Source: an optimization exercise on an open RTL-to-GDS flow (aim: small area). Production flows keep margins and buffers that such runs may drop. RTL that was checked went through simulation tests only; none was proved equivalent to the original. Some runs may be left out. An edit can pass the tests and still lose a function that they never use. Only the layout flow was run in run 2; the RTL was not checked for function there.

==> run_1/util_map.png <==
Drawn at 0.5 px/um. 35 x 35 tiles, from black (low) to pale yellow (high), 0 to 100% covered.
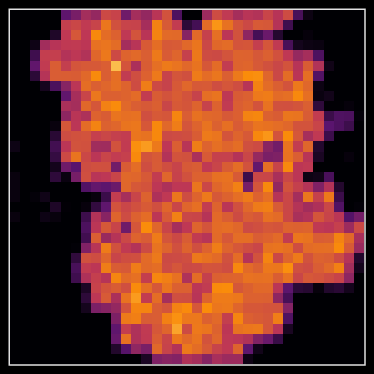
==> run_1/class_map.png <==
Drawn at 1 px/um. Fill, decap, tap and diode cells in grey.
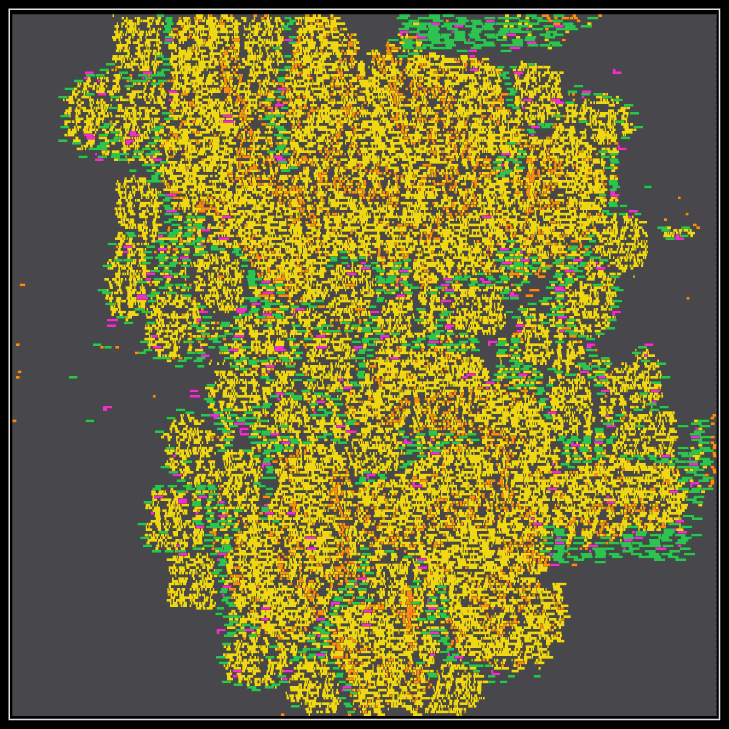
==> run_1/port_trees.png <==
Drawn at 1 px/um.
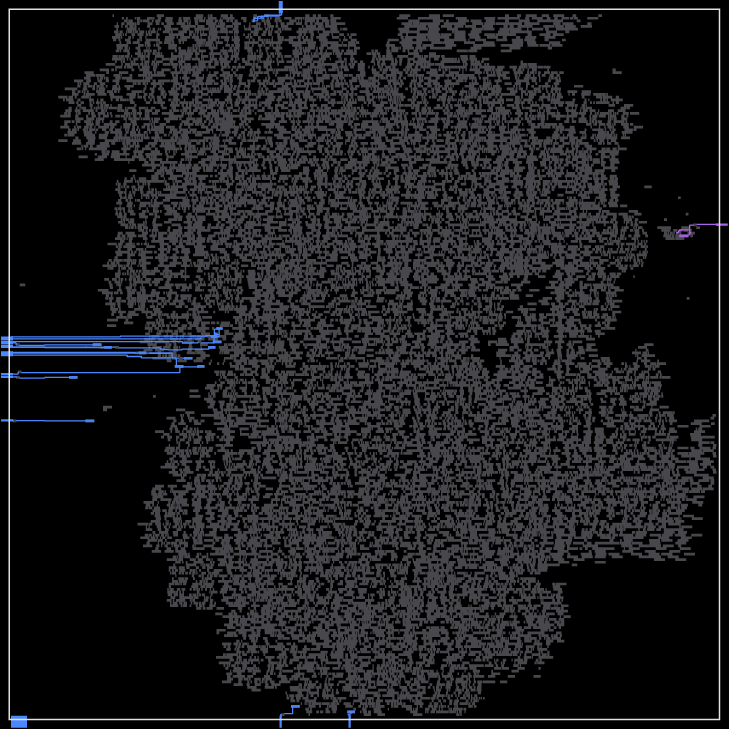
## flow/config.mk

```make
export PLATFORM = sky130hd
export DESIGN_NAME = waveform_generator_v5
export DESIGN_NICKNAME = waveform_generator_v5
export VERILOG_FILES = /design/flow/design.v
export SDC_FILE = /design/flow/constraint.sdc
export NUM_CORES = 4
export LEC_CHECK = 0
export CAP_MARGIN = 20
export CORE_MARGIN = 2
export CORE_UTILIZATION = 35
export SLEW_MARGIN = 20
```

## flow/constraint.sdc

```tcl
create_clock -name core_clock -period 11.0 [get_ports {clk}]
set_input_delay 2.2000 -clock core_clock [delete_from_list [all_inputs] [get_ports {clk}]]
set_output_delay 2.2000 -clock core_clock [all_outputs]
set_load 0.01 [all_outputs]
```

## flow/run.sh

```bash
#!/bin/bash
# synth_recipe.tcl (not shown) runs the flow's synth.tcl, then flattens the netlist and writes it again
# the make line also repeats each setting of config.mk as NAME=value (left out here)
make -C /OpenROAD-flow-scripts/flow DESIGN_CONFIG=/design/flow/config.mk WORK_HOME=/design/flow/orfs CLKGATE_MAP_FILE= SYNTH_SCRIPT=/design/flow/synth_recipe.tcl finish
```

## flow/design.v

```verilog
`timescale 1ns/1ps
module waveform_generator_v5 #(
    parameter integer DATA_WIDTH    = 16,
    parameter integer IDX_W         = 5,
    parameter integer GAIN_W        = 8,
    parameter integer LUT_ADDR_W    = 6,
    parameter integer PHASE_W       = 16,
    parameter integer STARTUP_DELAY = 0
)(
    input  wire                   clk,
    input  wire                   rst_n,
    input  wire [31:0]            s_axis_tdata,
    input  wire                   s_axis_tvalid,
    output wire                   s_axis_tready,
    output wire                   active_bank_o,
    output wire [31:0]            m_axis_tdata,
    output wire                   m_axis_tvalid,
    input  wire                   m_axis_tready
);
    function [15:0] sine;
        input [5:0] a;
        reg [15:0] r;
    begin
        case (a)
            6'd0: r = 16'h0000;
            6'd1: r = 16'h0c8c;
            6'd2: r = 16'h18f9;
            6'd3: r = 16'h2528;
            6'd4: r = 16'h30fb;
            6'd5: r = 16'h3c56;
            6'd6: r = 16'h471c;
            6'd7: r = 16'h5133;
            6'd8: r = 16'h5a82;
            6'd9: r = 16'h62f1;
            6'd10: r = 16'h6a6d;
            6'd11: r = 16'h70e2;
            6'd12: r = 16'h7641;
            6'd13: r = 16'h7a7c;
            6'd14: r = 16'h7d89;
            6'd15: r = 16'h7f61;
            6'd16: r = 16'h7fff;
            6'd17: r = 16'h7f61;
            6'd18: r = 16'h7d89;
            6'd19: r = 16'h7a7c;
            6'd20: r = 16'h7641;
            6'd21: r = 16'h70e2;
            6'd22: r = 16'h6a6d;
            6'd23: r = 16'h62f1;
            6'd24: r = 16'h5a82;
            6'd25: r = 16'h5133;
            6'd26: r = 16'h471c;
            6'd27: r = 16'h3c56;
            6'd28: r = 16'h30fb;
            6'd29: r = 16'h2528;
            6'd30: r = 16'h18f9;
            6'd31: r = 16'h0c8c;
            6'd32: r = 16'h0000;
            6'd33: r = 16'hf374;
            6'd34: r = 16'he707;
            6'd35: r = 16'hdad8;
            6'd36: r = 16'hcf05;
            6'd37: r = 16'hc3aa;
            6'd38: r = 16'hb8e4;
            6'd39: r = 16'haecd;
            6'd40: r = 16'ha57e;
            6'd41: r = 16'h9d0f;
            6'd42: r = 16'h9593;
            6'd43: r = 16'h8f1e;
            6'd44: r = 16'h89bf;
            6'd45: r = 16'h8584;
            6'd46: r = 16'h8277;
            6'd47: r = 16'h809f;
            6'd48: r = 16'h8001;
            6'd49: r = 16'h809f;
            6'd50: r = 16'h8277;
            6'd51: r = 16'h8584;
            6'd52: r = 16'h89bf;
            6'd53: r = 16'h8f1e;
            6'd54: r = 16'h9593;
            6'd55: r = 16'h9d0f;
            6'd56: r = 16'ha57e;
            6'd57: r = 16'haecd;
            6'd58: r = 16'hb8e4;
            6'd59: r = 16'hc3aa;
            6'd60: r = 16'hcf05;
            6'd61: r = 16'hdad8;
            6'd62: r = 16'he707;
            6'd63: r = 16'hf374;
        endcase
        sine = r;
    end
    endfunction
    function [15:0] pinc;
        input [4:0] a;
        reg [15:0] r;
    begin
        case (a)
            5'd0: r = 16'h0000;
            5'd1: r = 16'h03b7;
            5'd2: r = 16'h076f;
            5'd3: r = 16'h0b26;
            5'd4: r = 16'h0edd;
            5'd5: r = 16'h1295;
            5'd6: r = 16'h164c;
            5'd7: r = 16'h1a03;
            5'd8: r = 16'h1dbb;
            5'd9: r = 16'h2172;
            5'd10: r = 16'h2529;
            5'd11: r = 16'h28e1;
            5'd12: r = 16'h2c98;
            5'd13: r = 16'h304f;
            5'd14: r = 16'h3407;
            5'd15: r = 16'h37be;
            5'd16: r = 16'h3b75;
            5'd17: r = 16'h3f2d;
            5'd18: r = 16'h42e4;
            5'd19: r = 16'h469b;
            5'd20: r = 16'h4a53;
            5'd21: r = 16'h4e0a;
            5'd22: r = 16'h51c1;
            5'd23: r = 16'h5579;
            5'd24: r = 16'h5930;
            5'd25: r = 16'h5ce7;
            5'd26: r = 16'h609f;
            5'd27: r = 16'h6456;
            5'd28: r = 16'h680d;
            5'd29: r = 16'h6bc5;
            5'd30: r = 16'h6f7c;
            5'd31: r = 16'h7333;
        endcase
        pinc = r;
    end
    endfunction
    assign s_axis_tready = 1'b1;
    wire [3:0] cmd = s_axis_tdata[31:28];
    reg we_idx, we_gain, cpend, safe;
    reg        wch;
    reg [2:0]  wtone;
    reg [7:0]  wdata;
    always @(posedge clk or negedge rst_n) begin
        if (!rst_n) begin
            we_idx <= 1'b0; we_gain <= 1'b0; cpend <= 1'b0; safe <= 1'b1;
        end else begin
            we_idx  <= s_axis_tvalid && (cmd == 4'h1);
            we_gain <= s_axis_tvalid && (cmd == 4'h2);
            cpend   <= s_axis_tvalid && (cmd == 4'hF) && safe;
            if (s_axis_tvalid && (cmd == 4'hC)) safe <= s_axis_tdata[0];
        end
    end
    always @(posedge clk) begin
        wch   <= s_axis_tdata[27];
        wtone <= s_axis_tdata[26:24];
        wdata <= s_axis_tdata[7:0];
    end
    reg act, pa;
    always @(posedge clk or negedge rst_n) begin
        if (!rst_n) begin act <= 1'b0; pa <= 1'b0; end
        else begin act <= act ^ cpend; pa <= act; end
    end
    assign active_bank_o = act;
    reg  [2:0] wcnt;
    wire ov = (wcnt == 3'd5);
    reg  vld0, vld1;
    wire cl = ~ov | ~vld1;
    always @(posedge clk or negedge rst_n) begin
        if (!rst_n) wcnt <= 3'd0;
        else if (!ov) wcnt <= wcnt + 3'd1;
    end
    wire [15:0] chsum [0:1];
    genvar c, t;
    generate
        for (c = 0; c < 2; c = c + 1) begin : CH
            wire signed [18:0] y [0:7];
            for (t = 0; t < 8; t = t + 1) begin : TN
                reg [4:0] ix0, ix1;
                reg [7:0] g0, g1;
                wire wsel = (wch == c) && (wtone == t);
                always @(posedge clk or negedge rst_n) begin
                    if (!rst_n) begin
                        ix0 <= 5'd0; ix1 <= 5'd0; g0 <= 8'd0; g1 <= 8'd0;
                    end else begin
                        if (we_idx  && wsel &&  act) ix0 <= wdata[4:0];
                        if (we_idx  && wsel && !act) ix1 <= wdata[4:0];
                        if (we_gain && wsel &&  act) g0  <= wdata;
                        if (we_gain && wsel && !act) g1  <= wdata;
                    end
                end
                wire [4:0] ix = pa ? ix1 : ix0;
                wire signed [7:0] g = pa ? g1 : g0;
                reg [15:0] ph;
                always @(posedge clk or negedge rst_n) begin
                    if (!rst_n) ph <= 16'd0;
                    else if (cl) ph <= ph + pinc(ix);
                end
                reg [5:0] a;
                always @(posedge clk) a <= ph[15:10];
                wire signed [15:0] s = sine(a);
                wire signed [23:0] p = s * g;
                wire signed [23:0] b = p + (p[23] ? 24'sd63 : 24'sd64);
                assign y[t] = {{2{b[23]}}, b[23:7]};
            end
            wire signed [18:0] sum = ((y[0] + y[1]) + (y[2] + y[3])) + ((y[4] + y[5]) + (y[6] + y[7]));
            assign chsum[c] = (sum[18:15] == {4{sum[15]}}) ? sum[15:0] :
                              (sum[18] ? 16'h8000 : 16'h7fff);
        end
    endgenerate
    reg [31:0] d1, d2, d3, d4, d5;
    always @(posedge clk) begin
        if (cl) begin
            d1 <= {chsum[0], chsum[1]};
            d2 <= d1; d3 <= d2; d4 <= d3; d5 <= d4;
        end
    end
    reg [31:0] dat0, dat1;
    wire push = ov & ~vld1;
    wire pop  = vld0 & m_axis_tready;
    always @(posedge clk or negedge rst_n) begin
        if (!rst_n) begin
            vld0 <= 1'b0; vld1 <= 1'b0;
        end else begin
            if (pop) begin
                if (vld1) begin vld0 <= 1'b1; vld1 <= 1'b0; end
                else vld0 <= 1'b0;
            end
            if (push) begin
                if (!vld0 || pop) vld0 <= 1'b1;
                else vld1 <= 1'b1;
            end
        end
    end
    always @(posedge clk) begin
        if (pop && vld1) dat0 <= dat1;
        if (push && (!vld0 || pop)) dat0 <= d5;
        if (push && vld0 && !pop) dat1 <= d5;
    end
    assign m_axis_tdata  = dat0;
    assign m_axis_tvalid = vld0;
endmodule
```

==> results.txt, run 1 <==
- Setup repair after global routing could not meet its margin everywhere.
- The met3 wire length is approximately 26000 um.
- The hold path startpoint is d4[1].
- The total grt overflow is 0.
- The max-slew violation count was 0.
- The clock tree from TritonCTS is done.
- By count the netlist is led by inv_1 (2789), fa_1 (1870), nand2_1 (1825).
- The nature of the critical path startpoint is a flop.
- The post-detailed-placement half-perimeter wirelength is ~370000 um.
- TritonCTS created 158 clock buffers.
- After clock tree synthesis, the setup repair step added 74 buffers.
- The number of buffers and inverters on the critical path is 28.
- By startpoint and endpoint, the worst setup path is classified as flop to flop.
- Routability-driven placement finished with a final weighted congestion of 0.893.
- The share of layout cells above drive strength 1 is 16.7%.
- The tightest hold margin is 0.392 ns.
- The synthesized net count is roughly 24000.
- The non-filler instance count after layout is approximately 29000.
- The final clock period utilization by the worst path is 113%.
- The simple-gate portion of the synthesized area is 17.8%.
- The number of tap cells inserted is 6630.
- A clean result was blocked by negative setup slack.
- The antenna diode instance count is 8.
- The clock latency reported for the late side of the worst-skew pair is 0.91 ns.
- In this run the remaining antenna-violating nets after routing total 0.
- The first TritonRoute pass finished after 8 iterations.
- Summing all flip-flop and latch instances after layout gives 29300 um2.
- The placed instances occupy a cell area of 196000 um2.
- The number of antenna violations at the first check in global routing came to 16.
- Clock-pin slew was measured on the worst setup and hold paths at roughly 0.060 ns.
- The via count of the first global-routing pass is 147000.
- The cell type contributing the most total cell area after synthesis is fa_1.
- The finished cells cover 204000 um2.
- Of the post-synthesis cell area, the part taken by muxes is approximately 5.6%.
- The synthesized netlist devotes around 16% of its cell area to compound gates.
- The total number of sequential cells is 1175.
- The non-clock inverter instance count of the final layout is 2806.
- The horizontal die dimension is 709 um.
- The run finished, with violations left.
- The final cell utilization of the core is 41.2%.
- The logic depth of the worst path, buffers included is 54.
- The cts-stage hold buffer count is 0.
- The critical path required time is 11.64 ns.
- The hold violation count in the final report is 0.
- The mapped netlist covers 174000 um2.
- The total wire length after detailed routing is 477000 um.
- Counting flops with a built-in enable in the synthesized netlist gives 224.
- The die covers 502000 um2.
- Of the total standard cell area in the layout, the sequential portion is 14.4%.
- The number of design-rule violations left by the first detailed-router iteration is approximately 12000.
- STA classifies the critical path endpoint as a flop.
- The clock buffers instantiated in the layout total between 200 and 250.
- After synthesis the netlist holds a flip-flop and latch count of 1175.
- The multi-input combinational cell area is around 130000 um2.
- The via count of the routed design is 148000.
- The area fraction of clock buffers and clock inverters is 2.70%.
- The clock tree synthesis step divided the H-tree into 4 levels.
- After detailed routing, the met2 layer carries 221000 um of wire.
- The adder-cell share of the synthesized area is about a third.
- Summing the areas of all xor and xnor instances in the mapped netlist gives roughly 4.3% of the synthesized area.
- The worst reg2reg path depth is 54.
- In this run the most used layer during global routing was met2.
- The number of standard cells after synthesis is 20500.
- inv_1 is the most common cell in the netlist.
- The count of standard-cell rows is 258.
- In the post-synthesis netlist, the biggest area contributors are fa_1 (22%), ha_1 (9.9%), dfrtp_1 (9.8%).
- For this design, the sink count on the clock tree is between 1000 and 1500.
- The DRC violation count after routing is 0.
- The wire length of the first global-routing pass is 779000 um.
- The growth of design area from synthesis to finish is 17.2%.
- Once routing completed, OpenROAD measured the worst setup slack at -1.44 ns.
- The global routing met1 resource utilization is 26.0%.
- The worst register-to-register path ends at d1[20].
- Counting the fill cells in the layout gives 49100.
- The count of cells along the worst hold path is 0.
- Entering global routing, the biggest net connects ~120 pins.
- The count of nets after finishing is 25300.
- Between clock sinks in the finished design, the worst skew comes to 0.0602 ns.
- The top cell type by area accounts for a little over a fifth of the synthesized area.
- The met3 track demand over resource is 2.25%.
- For this run, asynchronously set or reset flops after synthesis account for 58.1%.
- The hold-critical path endpoint is d5[1].
- The sequential area share after synthesis is 16.8%.
- The upper clock frequency limit is about 80 MHz.
- Across the whole layout, multi-input logic makes up 64.8% of the cell area.
- Adding up every negative setup slack in the final design gives -41.91 ns.
- At the pin with the least slew margin, the transition time is 1.18 ns.
- The count of buffers not belonging to the clock network in the layout is 2301.
- The most used flip-flop cell after synthesis is dfrtp_1.
- Non-clock buffering takes up 8.88% of total cell area after layout.
- The longest individual stage delay on the worst path is 0.62 ns.
- After synthesis, the largest family of logic cells by area is adder cells.
- The cell with the most instances on the worst path is buf_4.
- The final setup violation count is 32.
- On the critical path the largest part of the delay comes from adder cells.
- Across the run, the number of max-cap violations was 0.
- The launching instance or port of the critical path is pa.
- Data on the critical path arrives at its endpoint at between 10 and 15 ns.
- The worst slew margin relative to its limit is 21.0%.
- In this run the critical register-to-register path is launched from pa.
- Along the worst path, the maximum fanout reaches 8.
- The critical path ends at d1[20].
- The count of different cell masters after synthesis is 130.
- In this run the worst hold path is classified as flop to flop.
- For this run, the number of Yosys warnings is 1.
- Subtracting the final worst setup slack from the clock period gives 12.44 ns.
- The biggest slice of the area belongs to multi-input combinational cells.
- The buffer depth of the longest clock path is 4.
- After detailed routing, the wire length on met1 is ~220000 um.
- In this run, post-CTS repair resized a total of 108 instances.
- The clock root buffer is clkbuf_16.
- After detailed routing, the average wire length per cell comes to roughly 17 um.
- The cell with the largest stage delay on the worst path is fa_1.
- For this run, combinational gates with multiple inputs come to 15600.
- In the layout the commonest cells are inv_1 (2773), buf_4 (2179), fa_1 (1858).
- In the routed layout, each cell is associated on average with a via count of a little over 5.
- The chip height is 709 um.
- For flop-to-flop paths, the worst setup slack is -1.44 ns.
- The number of instances in the placed design is 28400.
- The average footprint of a synthesized cell is roughly 8.5 um2.
- The global-route met2 utilization is between 30% and 40%.
- The highest metal layer carrying signal wires in the routed design is met5.
- The pre-CTS setup slack is -1.62 ns.
- The leading cell type in the layout, fill and taps excluded is inv_1.
- Global routing used 18.7% of the available tracks.
About util_map.png:
- fullest tile: 86%
- emptiest ninth of the die: lower left
- tiles over 75% full: 1.0%
- mean over tiles: 39%
Initial Util: 35.2%
Core Region: 494000 um2

About class_map.png:
- green: registers (cells 1175)
- yellow: remaining logic cells (cells 18375)
- orange: remaining buffers and delay cells (cells 2301)
- magenta: clock drivers and dummy loads (cells 289)

About port_trees.png:
- blue: s_axis_tdata (bits 32; direction input; edge 18 bottom, 12 left, 2 top; end cells 19; buffers 16; wire 1950 um)
- purple: m_axis_tvalid (bits 1; direction output; edge right; end cells 1; buffers 1; wire 54.5 um)
Top Ports: 71
number of buffer cells added on primary ports: 53

==> run 2: a larger rewrite; changed files in full <==
==> flow/design.v <==
`timescale 1ns/1ps
module rom2r_sync #(
    parameter integer DATA_WIDTH = 32,
    parameter integer ADDR_WIDTH = 10,    
    parameter integer ROM_DEPTH  = 1024,
    parameter        INIT_FILE   = "lut_q31_origin.mem"
)(
    input  wire                     clk,
    input  wire [ADDR_WIDTH-1:0]    addr_a,
    output reg  [DATA_WIDTH-1:0]    dout_a,
    input  wire [ADDR_WIDTH-1:0]    addr_b,
    output reg  [DATA_WIDTH-1:0]    dout_b
);
    reg [DATA_WIDTH-1:0] rom [0:ROM_DEPTH-1];
    initial begin
        if (INIT_FILE != "") begin
            $readmemh("lut_q31_origin.mem", rom);
        end
    end
    always @(posedge clk) begin
        dout_a <= rom[addr_a];
        dout_b <= rom[addr_b];
    end
endmodule
`timescale 1ns/1ps
module lut_rom2r #(
    parameter integer LUT_DEPTH  = 4096,
    parameter        INIT_FILE   = "lut_q31_origin.mem",
    parameter integer DATA_WIDTH = 32
)(
    input  wire                          clk,
    input  wire [ADDR_W-1:0]             addr_a,
    output wire [DATA_WIDTH-1:0]         dout_a,
    input  wire [ADDR_W-1:0]             addr_b,
    output wire [DATA_WIDTH-1:0]         dout_b
);
    function integer CLOG2;
        input integer value;
        integer v, i;
    begin
        v = (value > 0) ? value - 1 : 0;
        i = 0;
        while (v > 0) begin
            v = v >> 1;
            i = i + 1;
        end
        CLOG2 = i;
    end
    endfunction
    localparam integer ADDR_W = CLOG2(LUT_DEPTH);
    rom2r_sync #(
        .DATA_WIDTH (DATA_WIDTH),
        .ADDR_WIDTH (ADDR_W),
        .ROM_DEPTH  (LUT_DEPTH),
        .INIT_FILE  (INIT_FILE)
    ) u_rom (
        .clk    (clk),
        .addr_a (addr_a),
        .dout_a (dout_a),
        .addr_b (addr_b),
        .dout_b (dout_b)
    );
endmodule
`timescale 1ns / 1ps
module q_mul_param_hold #(
    parameter integer DATA_WIDTH = 32,                 
    parameter integer GAIN_WIDTH = 18,                 
    parameter integer FRAC_BITS  = 17,                 
    parameter integer PROD_WIDTH = DATA_WIDTH + GAIN_WIDTH
)(
    input  wire                         clk,
    input  wire                         rst_n,
    input  wire                         s_axis_tvalid,
    output wire                         s_axis_tready,
    input  wire signed [DATA_WIDTH-1:0] x_in,        
    input  wire signed [GAIN_WIDTH-1:0] gain_in,     
    output reg                          m_axis_tvalid,
    input  wire                         m_axis_tready,
    output reg  signed [DATA_WIDTH-1:0] y_out        
);
    wire can_load      = (~m_axis_tvalid) || (m_axis_tvalid && m_axis_tready);
    assign s_axis_tready = can_load;
    localparam integer PWIDTH = 2*PROD_WIDTH;
    wire signed [PROD_WIDTH-1:0] x_ext =
        {{(PROD_WIDTH-DATA_WIDTH){x_in[DATA_WIDTH-1]}}, x_in};
    wire signed [PROD_WIDTH-1:0] g_ext =
        {{(PROD_WIDTH-GAIN_WIDTH){gain_in[GAIN_WIDTH-1]}}, gain_in};
    (* use_dsp = "yes" *)
    wire signed [PWIDTH-1:0] prod_full = x_ext * g_ext;
    wire signed [PWIDTH-1:0] one      = {{(PWIDTH-1){1'b0}}, 1'b1};
    wire signed [PWIDTH-1:0] POS_BIAS = one <<< (FRAC_BITS-1);
    wire signed [PWIDTH-1:0] NEG_BIAS = POS_BIAS - one;
    wire signed [PWIDTH-1:0] biased   = prod_full + (prod_full[PWIDTH-1] ? NEG_BIAS : POS_BIAS);
    wire signed [PWIDTH-1:0] shifted  = biased >>> FRAC_BITS;
    wire need_sat =
        (shifted[PWIDTH-1:DATA_WIDTH] != { (PWIDTH-DATA_WIDTH){ shifted[DATA_WIDTH-1] } });
    wire signed [DATA_WIDTH-1:0] sat_val =
        shifted[PWIDTH-1] ? {1'b1, {(DATA_WIDTH-1){1'b0}}}    
                          : {1'b0, {(DATA_WIDTH-1){1'b1}}};   
    wire signed [DATA_WIDTH-1:0] y_next = need_sat ? sat_val : shifted[DATA_WIDTH-1:0];
    always @(posedge clk or negedge rst_n) begin
        if (!rst_n) begin
            m_axis_tvalid <= 1'b0;
            y_out         <= {DATA_WIDTH{1'b0}};
        end else begin
            if (m_axis_tvalid && m_axis_tready) begin
                m_axis_tvalid <= 1'b0;
            end
            if (s_axis_tvalid && s_axis_tready) begin
                y_out         <= y_next;
                m_axis_tvalid <= 1'b1;
            end
        end
    end
    initial begin
        if (FRAC_BITS < 1)
            $display("WARNING(q_mul_param_hold): FRAC_BITS < 1 may disable rounding.");
    end
endmodule
`timescale 1ns / 1ps
module adder_tree8_axis #(
    parameter integer DATA_WIDTH = 32,             
    parameter integer ACC_WIDTH  = DATA_WIDTH + 3  
)(
    input  wire                         clk,
    input  wire                         rst_n,
    input  wire                         s_axis_tvalid,
    output wire                         s_axis_tready,
    input  wire [8*DATA_WIDTH-1:0]      s_axis_tdata,
    output reg                          m_axis_tvalid,
    input  wire                         m_axis_tready,
    output reg  signed [DATA_WIDTH-1:0] m_axis_tdata
);
    wire can_load = (~m_axis_tvalid) || (m_axis_tvalid && m_axis_tready);
    assign s_axis_tready = can_load;
    wire signed [DATA_WIDTH-1:0] x [0:7];
    genvar ui;
    generate
        for (ui=0; ui<8; ui=ui+1) begin : UNPACK
            assign x[ui] = s_axis_tdata[(ui+1)*DATA_WIDTH-1 -: DATA_WIDTH];
        end
    endgenerate
    function signed [DATA_WIDTH-1:0] sat_to_nbits;
        input signed [ACC_WIDTH-1:0] a;
    begin
        if (a[ACC_WIDTH-1:DATA_WIDTH] == { (ACC_WIDTH-DATA_WIDTH){a[DATA_WIDTH-1]} })
            sat_to_nbits = a[DATA_WIDTH-1:0];
        else
            sat_to_nbits = a[ACC_WIDTH-1] ? {1'b1, {(DATA_WIDTH-1){1'b0}}}
                                          : {1'b0, {(DATA_WIDTH-1){1'b1}}};
    end
    endfunction
    reg signed [ACC_WIDTH-1:0] s1 [0:3];   
    reg signed [ACC_WIDTH-1:0] s2 [0:1];   
    reg                        v1, v2;     
    integer i1;
    always @(posedge clk or negedge rst_n) begin
        if (!rst_n) begin
            v1 <= 1'b0;
            for (i1=0; i1<4; i1=i1+1)
                s1[i1] <= {ACC_WIDTH{1'b0}};
        end else if (can_load && s_axis_tvalid) begin
            v1    <= 1'b1;
            s1[0] <= {{(ACC_WIDTH-DATA_WIDTH){x[0][DATA_WIDTH-1]}}, x[0]} +
                     {{(ACC_WIDTH-DATA_WIDTH){x[1][DATA_WIDTH-1]}}, x[1]};
            s1[1] <= {{(ACC_WIDTH-DATA_WIDTH){x[2][DATA_WIDTH-1]}}, x[2]} +
                     {{(ACC_WIDTH-DATA_WIDTH){x[3][DATA_WIDTH-1]}}, x[3]};
            s1[2] <= {{(ACC_WIDTH-DATA_WIDTH){x[4][DATA_WIDTH-1]}}, x[4]} +
                     {{(ACC_WIDTH-DATA_WIDTH){x[5][DATA_WIDTH-1]}}, x[5]};
            s1[3] <= {{(ACC_WIDTH-DATA_WIDTH){x[6][DATA_WIDTH-1]}}, x[6]} +
                     {{(ACC_WIDTH-DATA_WIDTH){x[7][DATA_WIDTH-1]}}, x[7]};
        end else if (can_load && !s_axis_tvalid) begin
            v1 <= 1'b0;  
        end
    end
    always @(posedge clk or negedge rst_n) begin
        if (!rst_n) begin
            v2   <= 1'b0;
            s2[0] <= {ACC_WIDTH{1'b0}};
            s2[1] <= {ACC_WIDTH{1'b0}};
        end else if (can_load) begin
            v2   <= v1;
            s2[0] <= s1[0] + s1[1];
            s2[1] <= s1[2] + s1[3];
        end
    end
    wire signed [DATA_WIDTH-1:0] sum_now = sat_to_nbits(s2[0] + s2[1]);
    always @(posedge clk or negedge rst_n) begin
        if (!rst_n) begin
            m_axis_tvalid <= 1'b0;
            m_axis_tdata  <= {DATA_WIDTH{1'b0}};
        end else begin
            if (m_axis_tvalid && m_axis_tready)
                m_axis_tvalid <= 1'b0;
            if (can_load && v2) begin
                m_axis_tdata  <= sum_now;
                m_axis_tvalid <= 1'b1;
            end
        end
    end
endmodule
`timescale 1ns/1ps
module compute_core_child #(
    parameter integer DATA_WIDTH   = 32,    
    parameter integer IDX_W        = 10,    
    parameter integer GAIN_W       = 18,    
    parameter integer PHASE_W      = 32,    
    parameter integer LUT_ADDR_W   = 12,    
    parameter integer LUT_DEPTH    = (1<<LUT_ADDR_W),
    parameter integer FRAC_BITS    = 17,    
    parameter         PHASE_INCR_INIT = "phase_incr_origin.mem",  
    parameter         SINE_LUT_INIT   = "lut_q31_origin.mem"      
)(
    input  wire                        clk,
    input  wire                        rst_n,
    input  wire [8*IDX_W -1:0]         index_a_bus,
    input  wire [8*GAIN_W-1:0]         gain_a_bus,
    output wire [DATA_WIDTH-1:0]       m_axis_tdata,
    output wire                        m_axis_tvalid,
    input  wire                        m_axis_tready
);
    wire [IDX_W -1:0] idx_a_now  [0:7];
    wire [GAIN_W-1:0] gain_a_now [0:7];
    genvar u;
    generate
        for (u=0; u<8; u=u+1) begin : UNPACK_A
            assign idx_a_now [u] = index_a_bus[(u+1)*IDX_W -1 -: IDX_W];
            assign gain_a_now[u] = gain_a_bus [(u+1)*GAIN_W-1 -: GAIN_W];
        end
    endgenerate
    localparam integer PHASE_TBL_DEPTH = (1<<IDX_W);
    reg [PHASE_W-1:0] phase_incr_tbl [0:PHASE_TBL_DEPTH-1];
    integer ii;
    initial begin
        if (PHASE_INCR_INIT != "") begin
            $readmemh("phase_incr_origin.mem", phase_incr_tbl);
        end else begin
            for (ii=0; ii<PHASE_TBL_DEPTH; ii=ii+1) phase_incr_tbl[ii] = {PHASE_W{1'b0}};
        end
    end
    reg [IDX_W-1:0]   last_idx_a [0:7];
    reg [PHASE_W-1:0] dphi_a_reg [0:7];
    integer ca;
    always @(posedge clk or negedge rst_n) begin
        if (!rst_n) begin
            for (ca=0; ca<8; ca=ca+1) begin
                last_idx_a[ca] <= {IDX_W{1'b0}};
                dphi_a_reg[ca] <= {PHASE_W{1'b0}};
            end
        end else begin
            for (ca=0; ca<8; ca=ca+1) begin
                if (idx_a_now[ca] != last_idx_a[ca]) begin
                    dphi_a_reg[ca] <= phase_incr_tbl[idx_a_now[ca]];  
                    last_idx_a[ca] <= idx_a_now[ca];
                end
            end
        end
    end
    reg [GAIN_W-1:0] gain_a_reg [0:7];
    integer cg;
    always @(posedge clk or negedge rst_n) begin
        if (!rst_n) begin
            for (cg=0; cg<8; cg=cg+1) gain_a_reg[cg] <= {GAIN_W{1'b0}};
        end else begin
            for (cg=0; cg<8; cg=cg+1)
                if (gain_a_now[cg] != gain_a_reg[cg]) gain_a_reg[cg] <= gain_a_now[cg];
        end
    end
    reg                    out_valid_r;
    reg  [DATA_WIDTH-1:0]  out_data_r;
    assign m_axis_tdata  = out_data_r;
    assign m_axis_tvalid = out_valid_r;
    wire can_load = (~out_valid_r) || (out_valid_r && m_axis_tready);
    wire advance  = can_load;
    reg [PHASE_W-1:0] pha_a [0:7];
    integer k;
    always @(posedge clk or negedge rst_n) begin
        if (!rst_n) begin
            for (k=0; k<8; k=k+1) pha_a[k] <= {PHASE_W{1'b0}};
        end else if (advance) begin
            for (k=0; k<8; k=k+1) pha_a[k] <= pha_a[k] + dphi_a_reg[k];
        end
    end
    wire [LUT_ADDR_W-1:0] lut_addr_a [0:7];
    wire signed [DATA_WIDTH-1:0] wav_a      [0:7];
    generate
        for (u=0; u<8; u=u+1) begin : ADDR_A
            assign lut_addr_a[u] = pha_a[u][PHASE_W-1 -: LUT_ADDR_W];
        end
    endgenerate
    genvar l;
    generate
        for (l=0; l<4; l=l+1) begin : G_LUT_A
            lut_rom2r #(
                .LUT_DEPTH (LUT_DEPTH),
                .INIT_FILE (SINE_LUT_INIT),
                .DATA_WIDTH(DATA_WIDTH)
            ) u_lut_a (
                .clk   (clk),
                .addr_a(lut_addr_a[2*l]),
                .dout_a(wav_a     [2*l]),
                .addr_b(lut_addr_a[2*l+1]),
                .dout_b(wav_a     [2*l+1])
            );
        end
    endgenerate
    wire                  mul_v [0:7];
    wire signed [DATA_WIDTH-1:0] mul_y [0:7];
    generate
        for (u=0; u<8; u=u+1) begin : MULS_A
            q_mul_param_hold #(
                .DATA_WIDTH (DATA_WIDTH),
                .GAIN_WIDTH (GAIN_W),
                .FRAC_BITS  (FRAC_BITS)
            ) u_mul (
                .clk           (clk),
                .rst_n         (rst_n),
                .s_axis_tvalid (advance),
                .s_axis_tready ( ),
                .x_in          (wav_a[u]),
                .gain_in       (gain_a_reg[u]),
                .m_axis_tvalid (mul_v[u]),
                .m_axis_tready (can_load),
                .y_out         (mul_y[u])
            );
        end
    endgenerate
    wire mul_all_valid = &{mul_v[0],mul_v[1],mul_v[2],mul_v[3],mul_v[4],mul_v[5],mul_v[6],mul_v[7]};
    wire [8*DATA_WIDTH-1:0] adder_in_bus =
        { mul_y[7], mul_y[6], mul_y[5], mul_y[4],
          mul_y[3], mul_y[2], mul_y[1], mul_y[0] };
    wire                    sumA_valid;
    wire signed [DATA_WIDTH-1:0] sumA_q31;
    adder_tree8_axis #(
        .DATA_WIDTH (DATA_WIDTH),
        .ACC_WIDTH  (DATA_WIDTH+3)
    ) u_adder_chA (
        .clk           (clk),
        .rst_n         (rst_n),
        .s_axis_tvalid (mul_all_valid && can_load),
        .s_axis_tready ( ),
        .s_axis_tdata  (adder_in_bus),
        .m_axis_tvalid (sumA_valid),
        .m_axis_tready (can_load),
        .m_axis_tdata  (sumA_q31)
    );
    always @(posedge clk or negedge rst_n) begin
        if (!rst_n) begin
            out_valid_r <= 1'b0;
            out_data_r  <= {DATA_WIDTH{1'b0}};
        end else begin
            if (out_valid_r && m_axis_tready)
                out_valid_r <= 1'b0;
            if (sumA_valid && can_load) begin
                out_data_r  <= sumA_q31;  
                out_valid_r <= 1'b1;
            end
        end
    end
endmodule
`timescale 1ns/1ps
module gpio_cfg_decoder_axis32 #(
    parameter integer IDX_W  = 10,
    parameter integer GAIN_W = 18
)(
    input  wire         clk,
    input  wire         rst_n,
    input  wire [31:0]  s_axis_tdata,
    input  wire         s_axis_tvalid,
    output wire         s_axis_tready,
    output reg          idx_we,
    output reg          gain_we,
    output reg          wr_ch,
    output reg  [2:0]   wr_tone,
    output reg  [IDX_W-1:0]  wr_index,
    output reg  [GAIN_W-1:0] wr_gain,
    output reg          commit_req,
    output reg          safe_we,
    output reg          safe_val
);
    wire [3:0]  cmd   = s_axis_tdata[31:28];
    wire        ch    = s_axis_tdata[27];
    wire [2:0]  tone  = s_axis_tdata[26:24];
    wire [19:0] data  = s_axis_tdata[19:0];
    localparam [3:0] CMD_IDX            = 4'h1;
    localparam [3:0] CMD_GAIN           = 4'h2;
    localparam [3:0] CMD_SAFE           = 4'hC;
    localparam [3:0] CMD_COMMIT         = 4'hF;
    assign s_axis_tready = 1;
    wire accept = s_axis_tvalid & s_axis_tready;
    always @(posedge clk or negedge rst_n) begin
        if (!rst_n) begin
            wr_ch           <= 1'b0;
            wr_tone         <= 3'd0;
            idx_we          <= 1'b0;
            gain_we         <= 1'b0;
            wr_index        <= {IDX_W{1'b0}};
            wr_gain         <= {GAIN_W{1'b0}};
            commit_req      <= 1'b0;
            safe_we         <= 1'b0;
            safe_val        <= 1'b0;
        end else begin
            commit_req      <= 1'b0;
            safe_we         <= 1'b0;
            idx_we          <= 1'b0;
            gain_we         <= 1'b0;
            if (accept) begin
                case (cmd)
                    CMD_IDX: begin
                        idx_we    <= 1'b1;
                        wr_ch    <= ch;
                        wr_tone  <= tone;
                        wr_index <= data[IDX_W-1:0];
                    end
                    CMD_GAIN: begin
                        gain_we     <= 1'b1;
                        wr_ch       <= ch;
                        wr_tone     <= tone;
                        wr_gain     <= data[GAIN_W-1:0];  
                    end
                    CMD_COMMIT: begin
                        commit_req <= 1'b1;
                    end
                    CMD_SAFE: begin
                        safe_we  <= 1'b1;
                        safe_val <= data[0];  
                    end
                    default: ;  
                endcase
            end
        end
    end
endmodule
`timescale 1ns/1ps
module cfg_pingpong_idx_gain_2x8 #(
    parameter integer IDX_W  = 10,
    parameter integer GAIN_W = 18
)(
    input  wire                clk,
    input  wire                rst_n,
    input  wire                idx_we,        
    input  wire                gain_we,       
    input  wire                wr_ch,         
    input  wire [2:0]          wr_tone,       
    input  wire [IDX_W-1:0]    wr_index,
    input  wire [GAIN_W-1:0]   wr_gain,
    input  wire                commit_req,
    input  wire                commit_safe,
    output reg                 active_bank,
    output wire [8*IDX_W -1:0] index_a_bus,
    output wire [8*GAIN_W-1:0] gain_a_bus,
    output wire [8*IDX_W -1:0] index_b_bus,
    output wire [8*GAIN_W-1:0] gain_b_bus
);
    reg [IDX_W -1:0] idx_a_0 [0:7], idx_a_1 [0:7];
    reg [GAIN_W-1:0] gn_a_0  [0:7], gn_a_1  [0:7];
    reg [IDX_W -1:0] idx_b_0 [0:7], idx_b_1 [0:7];
    reg [GAIN_W-1:0] gn_b_0  [0:7], gn_b_1  [0:7];
    wire shadow_bank = ~active_bank;
    localparam [GAIN_W-1:0] GAIN_ONE = (GAIN_W >= 18) ? 18'h1_0000
                                : {{(GAIN_W-1){1'b0}},1'b1};
    integer i;
    always @(posedge clk or negedge rst_n) begin
        if (!rst_n) begin
            active_bank <= 1'b0;
            for (i=0; i<8; i=i+1) begin
                idx_a_0[i] <= {IDX_W{1'b0}}; gn_a_0[i] <= {GAIN_W{1'b0}};
                idx_b_0[i] <= {IDX_W{1'b0}}; gn_b_0[i] <= {GAIN_W{1'b0}};
                idx_a_1[i] <= {IDX_W{1'b0}}; gn_a_1[i] <= {GAIN_W{1'b0}};
                idx_b_1[i] <= {IDX_W{1'b0}}; gn_b_1[i] <= {GAIN_W{1'b0}};
            end
        end else begin
            if (idx_we && wr_ch == 1'b0) begin
                if (shadow_bank == 1'b0) begin
                    idx_a_0[wr_tone] <= wr_index;
                end else begin
                    idx_a_1[wr_tone] <= wr_index;
                end
            end
            if (idx_we && wr_ch == 1'b1) begin
                if (shadow_bank == 1'b0) begin
                    idx_b_0[wr_tone] <= wr_index;
                end else begin
                    idx_b_1[wr_tone] <= wr_index;
                end
            end
            if (gain_we && wr_ch == 1'b0) begin
                if (shadow_bank == 1'b0) begin
                    gn_a_0[wr_tone] <= wr_gain;
                end else begin
                    gn_a_1[wr_tone] <= wr_gain;
                end
            end
            if (gain_we && wr_ch == 1'b1) begin
                if (shadow_bank == 1'b0) begin
                    gn_b_0[wr_tone] <= wr_gain;
                end else begin
                    gn_b_1[wr_tone] <= wr_gain;
                end
            end
            if (commit_req && commit_safe) begin
                active_bank <= ~active_bank;
            end
        end
    end
    genvar t;
    generate
        for (t=0; t<8; t=t+1) begin : PACK
            assign index_a_bus[(t+1)*IDX_W -1 -: IDX_W] = (active_bank==1'b0) ? idx_a_0[t] : idx_a_1[t];
            assign gain_a_bus [(t+1)*GAIN_W-1 -: GAIN_W]= (active_bank==1'b0) ? gn_a_0 [t] : gn_a_1 [t];
            assign index_b_bus[(t+1)*IDX_W -1 -: IDX_W] = (active_bank==1'b0) ? idx_b_0[t] : idx_b_1[t];
            assign gain_b_bus [(t+1)*GAIN_W-1 -: GAIN_W]= (active_bank==1'b0) ? gn_b_0 [t] : gn_b_1 [t];
        end
    endgenerate
endmodule
`timescale 1ns/1ps
module stream_register_slice #(
    parameter integer DATA_WIDTH    = 32,
    parameter integer STARTUP_DELAY = 0
)(
    input  wire                   clk,
    input  wire                   rst_n,
    input  wire [DATA_WIDTH-1:0]  s_axis_tdata,
    input  wire                   s_axis_tvalid,
    output wire                   s_axis_tready,
    output reg  [DATA_WIDTH-1:0]  m_axis_tdata,
    output reg                    m_axis_tvalid,
    input  wire                   m_axis_tready
);
    localparam integer SCNT_W = (STARTUP_DELAY <= 1) ? 1 :
                                (STARTUP_DELAY <= 2) ? 2 :
                                (STARTUP_DELAY <= 4) ? 3 :
                                (STARTUP_DELAY <= 8) ? 4 : 8;
    reg [SCNT_W-1:0] start_cnt;
    wire startup_done = (STARTUP_DELAY == 0) ? 1'b1
                        : (start_cnt == STARTUP_DELAY[SCNT_W-1:0]);
    always @(posedge clk or negedge rst_n) begin
        if (!rst_n) start_cnt <= {SCNT_W{1'b0}};
        else if (!startup_done) start_cnt <= start_cnt + {{(SCNT_W-1){1'b0}},1'b1};
    end
    reg                  vld0, vld1;
    reg [DATA_WIDTH-1:0] dat0, dat1;
    assign s_axis_tready = !vld1;
    wire   push = s_axis_tvalid && s_axis_tready;
    wire   pop  = m_axis_tvalid && m_axis_tready;
    always @(posedge clk or negedge rst_n) begin
        if (!rst_n) begin
            vld0 <= 1'b0; vld1 <= 1'b0;
            dat0 <= {DATA_WIDTH{1'b0}};
            dat1 <= {DATA_WIDTH{1'b0}};
        end else begin
            if (pop) begin
                if (vld1) begin
                    dat0 <= dat1; vld0 <= 1'b1; vld1 <= 1'b0;
                end else begin
                    vld0 <= 1'b0;
                end
            end
            if (push) begin
                if (!vld0 || (pop && !vld1)) begin
                    dat0 <= s_axis_tdata; vld0 <= 1'b1;
                end else begin
                    dat1 <= s_axis_tdata; vld1 <= 1'b1;
                end
            end
        end
    end
    always @(*) begin
        m_axis_tdata  = dat0;
        m_axis_tvalid = vld0 && startup_done;
    end
endmodule
`timescale 1ns/1ps
module waveform_generator_v5 #(
    parameter integer DATA_WIDTH    = 16,   
    parameter integer IDX_W         = 5,    
    parameter integer GAIN_W        = 8,    
    parameter integer LUT_ADDR_W    = 6,    
    parameter integer PHASE_W       = 16,   
    parameter integer STARTUP_DELAY = 0
)(
    input  wire                   clk,
    input  wire                   rst_n,
    input  wire [31:0]            s_axis_tdata,
    input  wire                   s_axis_tvalid,
    output wire                   s_axis_tready,
    output wire                   active_bank_o,
    output wire [31:0]            m_axis_tdata,
    output wire                   m_axis_tvalid,
    input  wire                   m_axis_tready
);
    wire               idx_we;
    wire               gain_we;
    wire               wr_ch;
    wire [2:0]         wr_tone;
    wire [IDX_W-1:0]   wr_index;
    wire [GAIN_W-1:0]  wr_gain;
    wire               commit_req;
    wire               safe_we;
    wire               safe_val;
    gpio_cfg_decoder_axis32 #(
        .IDX_W (IDX_W),
        .GAIN_W(GAIN_W)
    ) u_dec (
        .clk          (clk),
        .rst_n        (rst_n),
        .s_axis_tdata (s_axis_tdata),
        .s_axis_tvalid(s_axis_tvalid),
        .s_axis_tready(s_axis_tready),    
        .idx_we       (idx_we),
        .gain_we      (gain_we),
        .wr_ch        (wr_ch),
        .wr_tone      (wr_tone),
        .wr_index     (wr_index),
        .wr_gain      (wr_gain),
        .commit_req   (commit_req),
        .safe_we      (safe_we),
        .safe_val     (safe_val)
    );
    reg commit_safe_reg;
    always @(posedge clk or negedge rst_n) begin
        if (!rst_n)
            commit_safe_reg <= 1'b1;    
        else if (safe_we)
            commit_safe_reg <= safe_val;
    end
    wire [8*IDX_W -1:0] index_a_bus_int;
    wire [8*GAIN_W-1:0] gain_a_bus_int;
    wire [8*IDX_W -1:0] index_b_bus_int;
    wire [8*GAIN_W-1:0] gain_b_bus_int;
    wire                 active_bank_int;
    cfg_pingpong_idx_gain_2x8 #(
        .IDX_W (IDX_W),
        .GAIN_W(GAIN_W)
    ) u_cfg (
        .clk         (clk),
        .rst_n       (rst_n),
        .idx_we      (idx_we),
        .gain_we     (gain_we),
        .wr_ch       (wr_ch),
        .wr_tone     (wr_tone),
        .wr_index    (wr_index),
        .wr_gain     (wr_gain),
        .commit_req  (commit_req),
        .commit_safe (commit_safe_reg),
        .active_bank (active_bank_int),
        .index_a_bus (index_a_bus_int),
        .gain_a_bus  (gain_a_bus_int),
        .index_b_bus (index_b_bus_int),
        .gain_b_bus  (gain_b_bus_int)
    );
    assign active_bank_o = active_bank_int;
    wire [DATA_WIDTH-1:0] coreA_tdata;
    wire                  coreA_tvalid;
    wire                  coreA_tready;
    compute_core_child #(
        .DATA_WIDTH(DATA_WIDTH),
        .IDX_W     (IDX_W),
        .GAIN_W    (GAIN_W),
        .LUT_ADDR_W(LUT_ADDR_W),
        .FRAC_BITS (GAIN_W-1),
        .PHASE_W   (PHASE_W)
    ) u_core_A (
        .clk          (clk),
        .rst_n        (rst_n),
        .index_a_bus  (index_a_bus_int),
        .gain_a_bus   (gain_a_bus_int),
        .m_axis_tdata (coreA_tdata),
        .m_axis_tvalid(coreA_tvalid),
        .m_axis_tready(coreA_tready)
    );
    wire [DATA_WIDTH-1:0] coreB_tdata;
    wire                  coreB_tvalid;
    wire                  coreB_tready;
    compute_core_child #(
        .DATA_WIDTH(DATA_WIDTH),
        .IDX_W     (IDX_W),
        .GAIN_W    (GAIN_W),
        .LUT_ADDR_W(LUT_ADDR_W),
        .FRAC_BITS (GAIN_W-1),
        .PHASE_W   (PHASE_W)
    ) u_core_B (
        .clk          (clk),
        .rst_n        (rst_n),
        .index_a_bus  (index_b_bus_int),    
        .gain_a_bus   (gain_b_bus_int),
        .m_axis_tdata (coreB_tdata),
        .m_axis_tvalid(coreB_tvalid),
        .m_axis_tready(coreB_tready)
    );
    wire                 join_s_tready;
    wire                 join_s_tvalid = coreA_tvalid & coreB_tvalid;
    assign coreA_tready = join_s_tready & coreB_tvalid;
    assign coreB_tready = join_s_tready & coreA_tvalid;
    wire [31:0] join_s_tdata = { coreA_tdata[DATA_WIDTH-1 -: 16], coreB_tdata[DATA_WIDTH-1 -: 16] };
    stream_register_slice #(
        .DATA_WIDTH   (32),
        .STARTUP_DELAY(STARTUP_DELAY)
    ) u_slice (
        .clk          (clk),
        .rst_n        (rst_n),
        .s_axis_tdata (join_s_tdata),
        .s_axis_tvalid(join_s_tvalid),
        .s_axis_tready(join_s_tready),
        .m_axis_tdata (m_axis_tdata),
        .m_axis_tvalid(m_axis_tvalid),
        .m_axis_tready(m_axis_tready)
    );
endmodule
==> flow/lut_q31_origin.mem <==
0000
0c8c
18f9
2528
30fb
3c56
471c
5133
5a82
62f1
6a6d
70e2
7641
7a7c
7d89
7f61
7fff
7f61
7d89
7a7c
7641
70e2
6a6d
62f1
5a82
5133
471c
3c56
30fb
2528
18f9
0c8c
0000
f374
e707
dad8
cf05
c3aa
b8e4
aecd
a57e
9d0f
9593
8f1e
89bf
8584
8277
809f
8001
809f
8277
8584
89bf
8f1e
9593
9d0f
a57e
aecd
b8e4
c3aa
cf05
dad8
e707
f374
==> flow/phase_incr_origin.mem <==
0000
03b7
076f
0b26
0edd
1295
164c
1a03
1dbb
2172
2529
28e1
2c98
304f
3407
37be
3b75
3f2d
42e4
469b
4a53
4e0a
51c1
5579
5930
5ce7
609f
6456
680d
6bc5
6f7c
7333
==> run_2/placed.png <==
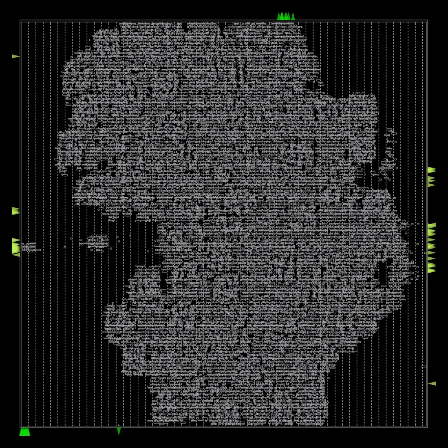
Seq area share: 22.2%
final cell count without fillers: 31200
Core Region: 586000 um2
num tapcells: 7782

==> run_2/class_map.png <==
Drawn at 1 px/um. Fill, decap, tap and diode cells in grey.
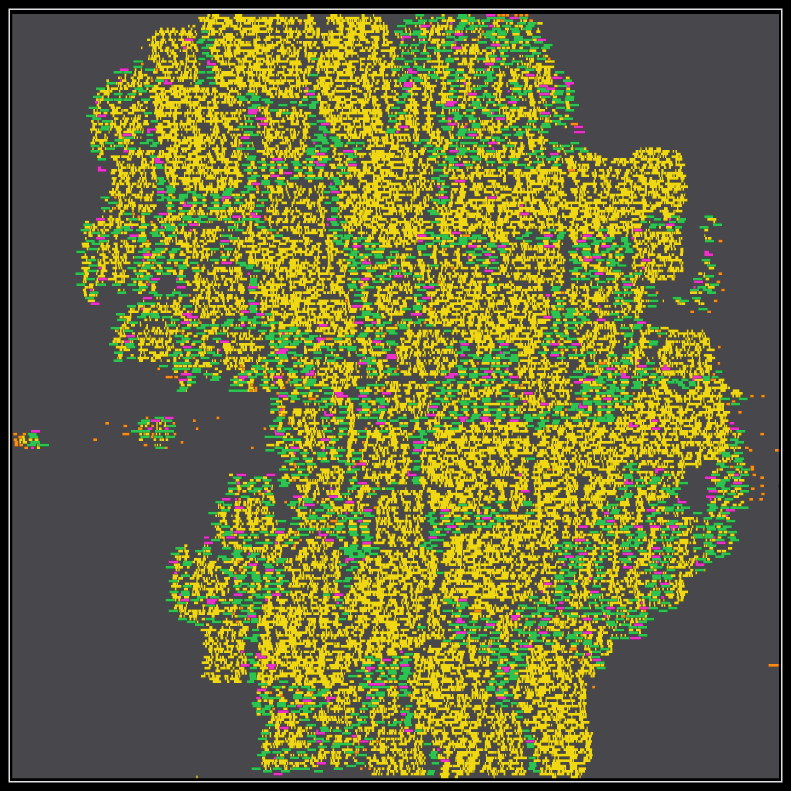
- green: registers (cells 2022)
- orange: remaining buffers and delay cells (cells 228)
- yellow: remaining logic cells (cells 20674)
- magenta: clock drivers and dummy loads (cells 448)
cell row count: 281
final core utilization: 37.9%
post-route cell area: 222000 um2

==> run 2 against run 1 <==
Compared with the run above:
- now clean on timing, DRC and antenna
- sequential cell count up 847
- non-clock buffer count shrank 2073
- final cell count increased by 8.3%
- clock-buffer cell count grew 114
==> results.txt, run 2 <==
- The flow ran to the end and the layout has no timing, DRC or antenna violations.
- The number of buffer and inverter instances along the worst setup path is 4 (-86%).
- The synthesized design spends more area on one cell type than any other, namely dfrtp_1.
- The mux share of post-synthesis cell area is 5.46% (-0.12 points).
- The hold-critical path endpoint is u_core_A.MULS_A[6].u_mul.m_axis_tvalid.
- The via count of the first global-routing pass is 161000 (+9.8%).
- The number of clock buffer instances in the layout is 325 (+54%).
- The combinational family with the most area after synthesis is adder cells.
- The count of boundary I/O pins is 71 (unchanged).
- The pre-CTS setup slack is 2.46 ns (+4.08 ns).
- The wire length of the first global-routing pass is 881000 um (+13%).
- The average footprint of a synthesized cell is 8.64 um2 (+1.9%).
- The number of standard cells after synthesis is 23800 (+16%).
- The flip-flop and latch count after synthesis was 2022 (+72%).
- The met3 track demand over resource came to 2.14% (-0.10 points).
- In the layout the commonest cells are inv_1 (2770), nand2_1 (2128), nor2_1 (1912).
- The multi-input combinational cell area is 142000 um2 (+7.5%).
- The total wire length after detailed routing is 542000 um (+14%).
- The setup total negative slack is 0 ns (+41.91 ns).
- Sorting the synthesized cells by area gives the leading types as dfrtp_1 (21%), fa_1 (16%), ha_1 (9.2%).
- The horizontal die dimension is 771 um (+8.8%).
- The growth of design area from synthesis to finish is 7.86%.
- The final clock period utilization by the worst path is 78.2% (-35 points).
- The highest layer touched by signal routing is met5.
- The sequential area share after synthesis came to 24.0% (+7.2 points).
- The hold path startpoint is u_core_A.MULS_A[6].u_mul.m_axis_tvalid.
- The DRC violation count after routing is 0 (unchanged).
- The max-slew violation count is 0 (unchanged).
- The endpoint of the worst register-to-register path is u_core_B.MULS_A[1].u_mul.y_out[7].
- The total of warnings raised by yosys came to 26 (+25).
- The final setup violation count is 0 (-100%).
- The sort of element at the end of the critical path is a flop.
- The chip height is 771 um (+8.8%).
- The post-detailed-placement half-perimeter wirelength is 401000 um (+9.3%).
- The remaining antenna violation count after routing is 0 (unchanged).
- The met1 wire length came to 255000 um (+17%).
- The leading cell type in the layout, fill and taps excluded is inv_1.
- The number of instances in the placed design was 30700 (+8.3%).
- By startpoint and endpoint, the worst setup path is classified as flop to flop.
- met2 is the most crowded layer.
- The simple-gate portion of the synthesized area is 16.2% (-1.6 points).
- CTS placed an instance of clkbuf_16 at the clock tree root.
- The final-layout non-clock buffer area share is 0.896% (-8.0 points).
- The fraction of the mapped netlist area in compound gates is 17.3% (+1.4 points).
- The number of resized instances in the post-cts repair step came to 0 (-100%).
- The placed standard-cell area is 214000 um2 (+8.8%).
- In this run the critical register-to-register path is launched from u_core_B.gain_a_reg[1][2].
- The number of search-and-repair iterations in the first detailed-routing pass is 8 (unchanged).
- The number of port buffers is 53 (unchanged).
- The synthesized net count came to 27100 (+14%).
- The clock latency reported for the late side of the worst-skew pair is 0.98 ns (+0.07 ns).
- The count of different cell masters after synthesis came to 130 (unchanged).
- The most common cell in the netlist is inv_1.
- The maximum number of pins on one net before global-route repair is 161 (+30%).
- The clock sink count came to 2022 (+72%).
- The least setup slack across all paths after layout is 2.40 ns (+3.84 ns).
- The number of antenna violations at the first check in global routing came to 31 (+15).
- The non-clock inverter instance count of the final layout was 2818 (+0.43%).
- The number of H-tree levels came to 4 (unchanged).
- The final weighted congestion in routability-driven placement was 0.884 (-1.1%).
- The area of the die is 594000 um2 (+18%).
- In the synthesized netlist, the cells that appear most often are inv_1 (2770), nand2_1 (2130), nor2_1 (1915).
- The worst reg2reg path depth is 29 (-46%).
- The maximum clock skew at final layout came to 0.0667 ns (+0.00651 ns).
- The total number of multi-input combinational cells is 17900 (+15%).
- The final-layout fill cell count was 59200 (+21%).
- The count of nets after finishing is 26400 (+4.4%).
- The number of flops mapped to enable cells by yosys is 0 (-100%).
- The logic depth of the worst path, buffers included came to 29 (-46%).
- The critical path required time came to 11.82 ns (+0.18 ns).
- The antenna diode instance count came to 9 (+1).
- The cts-stage hold buffer count is 0 (unchanged).
- The starting density of the core was 35.1% (about the same).
- The worst slew margin relative to its limit is 17.8% (-3.2 points).
- The area fraction of clock buffers and clock inverters is 3.83% (+1.1 points).
- The total grt overflow is 0 (unchanged).
- The nature of the critical path startpoint is a flop.
- Setup repair after global routing left no endpoint under its margin.
- The leading register cell type out of synthesis is dfrtp_1.
- The longest individual stage delay on the worst path is 0.71 ns (+0.09 ns).
- The launching instance or port of the critical path is u_core_B.gain_a_reg[1][2].
- TritonCTS built the clock tree.
- The top cell type's share of synthesized area is 21.5% (-0.088 points).
- The sequential cell area in the final layout is 49400 um2 (+69%).
- The tightest hold margin is 0.461 ns (+0.0687 ns).
- The proportion of synthesized flip-flops having asynchronous set or reset is 87.3% (+29 points).
- The worst min-delay path category is flop to flop.
- The register clock-pin slew on the reported worst setup and hold paths is 0.06 ns (about the same).
- The via count of the routed design is 165000 (+11%).
- The total of max-cap violations came to 0 (unchanged).
- The biggest fanout along the worst timing path came to 16 (+8).
- The end point of the critical path is u_core_B.MULS_A[1].u_mul.y_out[7].
- The met2 layer wire length in the routed design is 244000 um (+11%).
- The clock buffer count from CTS is 241 (+53%).
- The total number of sequential cells is 2022 (+72%).
- The count of cells along the worst hold path came to 1 (+1).
- The summed instance area of the synthesized netlist is 206000 um2 (+18%).
- The total routing usage reported by global routing is 17.9% (-0.82 points).
- The time the final worst path needs with I/O delays and setup is 8.60 ns (-3.84 ns).
- The family of cells with the greatest summed delay on the critical path is adder cells.
- The adder-cell share of the synthesized area was 25.9% (-5.6 points).
- The buffer depth of the longest clock path is 4 (unchanged).
- The xor-xnor portion of the synthesized cell area came to 3.98% (-0.35 points).
- The count of buffers not belonging to the clock network in the layout came to 228 (-90%).
- The upper clock frequency limit is 116 MHz (+45%).
- The cell with the largest stage delay on the worst path is dfrtp_1.
- The number of vias per cell came to 5.30 (+2.8%).
- The fraction of standard cell area in multi-input logic was 63.9% (-0.92 points).
- The number of design-rule violations left by the first detailed-router iteration is 13800 (+15%).
- The data arrival at the endpoint of the critical path is 9.43 ns (-3.65 ns).
- The hold violation count in the final report is 0 (unchanged).
- The largest cell class by area is multi-input combinational cells.
- The share of layout cells above drive strength 1 is 7.19% (-9.5 points).
- The met3 wire length is 30500 um (+16%).
- The wire length per cell is 17.4 um (+4.8%).
- The post-CTS setup buffer count is 0 (-100%).
- The slew at the pin closest to its max-slew limit is 1.23 ns (+0.0450 ns).
==> run_2/congestion_map.png <==
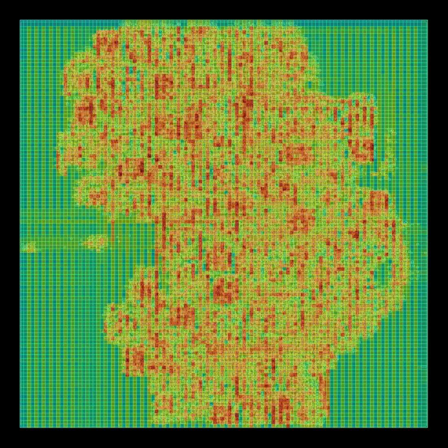
routing usage on met1: 25.7%
met2 Resource Use GR: 28.7%

## Run 3: large edit since run 2, in outline
flow/design.v: 709 -> 2231 lines; modules unchanged: 0
  waveform_generator_v5: edited, 136 -> 122 lines
  awg_chsum: new, 1975 lines
  awg_phase: new, 129 lines
  awg_fa: new, 4 lines
  removed: rom2r_sync, lut_rom2r, q_mul_param_hold, adder_tree8_axis, compute_core_child, gpio_cfg_decoder_axis32, cfg_pingpong_idx_gain_2x8, stream_register_slice
==> module waveform_generator_v5 as of run 3 <==
module waveform_generator_v5 #(
    parameter integer DATA_WIDTH    = 16,
    parameter integer IDX_W         = 5,
    parameter integer GAIN_W        = 8,
    parameter integer LUT_ADDR_W    = 6,
    parameter integer PHASE_W       = 16,
    parameter integer STARTUP_DELAY = 0
)(
    input  wire                   clk,
    input  wire                   rst_n,
    input  wire [31:0]            s_axis_tdata,
    input  wire                   s_axis_tvalid,
    output wire                   s_axis_tready,
    output wire                   active_bank_o,
    output wire [31:0]            m_axis_tdata,
    output wire                   m_axis_tvalid,
    input  wire                   m_axis_tready
);
    assign s_axis_tready = 1'b1;
    wire [3:0] cmd = s_axis_tdata[31:28];
    reg we_idx, we_gain, cpend, safe;
    reg        wch;
    reg [2:0]  wtone;
    reg [7:0]  wdata;
    always @(posedge clk or negedge rst_n) begin
        if (!rst_n) begin
            we_idx <= 1'b0; we_gain <= 1'b0; cpend <= 1'b0; safe <= 1'b1;
        end else begin
            we_idx  <= s_axis_tvalid && (cmd == 4'h1);
            we_gain <= s_axis_tvalid && (cmd == 4'h2);
            cpend   <= s_axis_tvalid && (cmd == 4'hF) && safe;
            if (s_axis_tvalid && (cmd == 4'hC)) safe <= s_axis_tdata[0];
        end
    end
    always @(posedge clk) begin
        wch   <= s_axis_tdata[27];
        wtone <= s_axis_tdata[26:24];
        wdata <= s_axis_tdata[7:0];
    end
    reg act, pa;
    always @(posedge clk or negedge rst_n) begin
        if (!rst_n) begin act <= 1'b0; pa <= 1'b0; end
        else begin act <= act ^ cpend; pa <= act; end
    end
    assign active_bank_o = act;
    wire swap = act ^ pa;
    reg  [2:0] wcnt;
    wire ov = (wcnt == 3'd5);
    reg  vld0, vld1;
    wire cl = ~ov | ~vld1;
    always @(posedge clk or negedge rst_n) begin
        if (!rst_n) wcnt <= 3'd0;
        else if (!ov) wcnt <= wcnt + 3'd1;
    end
    wire [15:0] chsum [0:1];
    genvar c, t;
    generate
        for (c = 0; c < 2; c = c + 1) begin : CH
            wire [47:0] av;
            wire [63:0] gv;
            for (t = 0; t < 8; t = t + 1) begin : TN
                reg [4:0] ci, oi;
                reg [7:0] cg, og;
                wire wsel = (wch == c) && (wtone == t);
                always @(posedge clk or negedge rst_n) begin
                    if (!rst_n) begin
                        ci <= 5'd0; oi <= 5'd0; cg <= 8'd0; og <= 8'd0;
                    end else begin
                        ci <= swap ? oi : ci;
                        cg <= swap ? og : cg;
                        oi <= (we_idx  && wsel) ? wdata[4:0] : (swap ? ci : oi);
                        og <= (we_gain && wsel) ? wdata      : (swap ? cg : og);
                    end
                end
                reg  [15:0] ph;
                wire [15:0] phn;
                awg_phase u_ph (.ph(ph), .ix(ci & {5{cl}}), .phn(phn));
                always @(posedge clk or negedge rst_n) begin
                    if (!rst_n) ph <= 16'd0;
                    else ph <= phn;
                end
                wire [4:0] x = ph[14:10];
                reg  [5:0] a;
                always @(posedge clk) a <= {ph[15], x[4] ? (5'd16 - {1'b0, x[3:0]}) : x};
                assign av[6*t +: 6] = a;
                assign gv[8*t +: 8] = cg;
            end
            awg_chsum u_sum (.a(av), .g(gv), .y(chsum[c]));
        end
    endgenerate
    reg [31:0] d1, d2, d3, d4, d5;
    always @(posedge clk) begin
        if (cl) begin
            d1 <= {chsum[0], chsum[1]};
            d2 <= d1; d3 <= d2; d4 <= d3; d5 <= d4;
        end
    end
    reg [31:0] dat0, dat1;
    wire push = ov & ~vld1;
    wire pop  = vld0 & m_axis_tready;
    always @(posedge clk or negedge rst_n) begin
        if (!rst_n) begin
            vld0 <= 1'b0; vld1 <= 1'b0;
        end else begin
            if (pop) begin
                if (vld1) begin vld0 <= 1'b1; vld1 <= 1'b0; end
                else vld0 <= 1'b0;
            end
            if (push) begin
                if (!vld0 || pop) vld0 <= 1'b1;
                else vld1 <= 1'b1;
            end
        end
    end
    always @(posedge clk) begin
        if (pop && vld1) dat0 <= dat1;
        if (push && (!vld0 || pop)) dat0 <= d5;
        if (push && vld0 && !pop) dat1 <= d5;
    end
    assign m_axis_tdata  = dat0;
    assign m_axis_tvalid = vld0;
endmodule
==> module awg_fa as of run 3 <==
module awg_fa (input wire a, input wire b, input wire c, output wire s, output wire co);
    assign s  = a ^ b ^ c;
    assign co = (a & b) | (a & c) | (b & c);
endmodule
==> module awg_phase as of run 3 <==
module awg_phase (
    input  wire [15:0] ph,
    input  wire [4:0]  ix,
    output wire [15:0] phn
);
    function [3:0] hf;
        input [4:0] i;
        reg [3:0] r;
    begin
        case (i)
            5'd0: r = 4'd0;
            5'd1: r = 4'd0;
            5'd2: r = 4'd1;
            5'd3: r = 4'd1;
            5'd4: r = 4'd1;
            5'd5: r = 4'd2;
            5'd6: r = 4'd2;
            5'd7: r = 4'd2;
            5'd8: r = 4'd3;
            5'd9: r = 4'd3;
            5'd10: r = 4'd3;
            5'd11: r = 4'd4;
            5'd12: r = 4'd4;
            5'd13: r = 4'd4;
            5'd14: r = 4'd5;
            5'd15: r = 4'd5;
            5'd16: r = 4'd5;
            5'd17: r = 4'd6;
            5'd18: r = 4'd6;
            5'd19: r = 4'd6;
            5'd20: r = 4'd7;
            5'd21: r = 4'd7;
            5'd22: r = 4'd7;
            5'd23: r = 4'd8;
            5'd24: r = 4'd8;
            5'd25: r = 4'd8;
            5'd26: r = 4'd9;
            5'd27: r = 4'd9;
            5'd28: r = 4'd9;
            5'd29: r = 4'd10;
            5'd30: r = 4'd10;
            5'd31: r = 4'd10;
        endcase
        hf = r;
    end
    endfunction
    wire [3:0] h = hf(ix);
    wire m0 = (ph[0] & 1'b1) | (ph[0] & ~ix[0]) | (1'b1 & ~ix[0]);
    wire m1 = ph[0] ^ 1'b1 ^ ~ix[0];
    wire m2 = m1 & h[0];
    wire m3 = m1 ^ h[0];
    wire m4, m5;
    awg_fa u_m4 (.a(ph[1]), .b(~ix[1]), .c(m0), .s(m4), .co(m5));
    wire m6, m7;
    awg_fa u_m6 (.a(h[1]), .b(m2), .c(m4), .s(m6), .co(m7));
    wire m8, m9;
    awg_fa u_m8 (.a(ph[2]), .b(~ix[2]), .c(h[2]), .s(m8), .co(m9));
    wire m10, m11;
    awg_fa u_m10 (.a(m5), .b(m8), .c(m7), .s(m10), .co(m11));
    wire m12 = (ph[3] & 1'b1) | (ph[3] & ~ix[0]) | (1'b1 & ~ix[0]);
    wire m13 = ph[3] ^ 1'b1 ^ ~ix[0];
    wire m14, m15;
    awg_fa u_m14 (.a(~ix[3]), .b(m13), .c(h[3]), .s(m14), .co(m15));
    wire m16, m17;
    awg_fa u_m16 (.a(m9), .b(m14), .c(m11), .s(m16), .co(m17));
    wire m18, m19;
    awg_fa u_m18 (.a(ph[4]), .b(~ix[1]), .c(~ix[4]), .s(m18), .co(m19));
    wire m20, m21;
    awg_fa u_m20 (.a(m12), .b(m18), .c(m15), .s(m20), .co(m21));
    wire m22 = m20 & m17;
    wire m23 = m20 ^ m17;
    wire m24 = (ph[5] & 1'b1) | (ph[5] & ~ix[2]) | (1'b1 & ~ix[2]);
    wire m25 = ph[5] ^ 1'b1 ^ ~ix[2];
    wire m26, m27;
    awg_fa u_m26 (.a(m19), .b(m25), .c(m21), .s(m26), .co(m27));
    wire m28 = m26 & m22;
    wire m29 = m26 ^ m22;
    wire m30, m31;
    awg_fa u_m30 (.a(ph[6]), .b(~ix[0]), .c(~ix[3]), .s(m30), .co(m31));
    wire m32, m33;
    awg_fa u_m32 (.a(m24), .b(m30), .c(m27), .s(m32), .co(m33));
    wire m34 = m32 & m28;
    wire m35 = m32 ^ m28;
    wire m36, m37;
    awg_fa u_m36 (.a(ph[7]), .b(~ix[1]), .c(~ix[4]), .s(m36), .co(m37));
    wire m38, m39;
    awg_fa u_m38 (.a(m31), .b(m36), .c(m33), .s(m38), .co(m39));
    wire m40 = m38 & m34;
    wire m41 = m38 ^ m34;
    wire m42 = (ph[8] & 1'b1) | (ph[8] & ~ix[2]) | (1'b1 & ~ix[2]);
    wire m43 = ph[8] ^ 1'b1 ^ ~ix[2];
    wire m44, m45;
    awg_fa u_m44 (.a(m37), .b(m43), .c(m39), .s(m44), .co(m45));
    wire m46 = m44 & m40;
    wire m47 = m44 ^ m40;
    wire m48 = (ph[9] & 1'b1) | (ph[9] & ~ix[3]) | (1'b1 & ~ix[3]);
    wire m49 = ph[9] ^ 1'b1 ^ ~ix[3];
    wire m50, m51;
    awg_fa u_m50 (.a(m42), .b(m49), .c(m45), .s(m50), .co(m51));
    wire m52 = m50 & m46;
    wire m53 = m50 ^ m46;
    wire m54 = (ph[10] & 1'b1) | (ph[10] & ix[0]) | (1'b1 & ix[0]);
    wire m55 = ph[10] ^ 1'b1 ^ ix[0];
    wire m56, m57;
    awg_fa u_m56 (.a(~ix[4]), .b(m55), .c(m48), .s(m56), .co(m57));
    wire m58, m59;
    awg_fa u_m58 (.a(m56), .b(m51), .c(m52), .s(m58), .co(m59));
    wire m60, m61;
    awg_fa u_m60 (.a(ph[11]), .b(ix[1]), .c(m54), .s(m60), .co(m61));
    wire m62, m63;
    awg_fa u_m62 (.a(m60), .b(m57), .c(m59), .s(m62), .co(m63));
    wire m64 = (ph[12] & 1'b1) | (ph[12] & ix[2]) | (1'b1 & ix[2]);
    wire m65 = ph[12] ^ 1'b1 ^ ix[2];
    wire m66, m67;
    awg_fa u_m66 (.a(m65), .b(m61), .c(m63), .s(m66), .co(m67));
    wire m68 = (ph[13] & 1'b1) | (ph[13] & ix[3]) | (1'b1 & ix[3]);
    wire m69 = ph[13] ^ 1'b1 ^ ix[3];
    wire m70, m71;
    awg_fa u_m70 (.a(m64), .b(m69), .c(m67), .s(m70), .co(m71));
    wire m72 = (ph[14] & 1'b1) | (ph[14] & ix[4]) | (1'b1 & ix[4]);
    wire m73 = ph[14] ^ 1'b1 ^ ix[4];
    wire m74, m75;
    awg_fa u_m74 (.a(m68), .b(m73), .c(m71), .s(m74), .co(m75));
    wire m76 = (ph[15] & 1'b1) | (ph[15] & m72) | (1'b1 & m72);
    wire m77 = ph[15] ^ 1'b1 ^ m72;
    wire m78 = m77 & m75;
    wire m79 = m77 ^ m75;
    assign phn = {m79, m74, m70, m66, m62, m58, m53, m47, m41, m35, m29, m23, m16, m10, m6, m3};
endmodule
--- a/flow/config.mk
+++ b/flow/config.mk
@@ -6,4 +6,6 @@
 export NUM_CORES = 4
 export LEC_CHECK = 0
+export ABC_AREA = 1
+export ABC_CLOCK_PERIOD_IN_PS = 11000
 export CAP_MARGIN = 20
 export CORE_MARGIN = 2
removed: flow/lut_q31_origin.mem
removed: flow/phase_incr_origin.mem
==> run_3/util_map.png <==
27 x 27 tiles, from black (low) to pale yellow (high), 0 to 100% covered.
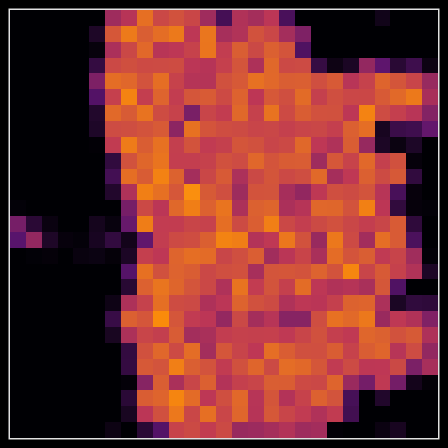
final core utilization: 37.9%
Core Region: 296000 um2
Initial Util: 35.1%

==> run_3/placed.png <==
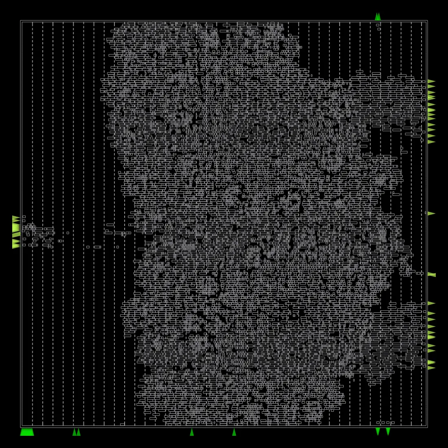
number of sequential storage elements: 1015
# fillers: 29800

==> run 3 against run 2 <==
Compared with the run above:
- still clean
- utilization is essentially flat
- register-to-register slack worse by 0.74 ns
- first-iteration DRC count decreased by 47%
- routed wire length is 48% lower
- global-route usage grew 0.93 points
- clock-buffer cell count down 162
- sequential cell count shrank 1007
- non-clock buffer count down 95
==> results.txt, run 3 <==
- The least setup slack across all paths after layout is 1.66 ns (-0.740 ns).
- The number of port buffers came to 53 (unchanged).
- The slowest stage of the critical path is the a211oi_2 cell.
- The placed standard-cell area is 108000 um2 (-49%).
- The number of design-rule violations left by the first detailed-router iteration came to 7286 (-47%).
- The register clock-pin slew on the reported worst setup and hold paths was 0.06 ns (about the same).
- The longest individual stage delay on the worst path is 0.62 ns (-0.09 ns).
- The clock latency reported for the late side of the worst-skew pair was 0.89 ns (-0.09 ns).
- The number of buffer and inverter instances along the worst setup path is 10 (+6).
- The xor-xnor portion of the synthesized cell area was 10.2% (+6.2 points).
- The number of clock buffer instances in the layout is 163 (-50%).
- The mux share of post-synthesis cell area is 0.357% (-5.1 points).
- The global routing met1 resource utilization is 28.0% (+2.3 points).
- The met1 wire length is 131000 um (-49%).
- The biggest fanout along the worst timing path is 15 (-1).
- The proportion of synthesized flip-flops having asynchronous set or reset came to 67.3% (-20 points).
- The sort of element at the end of the critical path is a flop.
- In the synthesized netlist the dominant register cell turns out to be dfrtp_1.
- The count of nets after finishing is 12900 (-51%).
- The buffer depth of the longest clock path is 4 (unchanged).
- The total of warnings raised by yosys is 3 (-88%).
- The highest routing layer actually used is met5.
- The worst slew margin relative to its limit is 23.6% (+5.8 points).
- The chip height was 549 um (-29%).
- The clock tree from TritonCTS is done.
- The adder-cell share of the synthesized area was 32.3% (+6.5 points).
- The hold-critical path endpoint is CH[0].TN[1].a[0].
- The total wire length after detailed routing is 283000 um (-48%).
- The final clock period utilization by the worst path was 84.9% (+6.7 points).
- The logic depth of the worst path, buffers included is 38 (+31%).
- The sequential area share after synthesis is 25.0% (+1.0 points).
- The startpoint identified for the worst hold timing path is CH[0].TN[1].ph[10].
- The most common cell in the netlist is inv_1.
- The slew at the pin closest to its max-slew limit came to 1.14 ns (-0.0845 ns).
- The area growth from synthesis to layout is 7.99%.
- The count of buffers not belonging to the clock network in the layout is 133 (-42%).
- The number of vias per cell is 5.00 (-5.7%).
- The met2 layer wire length in the routed design was 122000 um (-50%).
- The count of different cell masters after synthesis is 76 (-42%).
- The non-clock inverter instance count of the final layout is 2508 (-11%).
- The total grt overflow came to 0 (unchanged).
- The final cell area excluding filler cells is 112000 um2 (-49%).
- The clock sink count is 1015 (-50%).
- The clock buffer count from CTS came to 121 (-50%).
- The startpoint identified for the worst register-to-register timing path is CH[1].TN[5].a[0].
- The share of layout cells above drive strength 1 came to 6.07% (-1.1 points).
- The final weighted congestion in routability-driven placement is 1.02 (+15%).
- The number of instances in the placed design was 14800 (-52%).
- The worst reg2reg path depth came to 38 (+31%).
- The antenna diode instance count is 1 (-8).
- Setup repair after global routing left no endpoint under its margin.
- The area of the die is 301000 um2 (-49%).
- The remaining antenna violation count after routing is 0 (unchanged).
- The endpoint of the worst register-to-register path is d1[9].
- The via count of the routed design is 74800 (-55%).
- The upper clock frequency limit was 107 MHz (-7.9%).
- After synthesis, the largest family of logic cells by area is adder cells.
- The data arrival at the endpoint of the critical path is 9.89 ns (+0.46 ns).
- Counting instances in the post-synthesis netlist gives the leading cell types as inv_1 (2416), fa_1 (1334), nand2_1 (1162).
- The met3 wire length is 21900 um (-28%).
- The post-CTS setup buffer count is 0 (unchanged).
- The number of standard cells after synthesis is 11100 (-53%).
- The number of resized instances in the post-cts repair step is 0 (unchanged).
- The summed instance area of the synthesized netlist is 104000 um2 (-50%).
- The multi-input combinational cell area is 66500 um2 (-53%).
- The leading cell type in the layout, fill and taps excluded is inv_1.
- The total of max-cap violations came to 0 (unchanged).
- The post-detailed-placement half-perimeter wirelength is 221000 um (-45%).
- The library cells used most frequently in the layout, excluding fill and tap cells, are inv_1 (2409), fa_1 (1334), nand2_1 (1160).
- The average footprint of a synthesized cell is 9.33 um2 (+8.0%).
- The area fraction of clock buffers and clock inverters is 3.69% (-0.13 points).
- The proportion of cell area occupied by registers was 23.1% (+0.91 points).
- The family of cells with the greatest summed delay on the critical path is adder cells.
- The register with the most flip-flops in the layout has 256 of them.
- The maximum clock skew at final layout is 0.0883 ns (+0.0216 ns).
- The fraction of the mapped netlist area in compound gates was 12.0% (-5.3 points).
- The count of standard-cell rows is 200 (-29%).
- The top cell type's share of synthesized area was 25.7% (+4.2 points).
- The final setup violation count is 0 (unchanged).
- The count of boundary I/O pins is 71 (unchanged).
- The fraction of standard cell area in multi-input logic is 59.3% (-4.6 points).
- The run finished with no timing, DRC or antenna violations.
- The max-slew violation count came to 0 (unchanged).
- The flip-flop and latch count after synthesis is 1015 (-50%).
- The final-layout non-clock buffer area share came to 1.08% (+0.18 points).
- The number of tap cells inserted is 3939 (-49%).
- The tree is rooted in a clkbuf_16.
- The pre-CTS setup slack is 1.78 ns (-0.677 ns).
- The total number of multi-input combinational cells was 7156 (-60%).
- The wire length of the first global-routing pass is 443000 um (-50%).
- The critical path class is flop to flop.
- By area, the class that comes first in the final layout consists of multi-input combinational cells.
- The path class of the tightest hold or removal check is flop to flop.
- The total routing usage reported by global routing is 18.8% (+0.93 points).
- The cell with the most instances on the worst path is inv_1.
- The met3 track demand over resource is 3.16% (+1.0 points).
- The number of search-and-repair iterations in the first detailed-routing pass is 8 (unchanged).
- Following the worst setup path forward leads to its endpoint at d1[9].
- The most used routing layer is met2.
- The cts-stage hold buffer count is 0 (unchanged).
- The via count of the first global-routing pass is 73100 (-55%).
- The setup total negative slack is 0 ns (unchanged).
- The number of flops mapped to enable cells by yosys came to 224 (+224).
- The wire length per cell is 18.9 um (+8.8%).
- The hold violation count in the final report came to 0 (unchanged).
- CH.TN.ph holds more flip-flops than any other register.
- Ranked by total cell area, the synthesized netlist is headed by fa_1 (26%), dfrtp_1 (16%), xor2_1 (8.9%).
- The tightest hold margin is 0.350 ns (-0.111 ns).
- The non-filler instance count after layout is 15000 (-52%).
- The DRC violation count after routing came to 0 (unchanged).
- The nature of the critical path startpoint is a flop.
- The sequential cell area in the final layout came to 26000 um2 (-47%).
- The synthesized net count is 13100 (-52%).
- Tracing the worst setup path back leads to its startpoint at CH[1].TN[5].a[0].
- The number of H-tree levels is 3 (-1).
- The number of antenna violations at the first check in global routing came to 6 (-81%).
- The critical path required time is 11.55 ns (-0.27 ns).
- The count of cells along the worst hold path came to 0 (-1).
- The simple-gate portion of the synthesized area was 8.93% (-7.3 points).
- The global-route met2 utilization was 28.1% (-0.60 points).
- The maximum number of pins on one net before global-route repair is 171 (+6.2%).
- The horizontal die dimension is 549 um (-29%).
- The time the final worst path needs with I/O delays and setup is 9.34 ns (+0.740 ns).
- Of all cell types, the one taking the most synthesized area is fa_1.
==> run_3/class_map.png <==
Drawn at 1 px/um. Fill, decap, tap and diode cells in grey.
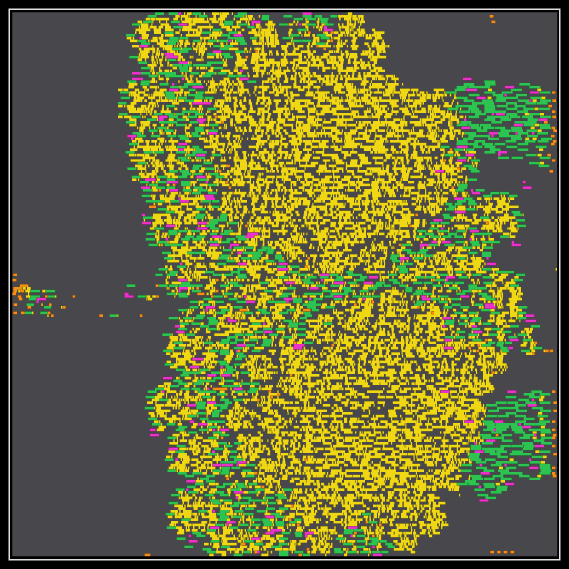
- magenta: clock drivers and dummy loads (cells 224)
- yellow: remaining logic cells (cells 9664)
- green: registers (cells 1015)
- orange: remaining buffers and delay cells (cells 133)

--- run 4: outline of the changes from run 3 ---
flow/design.v: 2231 -> 3170 lines; modules unchanged: 2
  awg_chsum: edited, 1975 -> 2915 lines
  awg_phase: edited, 129 -> 124 lines
  awg_ha: new, 4 lines
==> module awg_ha as of run 4 <==
module awg_ha (input wire a, input wire b, output wire s, output wire co);
    assign s  = a ^ b;
    assign co = a & b;
endmodule
==> module awg_phase as of run 4 <==
module awg_phase (
    input  wire [15:0] ph,
    input  wire [4:0]  ix,
    output wire [15:0] phn
);
    function [3:0] hf;
        input [4:0] i;
        reg [3:0] r;
    begin
        case (i)
            5'd0: r = 4'd0;
            5'd1: r = 4'd0;
            5'd2: r = 4'd1;
            5'd3: r = 4'd1;
            5'd4: r = 4'd1;
            5'd5: r = 4'd2;
            5'd6: r = 4'd2;
            5'd7: r = 4'd2;
            5'd8: r = 4'd3;
            5'd9: r = 4'd3;
            5'd10: r = 4'd3;
            5'd11: r = 4'd4;
            5'd12: r = 4'd4;
            5'd13: r = 4'd4;
            5'd14: r = 4'd5;
            5'd15: r = 4'd5;
            5'd16: r = 4'd5;
            5'd17: r = 4'd6;
            5'd18: r = 4'd6;
            5'd19: r = 4'd6;
            5'd20: r = 4'd7;
            5'd21: r = 4'd7;
            5'd22: r = 4'd7;
            5'd23: r = 4'd8;
            5'd24: r = 4'd8;
            5'd25: r = 4'd8;
            5'd26: r = 4'd9;
            5'd27: r = 4'd9;
            5'd28: r = 4'd9;
            5'd29: r = 4'd10;
            5'd30: r = 4'd10;
            5'd31: r = 4'd10;
        endcase
        hf = r;
    end
    endfunction
    wire [3:0] h = hf(ix);
    wire [3:0] hn = ~hf(ix);
    wire m0, m1;
    awg_fa u_m0 (.a(ph[0]), .b(~ix[0]), .c(hn[0]), .s(m0), .co(m1));
    wire m2, m3;
    awg_fa u_m2 (.a(ph[1]), .b(~ix[1]), .c(h[1]), .s(m2), .co(m3));
    wire m4, m5;
    awg_fa u_m4 (.a(h[0]), .b(m1), .c(m2), .s(m4), .co(m5));
    wire m6, m7;
    awg_fa u_m6 (.a(ph[2]), .b(~ix[2]), .c(h[2]), .s(m6), .co(m7));
    wire m8, m9;
    awg_fa u_m8 (.a(m3), .b(m6), .c(m5), .s(m8), .co(m9));
    wire m10, m11;
    awg_fa u_m10 (.a(ph[3]), .b(~ix[0]), .c(~ix[3]), .s(m10), .co(m11));
    wire m12, m13;
    awg_fa u_m12 (.a(m10), .b(hn[3]), .c(m7), .s(m12), .co(m13));
    wire m14, m15;
    awg_ha u_m14 (.a(m12), .b(m9), .s(m14), .co(m15));
    wire m16, m17;
    awg_fa u_m16 (.a(ph[4]), .b(~ix[1]), .c(~ix[4]), .s(m16), .co(m17));
    wire m18, m19;
    awg_fa u_m18 (.a(m11), .b(m16), .c(h[3]), .s(m18), .co(m19));
    wire m20, m21;
    awg_fa u_m20 (.a(m18), .b(m13), .c(m15), .s(m20), .co(m21));
    wire m22, m23;
    awg_fa u_m22 (.a(ph[5]), .b(ix[2]), .c(m17), .s(m22), .co(m23));
    wire m24, m25;
    awg_fa u_m24 (.a(m22), .b(m19), .c(m21), .s(m24), .co(m25));
    wire m26, m27;
    awg_fa u_m26 (.a(ph[6]), .b(~ix[0]), .c(~ix[3]), .s(m26), .co(m27));
    wire m28, m29;
    awg_fa u_m28 (.a(~ix[2]), .b(m26), .c(m23), .s(m28), .co(m29));
    wire m30, m31;
    awg_ha u_m30 (.a(m28), .b(m25), .s(m30), .co(m31));
    wire m32, m33;
    awg_fa u_m32 (.a(ph[7]), .b(~ix[1]), .c(~ix[4]), .s(m32), .co(m33));
    wire m34, m35;
    awg_fa u_m34 (.a(m27), .b(m32), .c(m29), .s(m34), .co(m35));
    wire m36, m37;
    awg_ha u_m36 (.a(m34), .b(m31), .s(m36), .co(m37));
    wire m38, m39;
    awg_fa u_m38 (.a(ph[8]), .b(ix[2]), .c(m33), .s(m38), .co(m39));
    wire m40, m41;
    awg_fa u_m40 (.a(m38), .b(m35), .c(m37), .s(m40), .co(m41));
    wire m42, m43;
    awg_fa u_m42 (.a(ph[9]), .b(ix[3]), .c(~ix[2]), .s(m42), .co(m43));
    wire m44, m45;
    awg_fa u_m44 (.a(m42), .b(m39), .c(m41), .s(m44), .co(m45));
    wire m46, m47;
    awg_fa u_m46 (.a(ph[10]), .b(~ix[0]), .c(~ix[4]), .s(m46), .co(m47));
    wire m48, m49;
    awg_fa u_m48 (.a(~ix[3]), .b(m43), .c(m46), .s(m48), .co(m49));
    wire m50, m51;
    awg_ha u_m50 (.a(m48), .b(m45), .s(m50), .co(m51));
    wire m52, m53;
    awg_fa u_m52 (.a(ph[11]), .b(ix[1]), .c(ix[0]), .s(m52), .co(m53));
    wire m54, m55;
    awg_fa u_m54 (.a(m52), .b(m47), .c(m49), .s(m54), .co(m55));
    wire m56, m57;
    awg_ha u_m56 (.a(m54), .b(m51), .s(m56), .co(m57));
    wire m58, m59;
    awg_fa u_m58 (.a(ph[12]), .b(~ix[2]), .c(m53), .s(m58), .co(m59));
    wire m60, m61;
    awg_fa u_m60 (.a(m58), .b(m55), .c(m57), .s(m60), .co(m61));
    wire m62, m63;
    awg_fa u_m62 (.a(ph[13]), .b(~ix[3]), .c(ix[2]), .s(m62), .co(m63));
    wire m64, m65;
    awg_fa u_m64 (.a(m62), .b(m59), .c(m61), .s(m64), .co(m65));
    wire m66, m67;
    awg_fa u_m66 (.a(ph[14]), .b(~ix[4]), .c(ix[3]), .s(m66), .co(m67));
    wire m68, m69;
    awg_fa u_m68 (.a(m63), .b(m66), .c(m65), .s(m68), .co(m69));
    wire m70, m71;
    awg_fa u_m70 (.a(ph[15]), .b(~ix[4]), .c(m67), .s(m70), .co(m71));
    wire m72, m73;
    awg_ha u_m72 (.a(m70), .b(m69), .s(m72), .co(m73));
    assign phn = {m72, m68, m64, m60, m56, m50, m44, m40, m36, m30, m24, m20, m14, m8, m4, m0};
endmodule
--- a/flow/config.mk
+++ b/flow/config.mk
@@ -10,4 +10,5 @@
 export CAP_MARGIN = 20
 export CORE_MARGIN = 2
-export CORE_UTILIZATION = 35
+export CORE_UTILIZATION = 50
+export CTS_BUF_LIST = sky130_fd_sc_hd__clkbuf_8
 export SLEW_MARGIN = 20
==> run_4/closeup.png <==
Window x 102 to 127, y 332 to 357 um. Cells in grey, sequential cells in the stronger grey; small squares are vias.
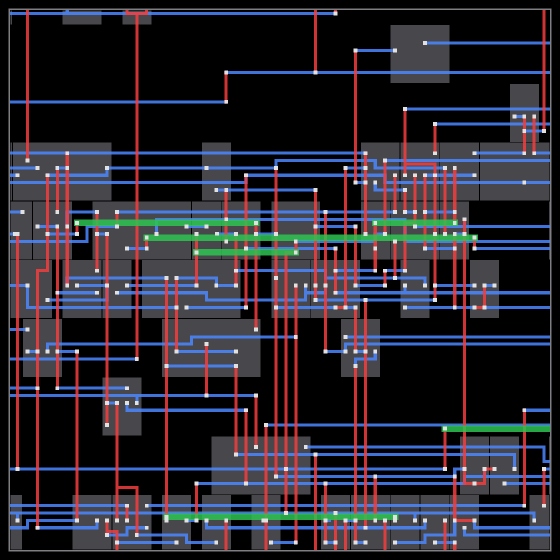
- blue: M1
- green: M3
- red: M2
- most frequent: nand2_1 (10), nor2_1 (5), a21oi_1 (5)
- cells with their middle in the window: 42
- sequential cells in the window: 0

==> run_4/congestion_map.png <==
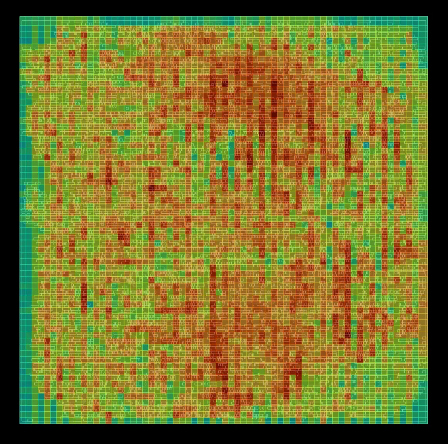
Total GRT Usage: 29.6%
final core utilization: 53.6%

==> run 4 against run 3 <==
Compared with the run above:
- fmax decreased by 4.9%
- cell area decreased by 2.0%
- synthesized cell count decreased by 0.37%
- via count increased by 3.9%
- critical endpoint is now d1[13]
- still clean on timing, DRC and antenna
- clock skew decreased by 0.045 ns
- largest cell class unchanged
- synthesized area decreased by 0.51%
- setup slack got worse by 0.48 ns
==> results.txt, run 4 <==
- The number of standard cells after synthesis is 11100 (-0.37%).
- The pre-CTS setup slack was 1.33 ns (-0.451 ns).
- The number of port buffers is 53 (unchanged).
- The slew at the pin closest to its max-slew limit was 1.13 ns (-0.0104 ns).
- The average footprint of a synthesized cell came to 9.32 um2 (-0.14%).
- The worst hold path begins at CH[1].TN[7].ph[15].
- The total grt overflow is 0 (unchanged).
- The summed instance area of the synthesized netlist is 103000 um2 (-0.51%).
- The wire length of the first global-routing pass is 476000 um (+7.5%).
- The flip-flop and latch count after synthesis is 1015 (unchanged).
- The clock sink count is 1015 (unchanged).
- The maximum number of pins on one net before global-route repair is 164 (-4.1%).
- The combinational family with the most area after synthesis is adder cells.
- The met1 wire length came to 140000 um (+6.7%).
- The final-layout non-clock buffer area share is 1.39% (+0.31 points).
- STA classifies the critical path endpoint as a flop.
- The sequential area share after synthesis is 25.1% (+0.13 points).
- The sequential cell area in the final layout came to 26000 um2 (unchanged).
- The mux share of post-synthesis cell area is 0.359% (+0.0018 points).
- The biggest fanout along the worst timing path is 15 (unchanged).
- The proportion of synthesized flip-flops having asynchronous set or reset is 67.3% (unchanged).
- The critical path is of the flop to flop type.
- The clock tree from TritonCTS is done.
- The post-detailed-placement half-perimeter wirelength is 244000 um (+10%).
- The post-CTS setup buffer count is 0 (unchanged).
- In this run the clock root is driven by a clkbuf_8.
- The end point of the critical path is d1[13].
- The register clock-pin slew on the reported worst setup and hold paths is 0.06 ns (about the same).
- The area of the die came to 210000 um2 (-30%).
- The logic depth of the worst path, buffers included came to 33 (-13%).
- The top cell type's share of synthesized area is 28.0% (+2.3 points).
- The cell with the largest stage delay on the worst path is a211oi_2.
- The clock latency reported for the late side of the worst-skew pair is 0.96 ns (+0.07 ns).
- The total wire length after detailed routing is 308000 um (+8.9%).
- The critical path required time is 11.67 ns (+0.12 ns).
- The via count of the routed design is 77700 (+3.9%).
- The non-filler instance count after layout came to 13900 (-7.5%).
- The DRC violation count after routing is 0 (unchanged).
- Ranked by instance count, the synthesized netlist is headed by inv_1 (2275), fa_1 (1446), nand2_1 (1295).
- The data arrival at the endpoint of the critical path is 10.49 ns (+0.60 ns).
- The least setup slack across all paths after layout is 1.18 ns (-0.476 ns).
- The area of the core was 205000 um2 (-31%).
- In the synthesized netlist the dominant register cell turns out to be dfrtp_1.
- The count of different cell masters after synthesis is 75 (-1.3%).
- The number of search-and-repair iterations in the first detailed-routing pass is 8 (unchanged).
- The hold-critical path endpoint is CH[1].TN[7].a[5].
- The top cell types in the final layout, fill and taps aside, are inv_1 (2326), fa_1 (1446), nand2_1 (1294).
- The number of resized instances in the post-cts repair step is 0 (unchanged).
- The antenna diode instance count is 2 (+1).
- The total of warnings raised by yosys is 3 (unchanged).
- The number of clock buffer instances in the layout was 212 (+30%).
- The highest routing layer actually used is met5.
- The number of design-rule violations left by the first detailed-router iteration is 7867 (+8.0%).
- The remaining antenna violation count after routing came to 0 (unchanged).
- The flow ran to the end and the layout has no timing, DRC or antenna violations.
- The adder-cell share of the synthesized area is 31.6% (-0.72 points).
- The via count of the first global-routing pass came to 77600 (+6.3%).
- Leaving out fill and tap cells, the most frequent cell in the layout is inv_1.
- The tightest hold margin is 0.379 ns (+0.0290 ns).
- The most used routing layer is met1.
- In this run the critical register-to-register path is launched from CH[1].TN[5].a[1].
- The final setup violation count came to 0 (unchanged).
- The largest cell class by area is multi-input combinational cells.
- The number of instances in the placed design is 13500 (-8.3%).
- The final clock period utilization by the worst path is 89.3% (+4.3 points).
- The global routing met1 resource utilization came to 44.7% (+17 points).
- The critical path starts at CH[1].TN[5].a[1].
- The wire length per cell came to 22.3 um (+18%).
- The endpoint of the worst register-to-register path is d1[13].
- The buffer depth of the longest clock path was 3 (-1).
- The family of cells with the greatest summed delay on the critical path is adder cells.
- The proportion of cell area occupied by registers is 23.6% (+0.46 points).
- The fraction of the mapped netlist area in compound gates is 12.3% (+0.25 points).
- The total of max-cap violations is 0 (unchanged).
- The area fraction of clock buffers and clock inverters came to 3.36% (-0.33 points).
- The final-layout fill cell count was 18700 (-37%).
- The count of buffers not belonging to the clock network in the layout is 182 (+37%).
- The share of layout cells above drive strength 1 came to 7.58% (+1.5 points).
- The met2 layer wire length in the routed design is 134000 um (+9.5%).
- The synthesized net count is 12900 (-1.4%).
- The worst setup path is launched from a flop.
- The starting density of the core was 50.4% (+15 points).
- The total number of multi-input combinational cells is 7246 (+1.3%).
- The number of buffer and inverter instances along the worst setup path was 4 (-6).
- The count of boundary I/O pins is 71 (unchanged).
- The horizontal die dimension came to 459 um (-16%).
- The hold violation count in the final report is 0 (unchanged).
- The longest individual stage delay on the worst path was 0.65 ns (+0.03 ns).
- The number of H-tree levels came to 4 (+1).
- The maximum clock skew at final layout is 0.0435 ns (-0.0447 ns).
- The non-clock inverter instance count of the final layout is 2392 (-4.6%).
- The worst min-delay path category is flop to flop.
- The worst slew margin relative to its limit is 23.9% (+0.27 points).
- In this design, the critical path's most frequently occurring cell is fa_1.
- The worst reg2reg path depth is 33 (-13%).
- The setup total negative slack is 0 ns (unchanged).
- The met3 track demand over resource is 5.84% (+2.7 points).
- The number of flip-flops in the largest register is 256 (unchanged).
- The global-route met2 utilization was 43.6% (+16 points).
- The count of standard-cell rows is 166 (-17%).
- The count of cells along the worst hold path is 0 (unchanged).
- The met3 wire length is 27000 um (+23%).
- The number of vias per cell is 5.61 (+12%).
- The placed standard-cell area was 106000 um2 (-1.6%).
- The upper clock frequency limit is 102 MHz (-4.9%).
- The number of tap cells inserted is 2688 (-32%).
- The register bank with the most flops is CH.TN.ph.
==> run_4/port_trees.png <==
Drawn at 1 px/um.
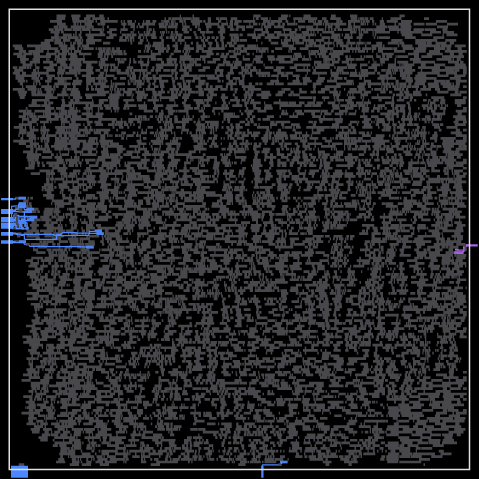

==> run 5: changes to the inputs <==
--- a/flow/config.mk
+++ b/flow/config.mk
@@ -11,4 +11,4 @@
 export CORE_MARGIN = 2
 export CORE_UTILIZATION = 50
-export CTS_BUF_LIST = sky130_fd_sc_hd__clkbuf_8
+export CTS_BUF_LIST = sky130_fd_sc_hd__clkbuf_4
 export SLEW_MARGIN = 20
==> run_5/congestion_map.png <==
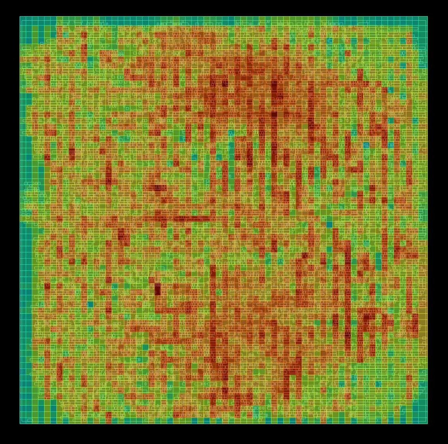
detail-routed net length per standard cell: 22.0 um
gr busiest metal: met1
routing usage on met1: 44.4%
met2 Resource Use GR: 43.6%
Total GRT Usage: 29.6%

==> run_5/placed.png <==
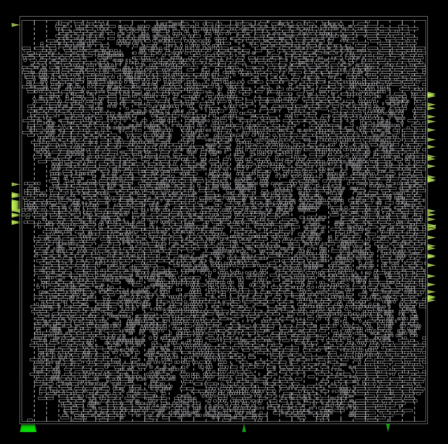
num tapcells: 2688
final cell count without fillers: 14100
# fillers: 18900

==> run 5 against run 4 <==
Compared with the run above:
- sequential share of layout area is essentially flat
- clock-buffer cell count grew 243
- routed wire length grew 0.18%
- highest routed layer is now met4
- via count grew 0.93%
- non-clock buffer count is the same
==> results.txt, run 5 <==
- The starting density of the core is 50.4% (unchanged).
- The sequential area share after synthesis was 25.1% (unchanged).
- The share of layout cells above drive strength 1 is 9.35% (+1.8 points).
- The average footprint of a synthesized cell is 9.32 um2 (unchanged).
- The placed standard-cell area is 106000 um2 (unchanged).
- The number of clock buffer instances in the layout is 455 (+110%).
- The proportion of cell area occupied by registers is 23.6% (about the same).
- The worst register-to-register path ends at d1[13].
- The post-CTS setup buffer count is 0 (unchanged).
- The buffer depth of the longest clock path came to 4 (+1).
- For this run, the leading register cell type out of synthesis is dfrtp_1.
- The sequential cell area in the final layout is 26000 um2 (unchanged).
- The horizontal die dimension is 459 um (unchanged).
- The met3 track demand over resource is 6.33% (+0.49 points).
- The fraction of the mapped netlist area in compound gates is 12.3% (unchanged).
- The top cell type's share of synthesized area is 28.0% (unchanged).
- The final clock period utilization by the worst path is 90.0% (+0.77 points).
- The biggest fanout along the worst timing path is 15 (unchanged).
- The leading cell type in the layout, fill and taps excluded is inv_1.
- The number of flip-flops in the largest register is 256 (unchanged).
- The upper clock frequency limit is 101 MHz (-0.86%).
- In the final design, more cell area goes to multi-input combinational cells than to any other class.
- The slew at the pin closest to its max-slew limit is 1.21 ns (+0.0808 ns).
- The maximum number of pins on one net before global-route repair is 164 (unchanged).
- TritonCTS built the clock tree.
- The worst min-delay path category is flop to flop.
- The via count of the routed design is 78500 (+0.93%).
- The sort of element at the end of the critical path is a flop.
- The total grt overflow is 0 (unchanged).
- The area of the core came to 205000 um2 (unchanged).
- The total of warnings raised by yosys is 3 (unchanged).
- The longest individual stage delay on the worst path is 0.66 ns (about the same).
- The final-layout non-clock buffer area share came to 1.39% (about the same).
- The mux share of post-synthesis cell area is 0.359% (unchanged).
- The critical path required time is 12.00 ns (+0.33 ns).
- The total of max-cap violations is 0 (unchanged).
- The count of cells along the worst hold path is 0 (unchanged).
- The DRC violation count after routing is 0 (unchanged).
- The nature of the critical path startpoint is a flop.
- The number of vias per cell is 5.58 (-0.51%).
- The adder-cell share of the synthesized area is 31.6% (unchanged).
- The data arrival at the endpoint of the critical path was 10.90 ns (+0.41 ns).
- The highest routing layer actually used is met4.
- The number of instances in the placed design is 13500 (unchanged).
- The combinational family with the most area after synthesis is adder cells.
- The total number of multi-input combinational cells came to 7246 (unchanged).
- The run finished with no timing, DRC or antenna violations.
- Sorting the synthesized cells by how often they occur yields inv_1 (2275), fa_1 (1446), nand2_1 (1295).
- The number of port buffers was 53 (unchanged).
- The antenna diode instance count is 7 (+5).
- In the layout the commonest cells are inv_1 (2267), fa_1 (1446), nand2_1 (1294).
- The cell with the largest stage delay on the worst path is a211oi_2.
- The met2 layer wire length in the routed design is 134000 um (-0.12%).
- The hold violation count in the final report is 0 (unchanged).
- The tightest hold margin is 0.369 ns (-0.0101 ns).
- The count of boundary I/O pins was 71 (unchanged).
- The worst reg2reg path depth is 33 (unchanged).
- The maximum clock skew at final layout is 0.132 ns (+0.0889 ns).
- The final setup violation count was 0 (unchanged).
- By startpoint and endpoint, the worst setup path is classified as flop to flop.
- The clock latency reported for the late side of the worst-skew pair is 1.32 ns (+0.36 ns).
- The cell family contributing the most delay on the critical path is adder cells.
- The launching instance or port of the critical path is CH[1].TN[5].a[0].
- The clock sink count is 1015 (unchanged).
- The synthesized net count is 12900 (unchanged).
- The count of standard-cell rows is 166 (unchanged).
- The number of search-and-repair iterations in the first detailed-routing pass is 8 (unchanged).
- Ranked by flip-flop count, first place goes to CH.TN.ph.
- The number of H-tree levels is 5 (+1).
- The most critical setup path has its endpoint at d1[13].
- The area fraction of clock buffers and clock inverters is 3.37% (+0.0084 points).
- The total wire length after detailed routing is 309000 um (+0.18%).
- The pre-CTS setup slack is 1.33 ns (unchanged).
- The proportion of synthesized flip-flops having asynchronous set or reset is 67.3% (unchanged).
- The non-clock inverter instance count of the final layout was 2392 (unchanged).
- The count of different cell masters after synthesis is 75 (unchanged).
- The logic depth of the worst path, buffers included is 33 (unchanged).
- The least setup slack across all paths after layout is 1.09 ns (-0.0852 ns).
- The summed instance area of the synthesized netlist came to 103000 um2 (unchanged).
==> run_5/closeup.png <==
Window x 102 to 127, y 332 to 357 um. Cells in grey, sequential cells in the stronger grey; small squares are vias.
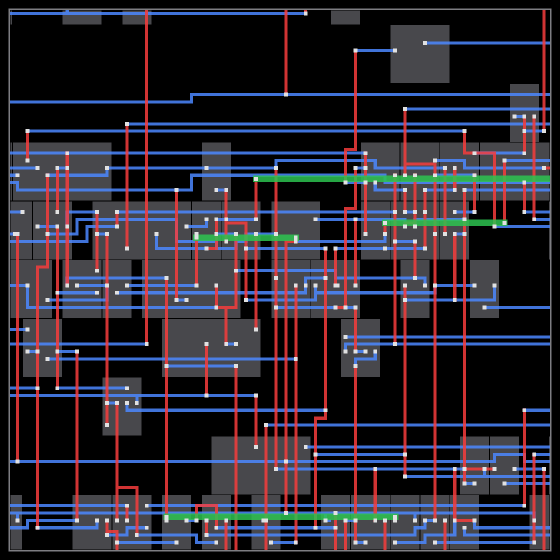
- green: M3
- red: M2
- blue: M1
- cells with their middle in the window: 42
- sequential cells in the window: 0
- most frequent: nand2_1 (10), nor2_1 (5), a21oi_1 (5)

==> run 6: changes to the inputs <==
--- a/flow/config.mk
+++ b/flow/config.mk
@@ -11,4 +11,6 @@
 export CORE_MARGIN = 2
 export CORE_UTILIZATION = 50
-export CTS_BUF_LIST = sky130_fd_sc_hd__clkbuf_4
+export CTS_BUF_LIST = sky130_fd_sc_hd__clkbuf_16
+export CTS_CLUSTER_DIAMETER = 150
+export CTS_CLUSTER_SIZE = 30
 export SLEW_MARGIN = 20
==> run_6/placed.png <==
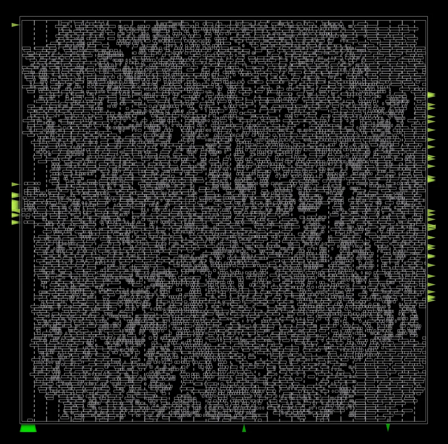
cell row count: 166
Core Region: 205000 um2
# fillers: 18900
final core utilization: 52.5%

==> run_6/closeup.png <==
Window x 102 to 127, y 332 to 357 um. Cells in grey, sequential cells in the stronger grey; small squares are vias.
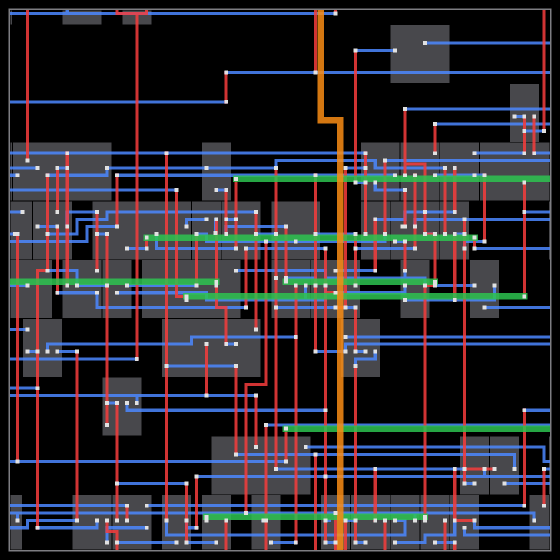
- green: M3
- orange: M4
- red: M2
- blue: M1
- cells with their middle in the window: 42
- most frequent: nand2_1 (10), nor2_1 (5), a21oi_1 (5)
- sequential cells in the window: 0

==> run 6 against run 5 <==
Compared with the run above:
- still clean on timing, DRC and antenna
- critical path depth unchanged
- cell area fell by 2.1%
- hold slack better by 0.026 ns
- critical endpoint unchanged
- largest cell class unchanged
==> results.txt, run 6 <==
- The flow ran to the end and the layout has no timing, DRC or antenna violations.
- The number of vias per cell is 5.63 (+0.88%).
- The library cell used most frequently in the layout, excluding fill and tap cells, is inv_1.
- The longest individual stage delay on the worst path is 0.64 ns (-0.02 ns).
- The most critical setup path has its endpoint at d1[13].
- Clock-pin slew was measured on the worst setup and hold paths at 0.11 ns.
- The number of instances in the placed design is 13500 (unchanged).
- The congestion estimate from routability-driven global placement came to just over 1.
- The total grt overflow was 0 (unchanged).
- The count of different cell masters after synthesis was 75 (unchanged).
- The number of tap cells inserted was 2688 (unchanged).
- Synthesis inferred around 1000 register bits.
- After synthesis, the most frequently instantiated cells are inv_1 (2275), fa_1 (1446), nand2_1 (1295).
- The final-layout non-clock buffer area share is 1.42% (+0.030 points).
- TritonCTS built the clock tree.
- The pre-CTS setup slack was 1.33 ns (unchanged).
- The number of H-tree levels is 2 (-3).
- The count of cells along the worst hold path is 0 (unchanged).
- The worst min-delay path category is flop to flop.
- The critical path required time is 11.46 ns (-0.54 ns).
- The family of cells with the greatest summed delay on the critical path is adder cells.
- The number of clock buffer instances in the layout came to 44 (-90%).
- Of the total standard cell area in the layout, the multi-input combinational portion is 61.7%.
- The number of flip-flops in the largest register was 256 (unchanged).
- In this run the critical register-to-register path is captured at d1[13].
- The non-filler instance count after layout is 13600 (-3.1%).
- The biggest fanout along the worst timing path was 15 (unchanged).
- The buffer depth of the longest clock path was 3 (-1).
- The synthesized net count is 12900 (unchanged).
- The wire length per cell was 22.5 um (+2.1%).
- The least setup slack across all paths after layout was 1.10 ns (+0.00483 ns).
- In the layout the commonest cells are inv_1 (2291), fa_1 (1446), nand2_1 (1294).
- The clock latency reported for the late side of the worst-skew pair is 0.75 ns (-0.57 ns).
- The sequential cell area in the final layout was 26000 um2 (unchanged).
- The final clock period utilization by the worst path is 90.0% (about the same).
- The average footprint of a synthesized cell is 9.32 um2 (unchanged).
- The largest cell class by area is multi-input combinational cells.
- The maximum number of pins on one net before global-route repair is 164 (unchanged).
- The total of warnings raised by yosys came to 3 (unchanged).
- In this run the most used layer during global routing was met1.
- The antenna diode instance count is 6 (-1).
- The final setup violation count is 0 (unchanged).
- The critical path class is flop to flop.
- The data arrival at the endpoint of the critical path is 10.36 ns (-0.54 ns).
- The met3 track demand over resource is 4.96% (-1.4 points).
- The sequential area share after synthesis is 25.1% (unchanged).
- The mux share of post-synthesis cell area is 0.359% (unchanged).
- The total of max-cap violations was 0 (unchanged).
- The global-route met2 utilization is 43.4% (-0.14 points).
- The logic depth of the worst path, buffers included is 33 (unchanged).
- The summed instance area of the synthesized netlist is 103000 um2 (unchanged).
- The total wire length after detailed routing came to 306000 um (-1.1%).
- The clock sink count came to 1015 (unchanged).
- The via count of the routed design is 76700 (-2.3%).
- The share of layout cells above drive strength 1 is 5.86% (-3.5 points).
- The DRC violation count after routing is 0 (unchanged).
- The number of antenna violations at the first check in global routing is 8.
- The top cell type's share of synthesized area came to 28.0% (unchanged).
- The highest routing layer actually used is met5.
- The tightest hold margin was 0.395 ns (+0.0263 ns).
- The starting density of the core was 50.4% (unchanged).
- The worst setup path is launched from a flop.
- The adder-cell share of the synthesized area came to 31.6% (unchanged).
- The leading register cell type out of synthesis is dfrtp_1.
- The number of standard cells after synthesis is approximately 11000.
- The remaining antenna violation count after routing is 0.
- The number of port buffers is 53 (unchanged).
- The placed standard-cell area was 106000 um2 (unchanged).
- The horizontal die dimension was 459 um (unchanged).
- The proportion of cell area occupied by registers is 24.1% (+0.51 points).
- The maximum clock skew at final layout was 0.0485 ns (-0.0839 ns).
- The register bank with the most flops is CH.TN.ph.
- The total number of multi-input combinational cells is 7246 (unchanged).
- The slowest stage of the critical path belongs to the cell a211oi_2.
- In this run the worst setup path begins at CH[1].TN[5].a[0].
- The global routing met1 resource utilization was 44.8% (+0.42 points).
- The slew at the pin closest to its max-slew limit came to 1.17 ns (-0.0452 ns).
- The number of search-and-repair iterations in the first detailed-routing pass is 6 (-2).
- The post-CTS setup buffer count is 0 (unchanged).
- The sort of element at the end of the critical path is a flop.
- The total routing usage reported by global routing is 29.2% (-0.43 points).
- The non-clock inverter instance count of the final layout is 2392 (unchanged).
- The proportion of synthesized flip-flops having asynchronous set or reset came to 67.3% (unchanged).
- The met2 layer wire length in the routed design is 133000 um (-0.64%).
- The fraction of the mapped netlist area in compound gates is 12.3% (unchanged).
- The worst reg2reg path depth was 33 (unchanged).
- The hold violation count in the final report came to 0 (unchanged).
- The count of boundary I/O pins came to 71 (unchanged).
- The upper clock frequency limit was 101 MHz (about the same).
- After synthesis, the largest family of logic cells by area is adder cells.
==> run_6/util_map.png <==
23 x 23 tiles, from black (low) to pale yellow (high), 0 to 100% covered.
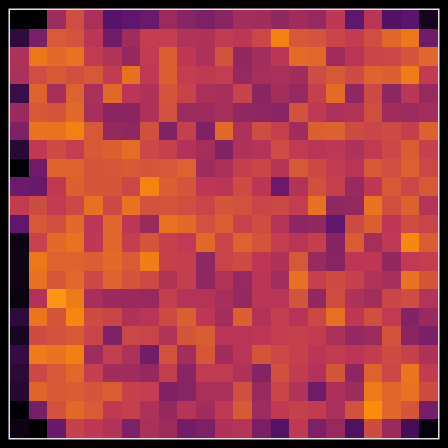
- nearly empty tiles: 1.1%
- mean over tiles: 50%
- fullest tile: 77%

==> run 7: changes to the inputs <==
==> flow/flow/run.sh (new file) <==
#!/bin/bash
# Own flow: the standard synthesis, then a netlist clean-up that removes
# redundant inverters around full-adder cells (sky130 fa is self-dual, so an
# adder may take complemented inputs and give complemented outputs), then
# the standard layout from the synthesized netlist to finish.
set -euo pipefail
R=orfs/results/${FLOW_PLATFORM}/waveform_generator_v5/base
bash standard.sh synth > flow_synth.log 2>&1
cp "$R/1_2_yosys.v" fainv_in.v
python3 flow/fainv.py fainv_in.v "$R/1_2_yosys.v" > fainv.log 2>&1
rm -f "$R/1_synth.odb" "$R/1_synth.sdc"
bash standard.sh > flow_finish.log 2>&1
==> flow/flow/fainv.py (new file) <==
#!/usr/bin/env python3
"""Remove redundant inverters around full-adder cells in a mapped netlist.

sky130 fa (SUM = A^B^CIN, COUT = MAJ(A,B,CIN)) is self-dual: feeding it the
complements of its inputs yields the complements of both outputs.  Each FA
may therefore be "flipped" (inputs and outputs complemented) without changing
the function.  Inverters are removed and re-inserted (one per signal that
some pin needs complemented), choosing flips by greedy local search so that
as few inverters as possible are needed.  Flip-flops and ports are untouched.
usage: fainv.py in.v out.v
"""
import re, sys, collections

src = open(sys.argv[1]).read()
m = re.search(r'\bmodule\s+(\S+)\s*\(', src)
head_end = src.index(';', m.end()) + 1
body_end = src.rindex('endmodule')
body = src[head_end:body_end]

cell_re = re.compile(r'^\s*(sky130_fd_sc_hd__\w+)\s+(\S+)\s*\((.*?)\);', re.S | re.M)
pin_re = re.compile(r'\.(\w+)\(\s*(.*?)\s*\)\s*(?:,|$)', re.S)
decls, cells = [], []
pos = 0
for cm in cell_re.finditer(body):
    decls.append(body[pos:cm.start()])
    pos = cm.end()
    typ, name, pins = cm.group(1), cm.group(2), cm.group(3)
    pl = [(p, n.strip()) for p, n in pin_re.findall(pins.strip())]
    cells.append([typ, name, pl])
rest = body[pos:]
assert 'assign' not in ''.join(decls) + rest, 'assign statements not supported'

OUTP = {'X', 'Y', 'Q', 'Q_N', 'SUM', 'COUT', 'HI', 'LO'}
ports = set()
for pm in re.finditer(r'^\s*(input|output|inout)\s+(\[[^\]]*\]\s*)?([^;]+);', src[:body_end], re.M):
    for n in pm.group(3).split(','):
        ports.add(n.strip())
def base(net):
    return re.sub(r'\s*\[\d+\]$', '', net)
def isport(net):
    return net in ports or base(net) in ports

invs = {}     # out net -> in net (inverters we may remove)
for c in cells:
    typ, name, pl = c
    if re.match(r'sky130_fd_sc_hd__(clk)?inv_\d+$', typ):
        d = dict(pl)
        if not isport(d['Y']):
            invs[d['Y']] = d['A']
def root(net):
    par = 0
    while net in invs:
        net = invs[net]; par ^= 1
    return net, par

fas = [c for c in cells if c[0] == 'sky130_fd_sc_hd__fa_1']
fa_of_out = {}
for i, c in enumerate(fas):
    d = dict(c[2])
    fa_of_out[d['SUM']] = i
    fa_of_out[d['COUT']] = i
# consumers: (cell index in cells, pin) for every non-inverter input pin
uses = collections.defaultdict(list)   # root signal -> list of (fa index or -1, parity literal)
fa_idx = {id(c): i for i, c in enumerate(fas)}
for c in cells:
    typ, name, pl = c
    d = dict(pl)
    if re.match(r'sky130_fd_sc_hd__(clk)?inv_\d+$', typ) and d['Y'] in invs:
        continue
    for p, n in pl:
        if p in OUTP or n.startswith("1'") or n == '':
            continue
        r, par = root(n)
        uses[r].append((fa_idx.get(id(c), -1), par))
# nets feeding ports through removable inverters: ports are never inverter outputs
# (excluded above), but a port may be a root signal; fine.

f = [0] * len(fas)
def sig_cost(r):
    pol = f[fa_of_out[r]] if r in fa_of_out else 0
    need = False
    for j, par in uses[r]:
        req = par ^ (f[j] if j >= 0 else 0)
        if req != pol:
            return 1
    return 0
fa_sigs = []
for i, c in enumerate(fas):
    d = dict(c[2])
    s = set([d['SUM'], d['COUT']])
    for p in ('A', 'B', 'CIN'):
        s.add(root(d[p])[0])
    fa_sigs.append(s)
total = sum(sig_cost(r) for r in uses)
orig_inv = sum(1 for c in cells if re.match(r'sky130_fd_sc_hd__(clk)?inv_\d+$', c[0]))
improved = True
it = 0
while improved and it < 50:
    improved = False
    it += 1
    for i in range(len(fas)):
        before = sum(sig_cost(r) for r in fa_sigs[i])
        f[i] ^= 1
        after = sum(sig_cost(r) for r in fa_sigs[i])
        if after < before:
            improved = True
            total += after - before
        else:
            f[i] ^= 1
sys.stderr.write(f"fainv: {len(fas)} FAs, {sum(f)} flipped, inverters {orig_inv} -> {total + (orig_inv - len(invs))}\n")

# rewrite: every removable inverter disappears; pins get root signal or its complement
comp_net = {}
new_cells = []
newwires = []
k = 0
def comp(r):
    global k
    if r not in comp_net:
        n = f"_fainv{k}_"; k += 1
        comp_net[r] = n
        newwires.append(n)
        new_cells.append(['sky130_fd_sc_hd__inv_1', f"_fainv_i{k}_", [('A', physical[r]), ('Y', n)]])
    return comp_net[r]
# physical net carrying each FA output: keep net names; a flipped FA's output net
# now carries the complement, so its name keeps meaning "physical value".
physical = collections.defaultdict(lambda: None)
for r in uses:
    physical[r] = r
out_cells = []
for c in cells:
    typ, name, pl = c
    d = dict(pl)
    if re.match(r'sky130_fd_sc_hd__(clk)?inv_\d+$', typ) and d['Y'] in invs:
        continue
    j = fa_idx.get(id(c), -1)
    npl = []
    for p, n in pl:
        if p in OUTP or n.startswith("1'") or n == '':
            npl.append((p, n)); continue
        r, par = root(n)
        pol = f[fa_of_out[r]] if r in fa_of_out else 0
        req = par ^ (f[j] if j >= 0 else 0)
        npl.append((p, r if req == pol else comp(r)))
    out_cells.append([typ, name, npl])
out_cells += new_cells
def fmt(c):
    def q(n):
        return n + ' ' if n.startswith('\\') else n
    return f"  {c[0]} {q(c[1])} (\n" + ",\n".join(f"    .{p}({q(n)})" for p, n in c[2]) + "\n  );\n"
txt = src[:head_end] + ''.join(decls) + ''.join(f"  wire {w};\n" for w in newwires) + ''.join(fmt(c) for c in out_cells) + rest + src[body_end:]
open(sys.argv[2], 'w').write(txt)
==> flow/standard.sh (new file) <==
#!/bin/bash
# synth_recipe.tcl (not shown) runs the flow's synth.tcl, then flattens the netlist and writes it again
# the make line also repeats each setting of config.mk as NAME=value (left out here)
make -C /OpenROAD-flow-scripts/flow DESIGN_CONFIG=/design/flow/config.mk WORK_HOME=/design/flow/orfs CLKGATE_MAP_FILE= SYNTH_SCRIPT=/design/flow/synth_recipe.tcl "${@:-finish}"
removed: flow/run.sh
==> run_7/placed.png <==
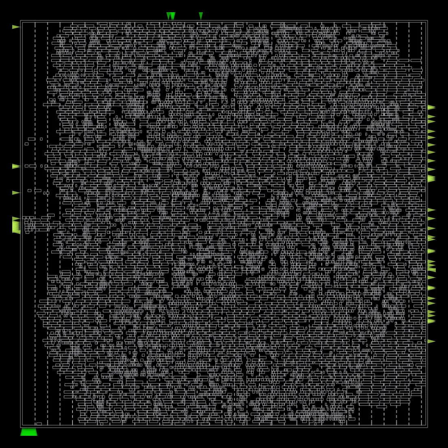
cell row count: 164
num tapcells: 2656
final core utilization: 52.3%
Seq area share: 24.9%
# fillers: 18000

==> run_7/port_trees.png <==
Drawn at 1 px/um.
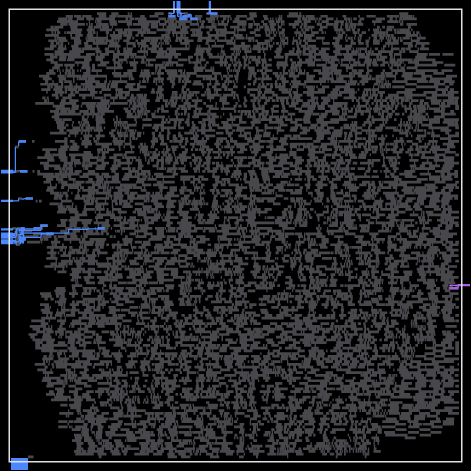
- purple: m_axis_tvalid (bits 1; direction output; edge right; end cells 1; buffers 1; wire 12.8 um)
- blue: s_axis_tdata (bits 32; direction input; edge 16 bottom, 11 left, 5 top; end cells 21; buffers 16; wire 379 um)

==> run 7 against run 6 <==
Compared with the run above:
- routed wire length fell by 6.6%
- synthesized area fell by 3.4%
- hold slack got worse by 0.0057 ns
- via count fell by 4.8%
- clock skew rose by 0.026 ns
- sequential cell count did not move
- non-clock buffer count fell by 20
- synthesized cell count fell by 8.5%
- first-iteration DRC count fell by 5.9%
- setup slack got worse by 0.14 ns
- register-to-register slack got worse by 0.14 ns
- critical path depth rose by 3
- still clean on timing, DRC and antenna
==> results.txt, run 7 <==
- The worst setup path is of the flop to flop kind.
- The logic depth of the worst path, buffers included is 36 (+9.1%).
- The total wire length after detailed routing is 285000 um (-6.6%).
- The placed standard-cell area is 103000 um2 (-3.5%).
- The biggest fanout along the worst timing path was 15 (unchanged).
- The wire length per cell is 22.6 um (+0.75%).
- The number of flip-flops in the largest register came to 256 (unchanged).
- The met2 layer wire length in the routed design was 122000 um (-8.0%).
- Leaving out fill and tap cells, the most frequent cell in the layout is inv_1.
- The count of boundary I/O pins is 71 (unchanged).
- The remaining antenna violation count after routing was 0 (unchanged).
- The number of port buffers is 53 (unchanged).
- The non-filler instance count after layout is 12600 (-7.3%).
- The worst reg2reg path depth is 36 (+9.1%).
- The via count of the routed design is 73000 (-4.8%).
- The pre-CTS setup slack is 1.12 ns (-0.216 ns).
- The launching instance or port of the critical path is CH[0].TN[0].a[0].
- The library cells used most frequently in the layout, excluding fill and tap cells, are inv_1 (1468), fa_1 (1446), nand2_1 (1294).
- The final setup violation count is 0 (unchanged).
- The upper clock frequency limit came to 99.6 MHz (-1.4%).
- The DRC violation count after routing came to 0 (unchanged).
- The final-layout non-clock buffer area share came to 1.39% (-0.033 points).
- The horizontal die dimension is 451 um (-1.7%).
- The number of instances in the placed design was 12500 (-7.3%).
- The critical path ends at d1[23].
- The starting density of the core is 50.1% (-0.26 points).
- The slew at the pin closest to its max-slew limit is 1.13 ns (-0.0390 ns).
- The global-route met2 utilization was 41.3% (-2.2 points).
- The critical path required time is 11.42 ns (-0.04 ns).
- The total of warnings raised by yosys is 3 (unchanged).
- The buffer depth of the longest clock path is 3 (unchanged).
- The average footprint of a synthesized cell is 9.83 um2 (+5.5%).
- The antenna diode instance count was 6 (unchanged).
- The worst min-delay path category is flop to flop.
- The least setup slack across all paths after layout was 0.958 ns (-0.142 ns).
- Signal routing reaches up to met4.
- In this run the critical register-to-register path is captured at d1[23].
- The clock latency reported for the late side of the worst-skew pair was 0.75 ns (about the same).
- The number of vias per cell is 5.79 (+2.7%).
- The synthesized net count was 11900 (-7.3%).
- The hold violation count in the final report is 0 (unchanged).
- The total of max-cap violations is 0 (unchanged).
- The run finished with no timing, DRC or antenna violations.
- The final clock period utilization by the worst path is 91.3% (+1.3 points).
- The number of clock buffer instances in the layout came to 46 (+4.5%).
- The data arrival at the endpoint of the critical path is 10.47 ns (+0.11 ns).
- The longest individual stage delay on the worst path is 0.62 ns (-0.02 ns).
- The total routing usage reported by global routing is 28.4% (-0.82 points).
- The number of search-and-repair iterations in the first detailed-routing pass was 6 (unchanged).
==> run_7/closeup.png <==
Window x 100 to 125, y 326 to 351 um. Cells in grey, sequential cells in the stronger grey; small squares are vias.
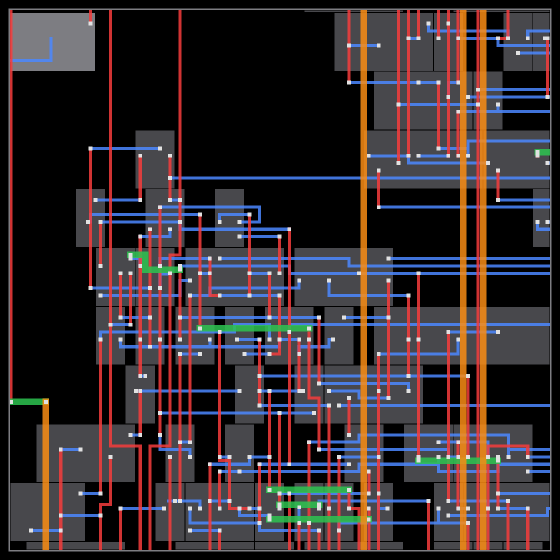


==> layout pictures side by side <==
Placed cells, one colour a class.
Drawn at 1 px/um. Fill, decap, tap and diode cells in grey.
(a)
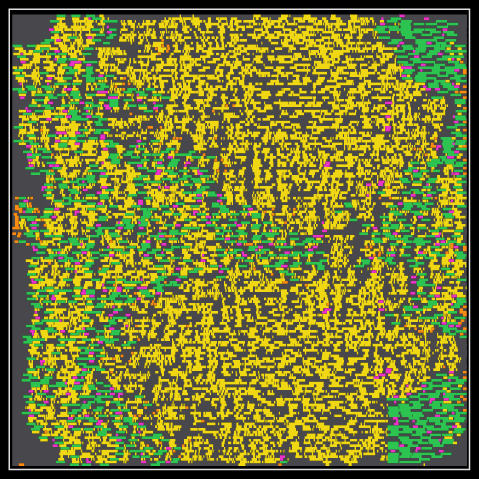
(b)
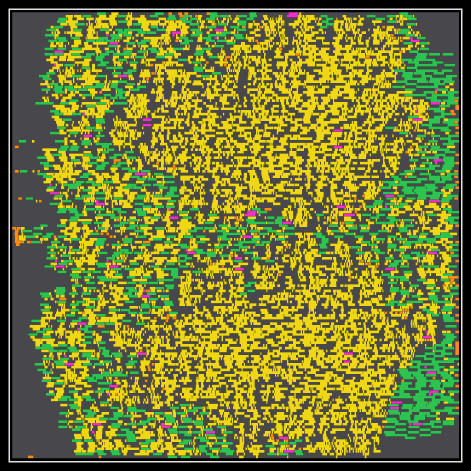
| from | picture |
|---|---|
| run 7 | (b) |
| run 4 | (a) |

Key to (a):
- yellow: remaining logic cells (cells 9638)
- orange: remaining buffers and delay cells (cells 182)
- magenta: clock drivers and dummy loads (cells 325)
- green: registers (cells 1015)


==> notes/layouts.md <==
Pictures saved along the way, in no particular order.

Cell density map.
picture 1
23 x 23 tiles, from black (low) to pale yellow (high), 0 to 100% covered.
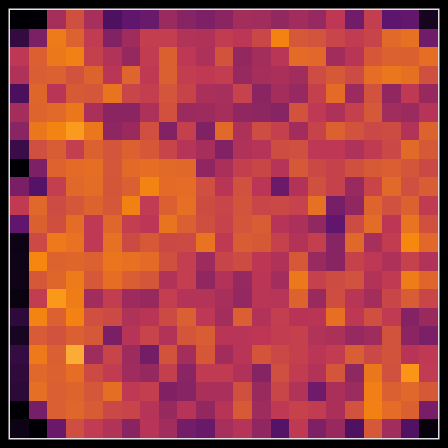
picture 2
Drawn at 0.5 px/um. 39 x 39 tiles, from black (low) to pale yellow (high), 0 to 100% covered.
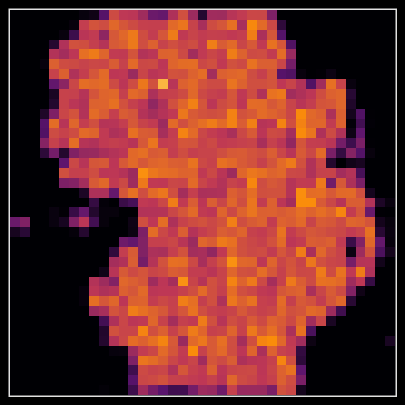
picture 3
23 x 23 tiles, from black (low) to pale yellow (high), 0 to 100% covered.
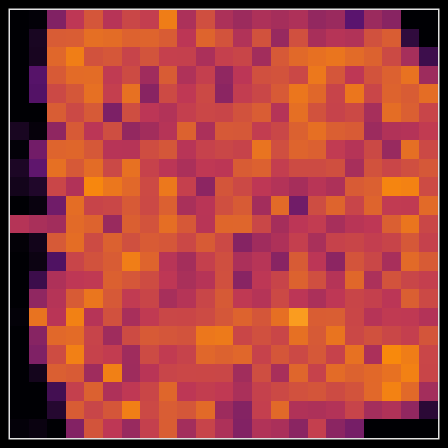
| from | picture |
|---|---|
| run 2 | picture 2 |
| run 4 | picture 1 |
| run 7 | picture 3 |
The one with the lowest utilization is picture 2.

Key to picture 1:
- fullest tile: 82%
- tiles over 75% full: 0.80%
- nearly empty tiles: 1.1%
- mean over tiles: 51%

-- afterwards: timing with drivers on the ports --
Ports are ideal in the flow. The routed layouts listed here were re-timed in OpenROAD.
Step 1 assumes that a clkbuf_16 drives the clock port and a buf_2 every other input.
Step 2 adds t to the input delays and takes it off the output delays; t is the mean of the earliest and latest rising clock arrival at the registers after step 1. Input paths then give back, and output paths get back, about the clock's delay inside the block.
Slacks: ideal / step 1 / step 2; pairs: ideal / step 1.
| run | shift t [ns] | setup slack, ns | hold slack, ns | worst register clock-pin slew, ns |
|---|---|---|---|---|
| run 1 | 0.995 | -1.440 / -1.440 / -1.440 | 0.392 / 0.392 / 0.392 | 0.08 / 0.08 |
| run 2 | 1.056 | 2.397 / 2.397 / 2.397 | 0.461 / 0.461 / 0.461 | 0.07 / 0.07 |
| run 3 | 0.943 | 1.656 / 1.656 / 1.656 | 0.350 / 0.350 / 0.350 | 0.07 / 0.07 |
| run 4 | 1.020 | 1.180 / 1.180 / 1.180 | 0.379 / 0.379 / 0.379 | 0.08 / 0.08 |
| run 5 | 1.347 | 1.095 / 1.095 / 1.095 | 0.369 / 0.369 / 0.369 | 0.08 / 0.08 |
| run 6 | 0.806 | 1.100 / 1.100 / 1.100 | 0.395 / 0.395 / 0.395 | 0.12 / 0.12 |
| run 7 | 0.800 | 0.958 / 0.958 / 0.958 | 0.389 / 0.389 / 0.389 | 0.12 / 0.12 |
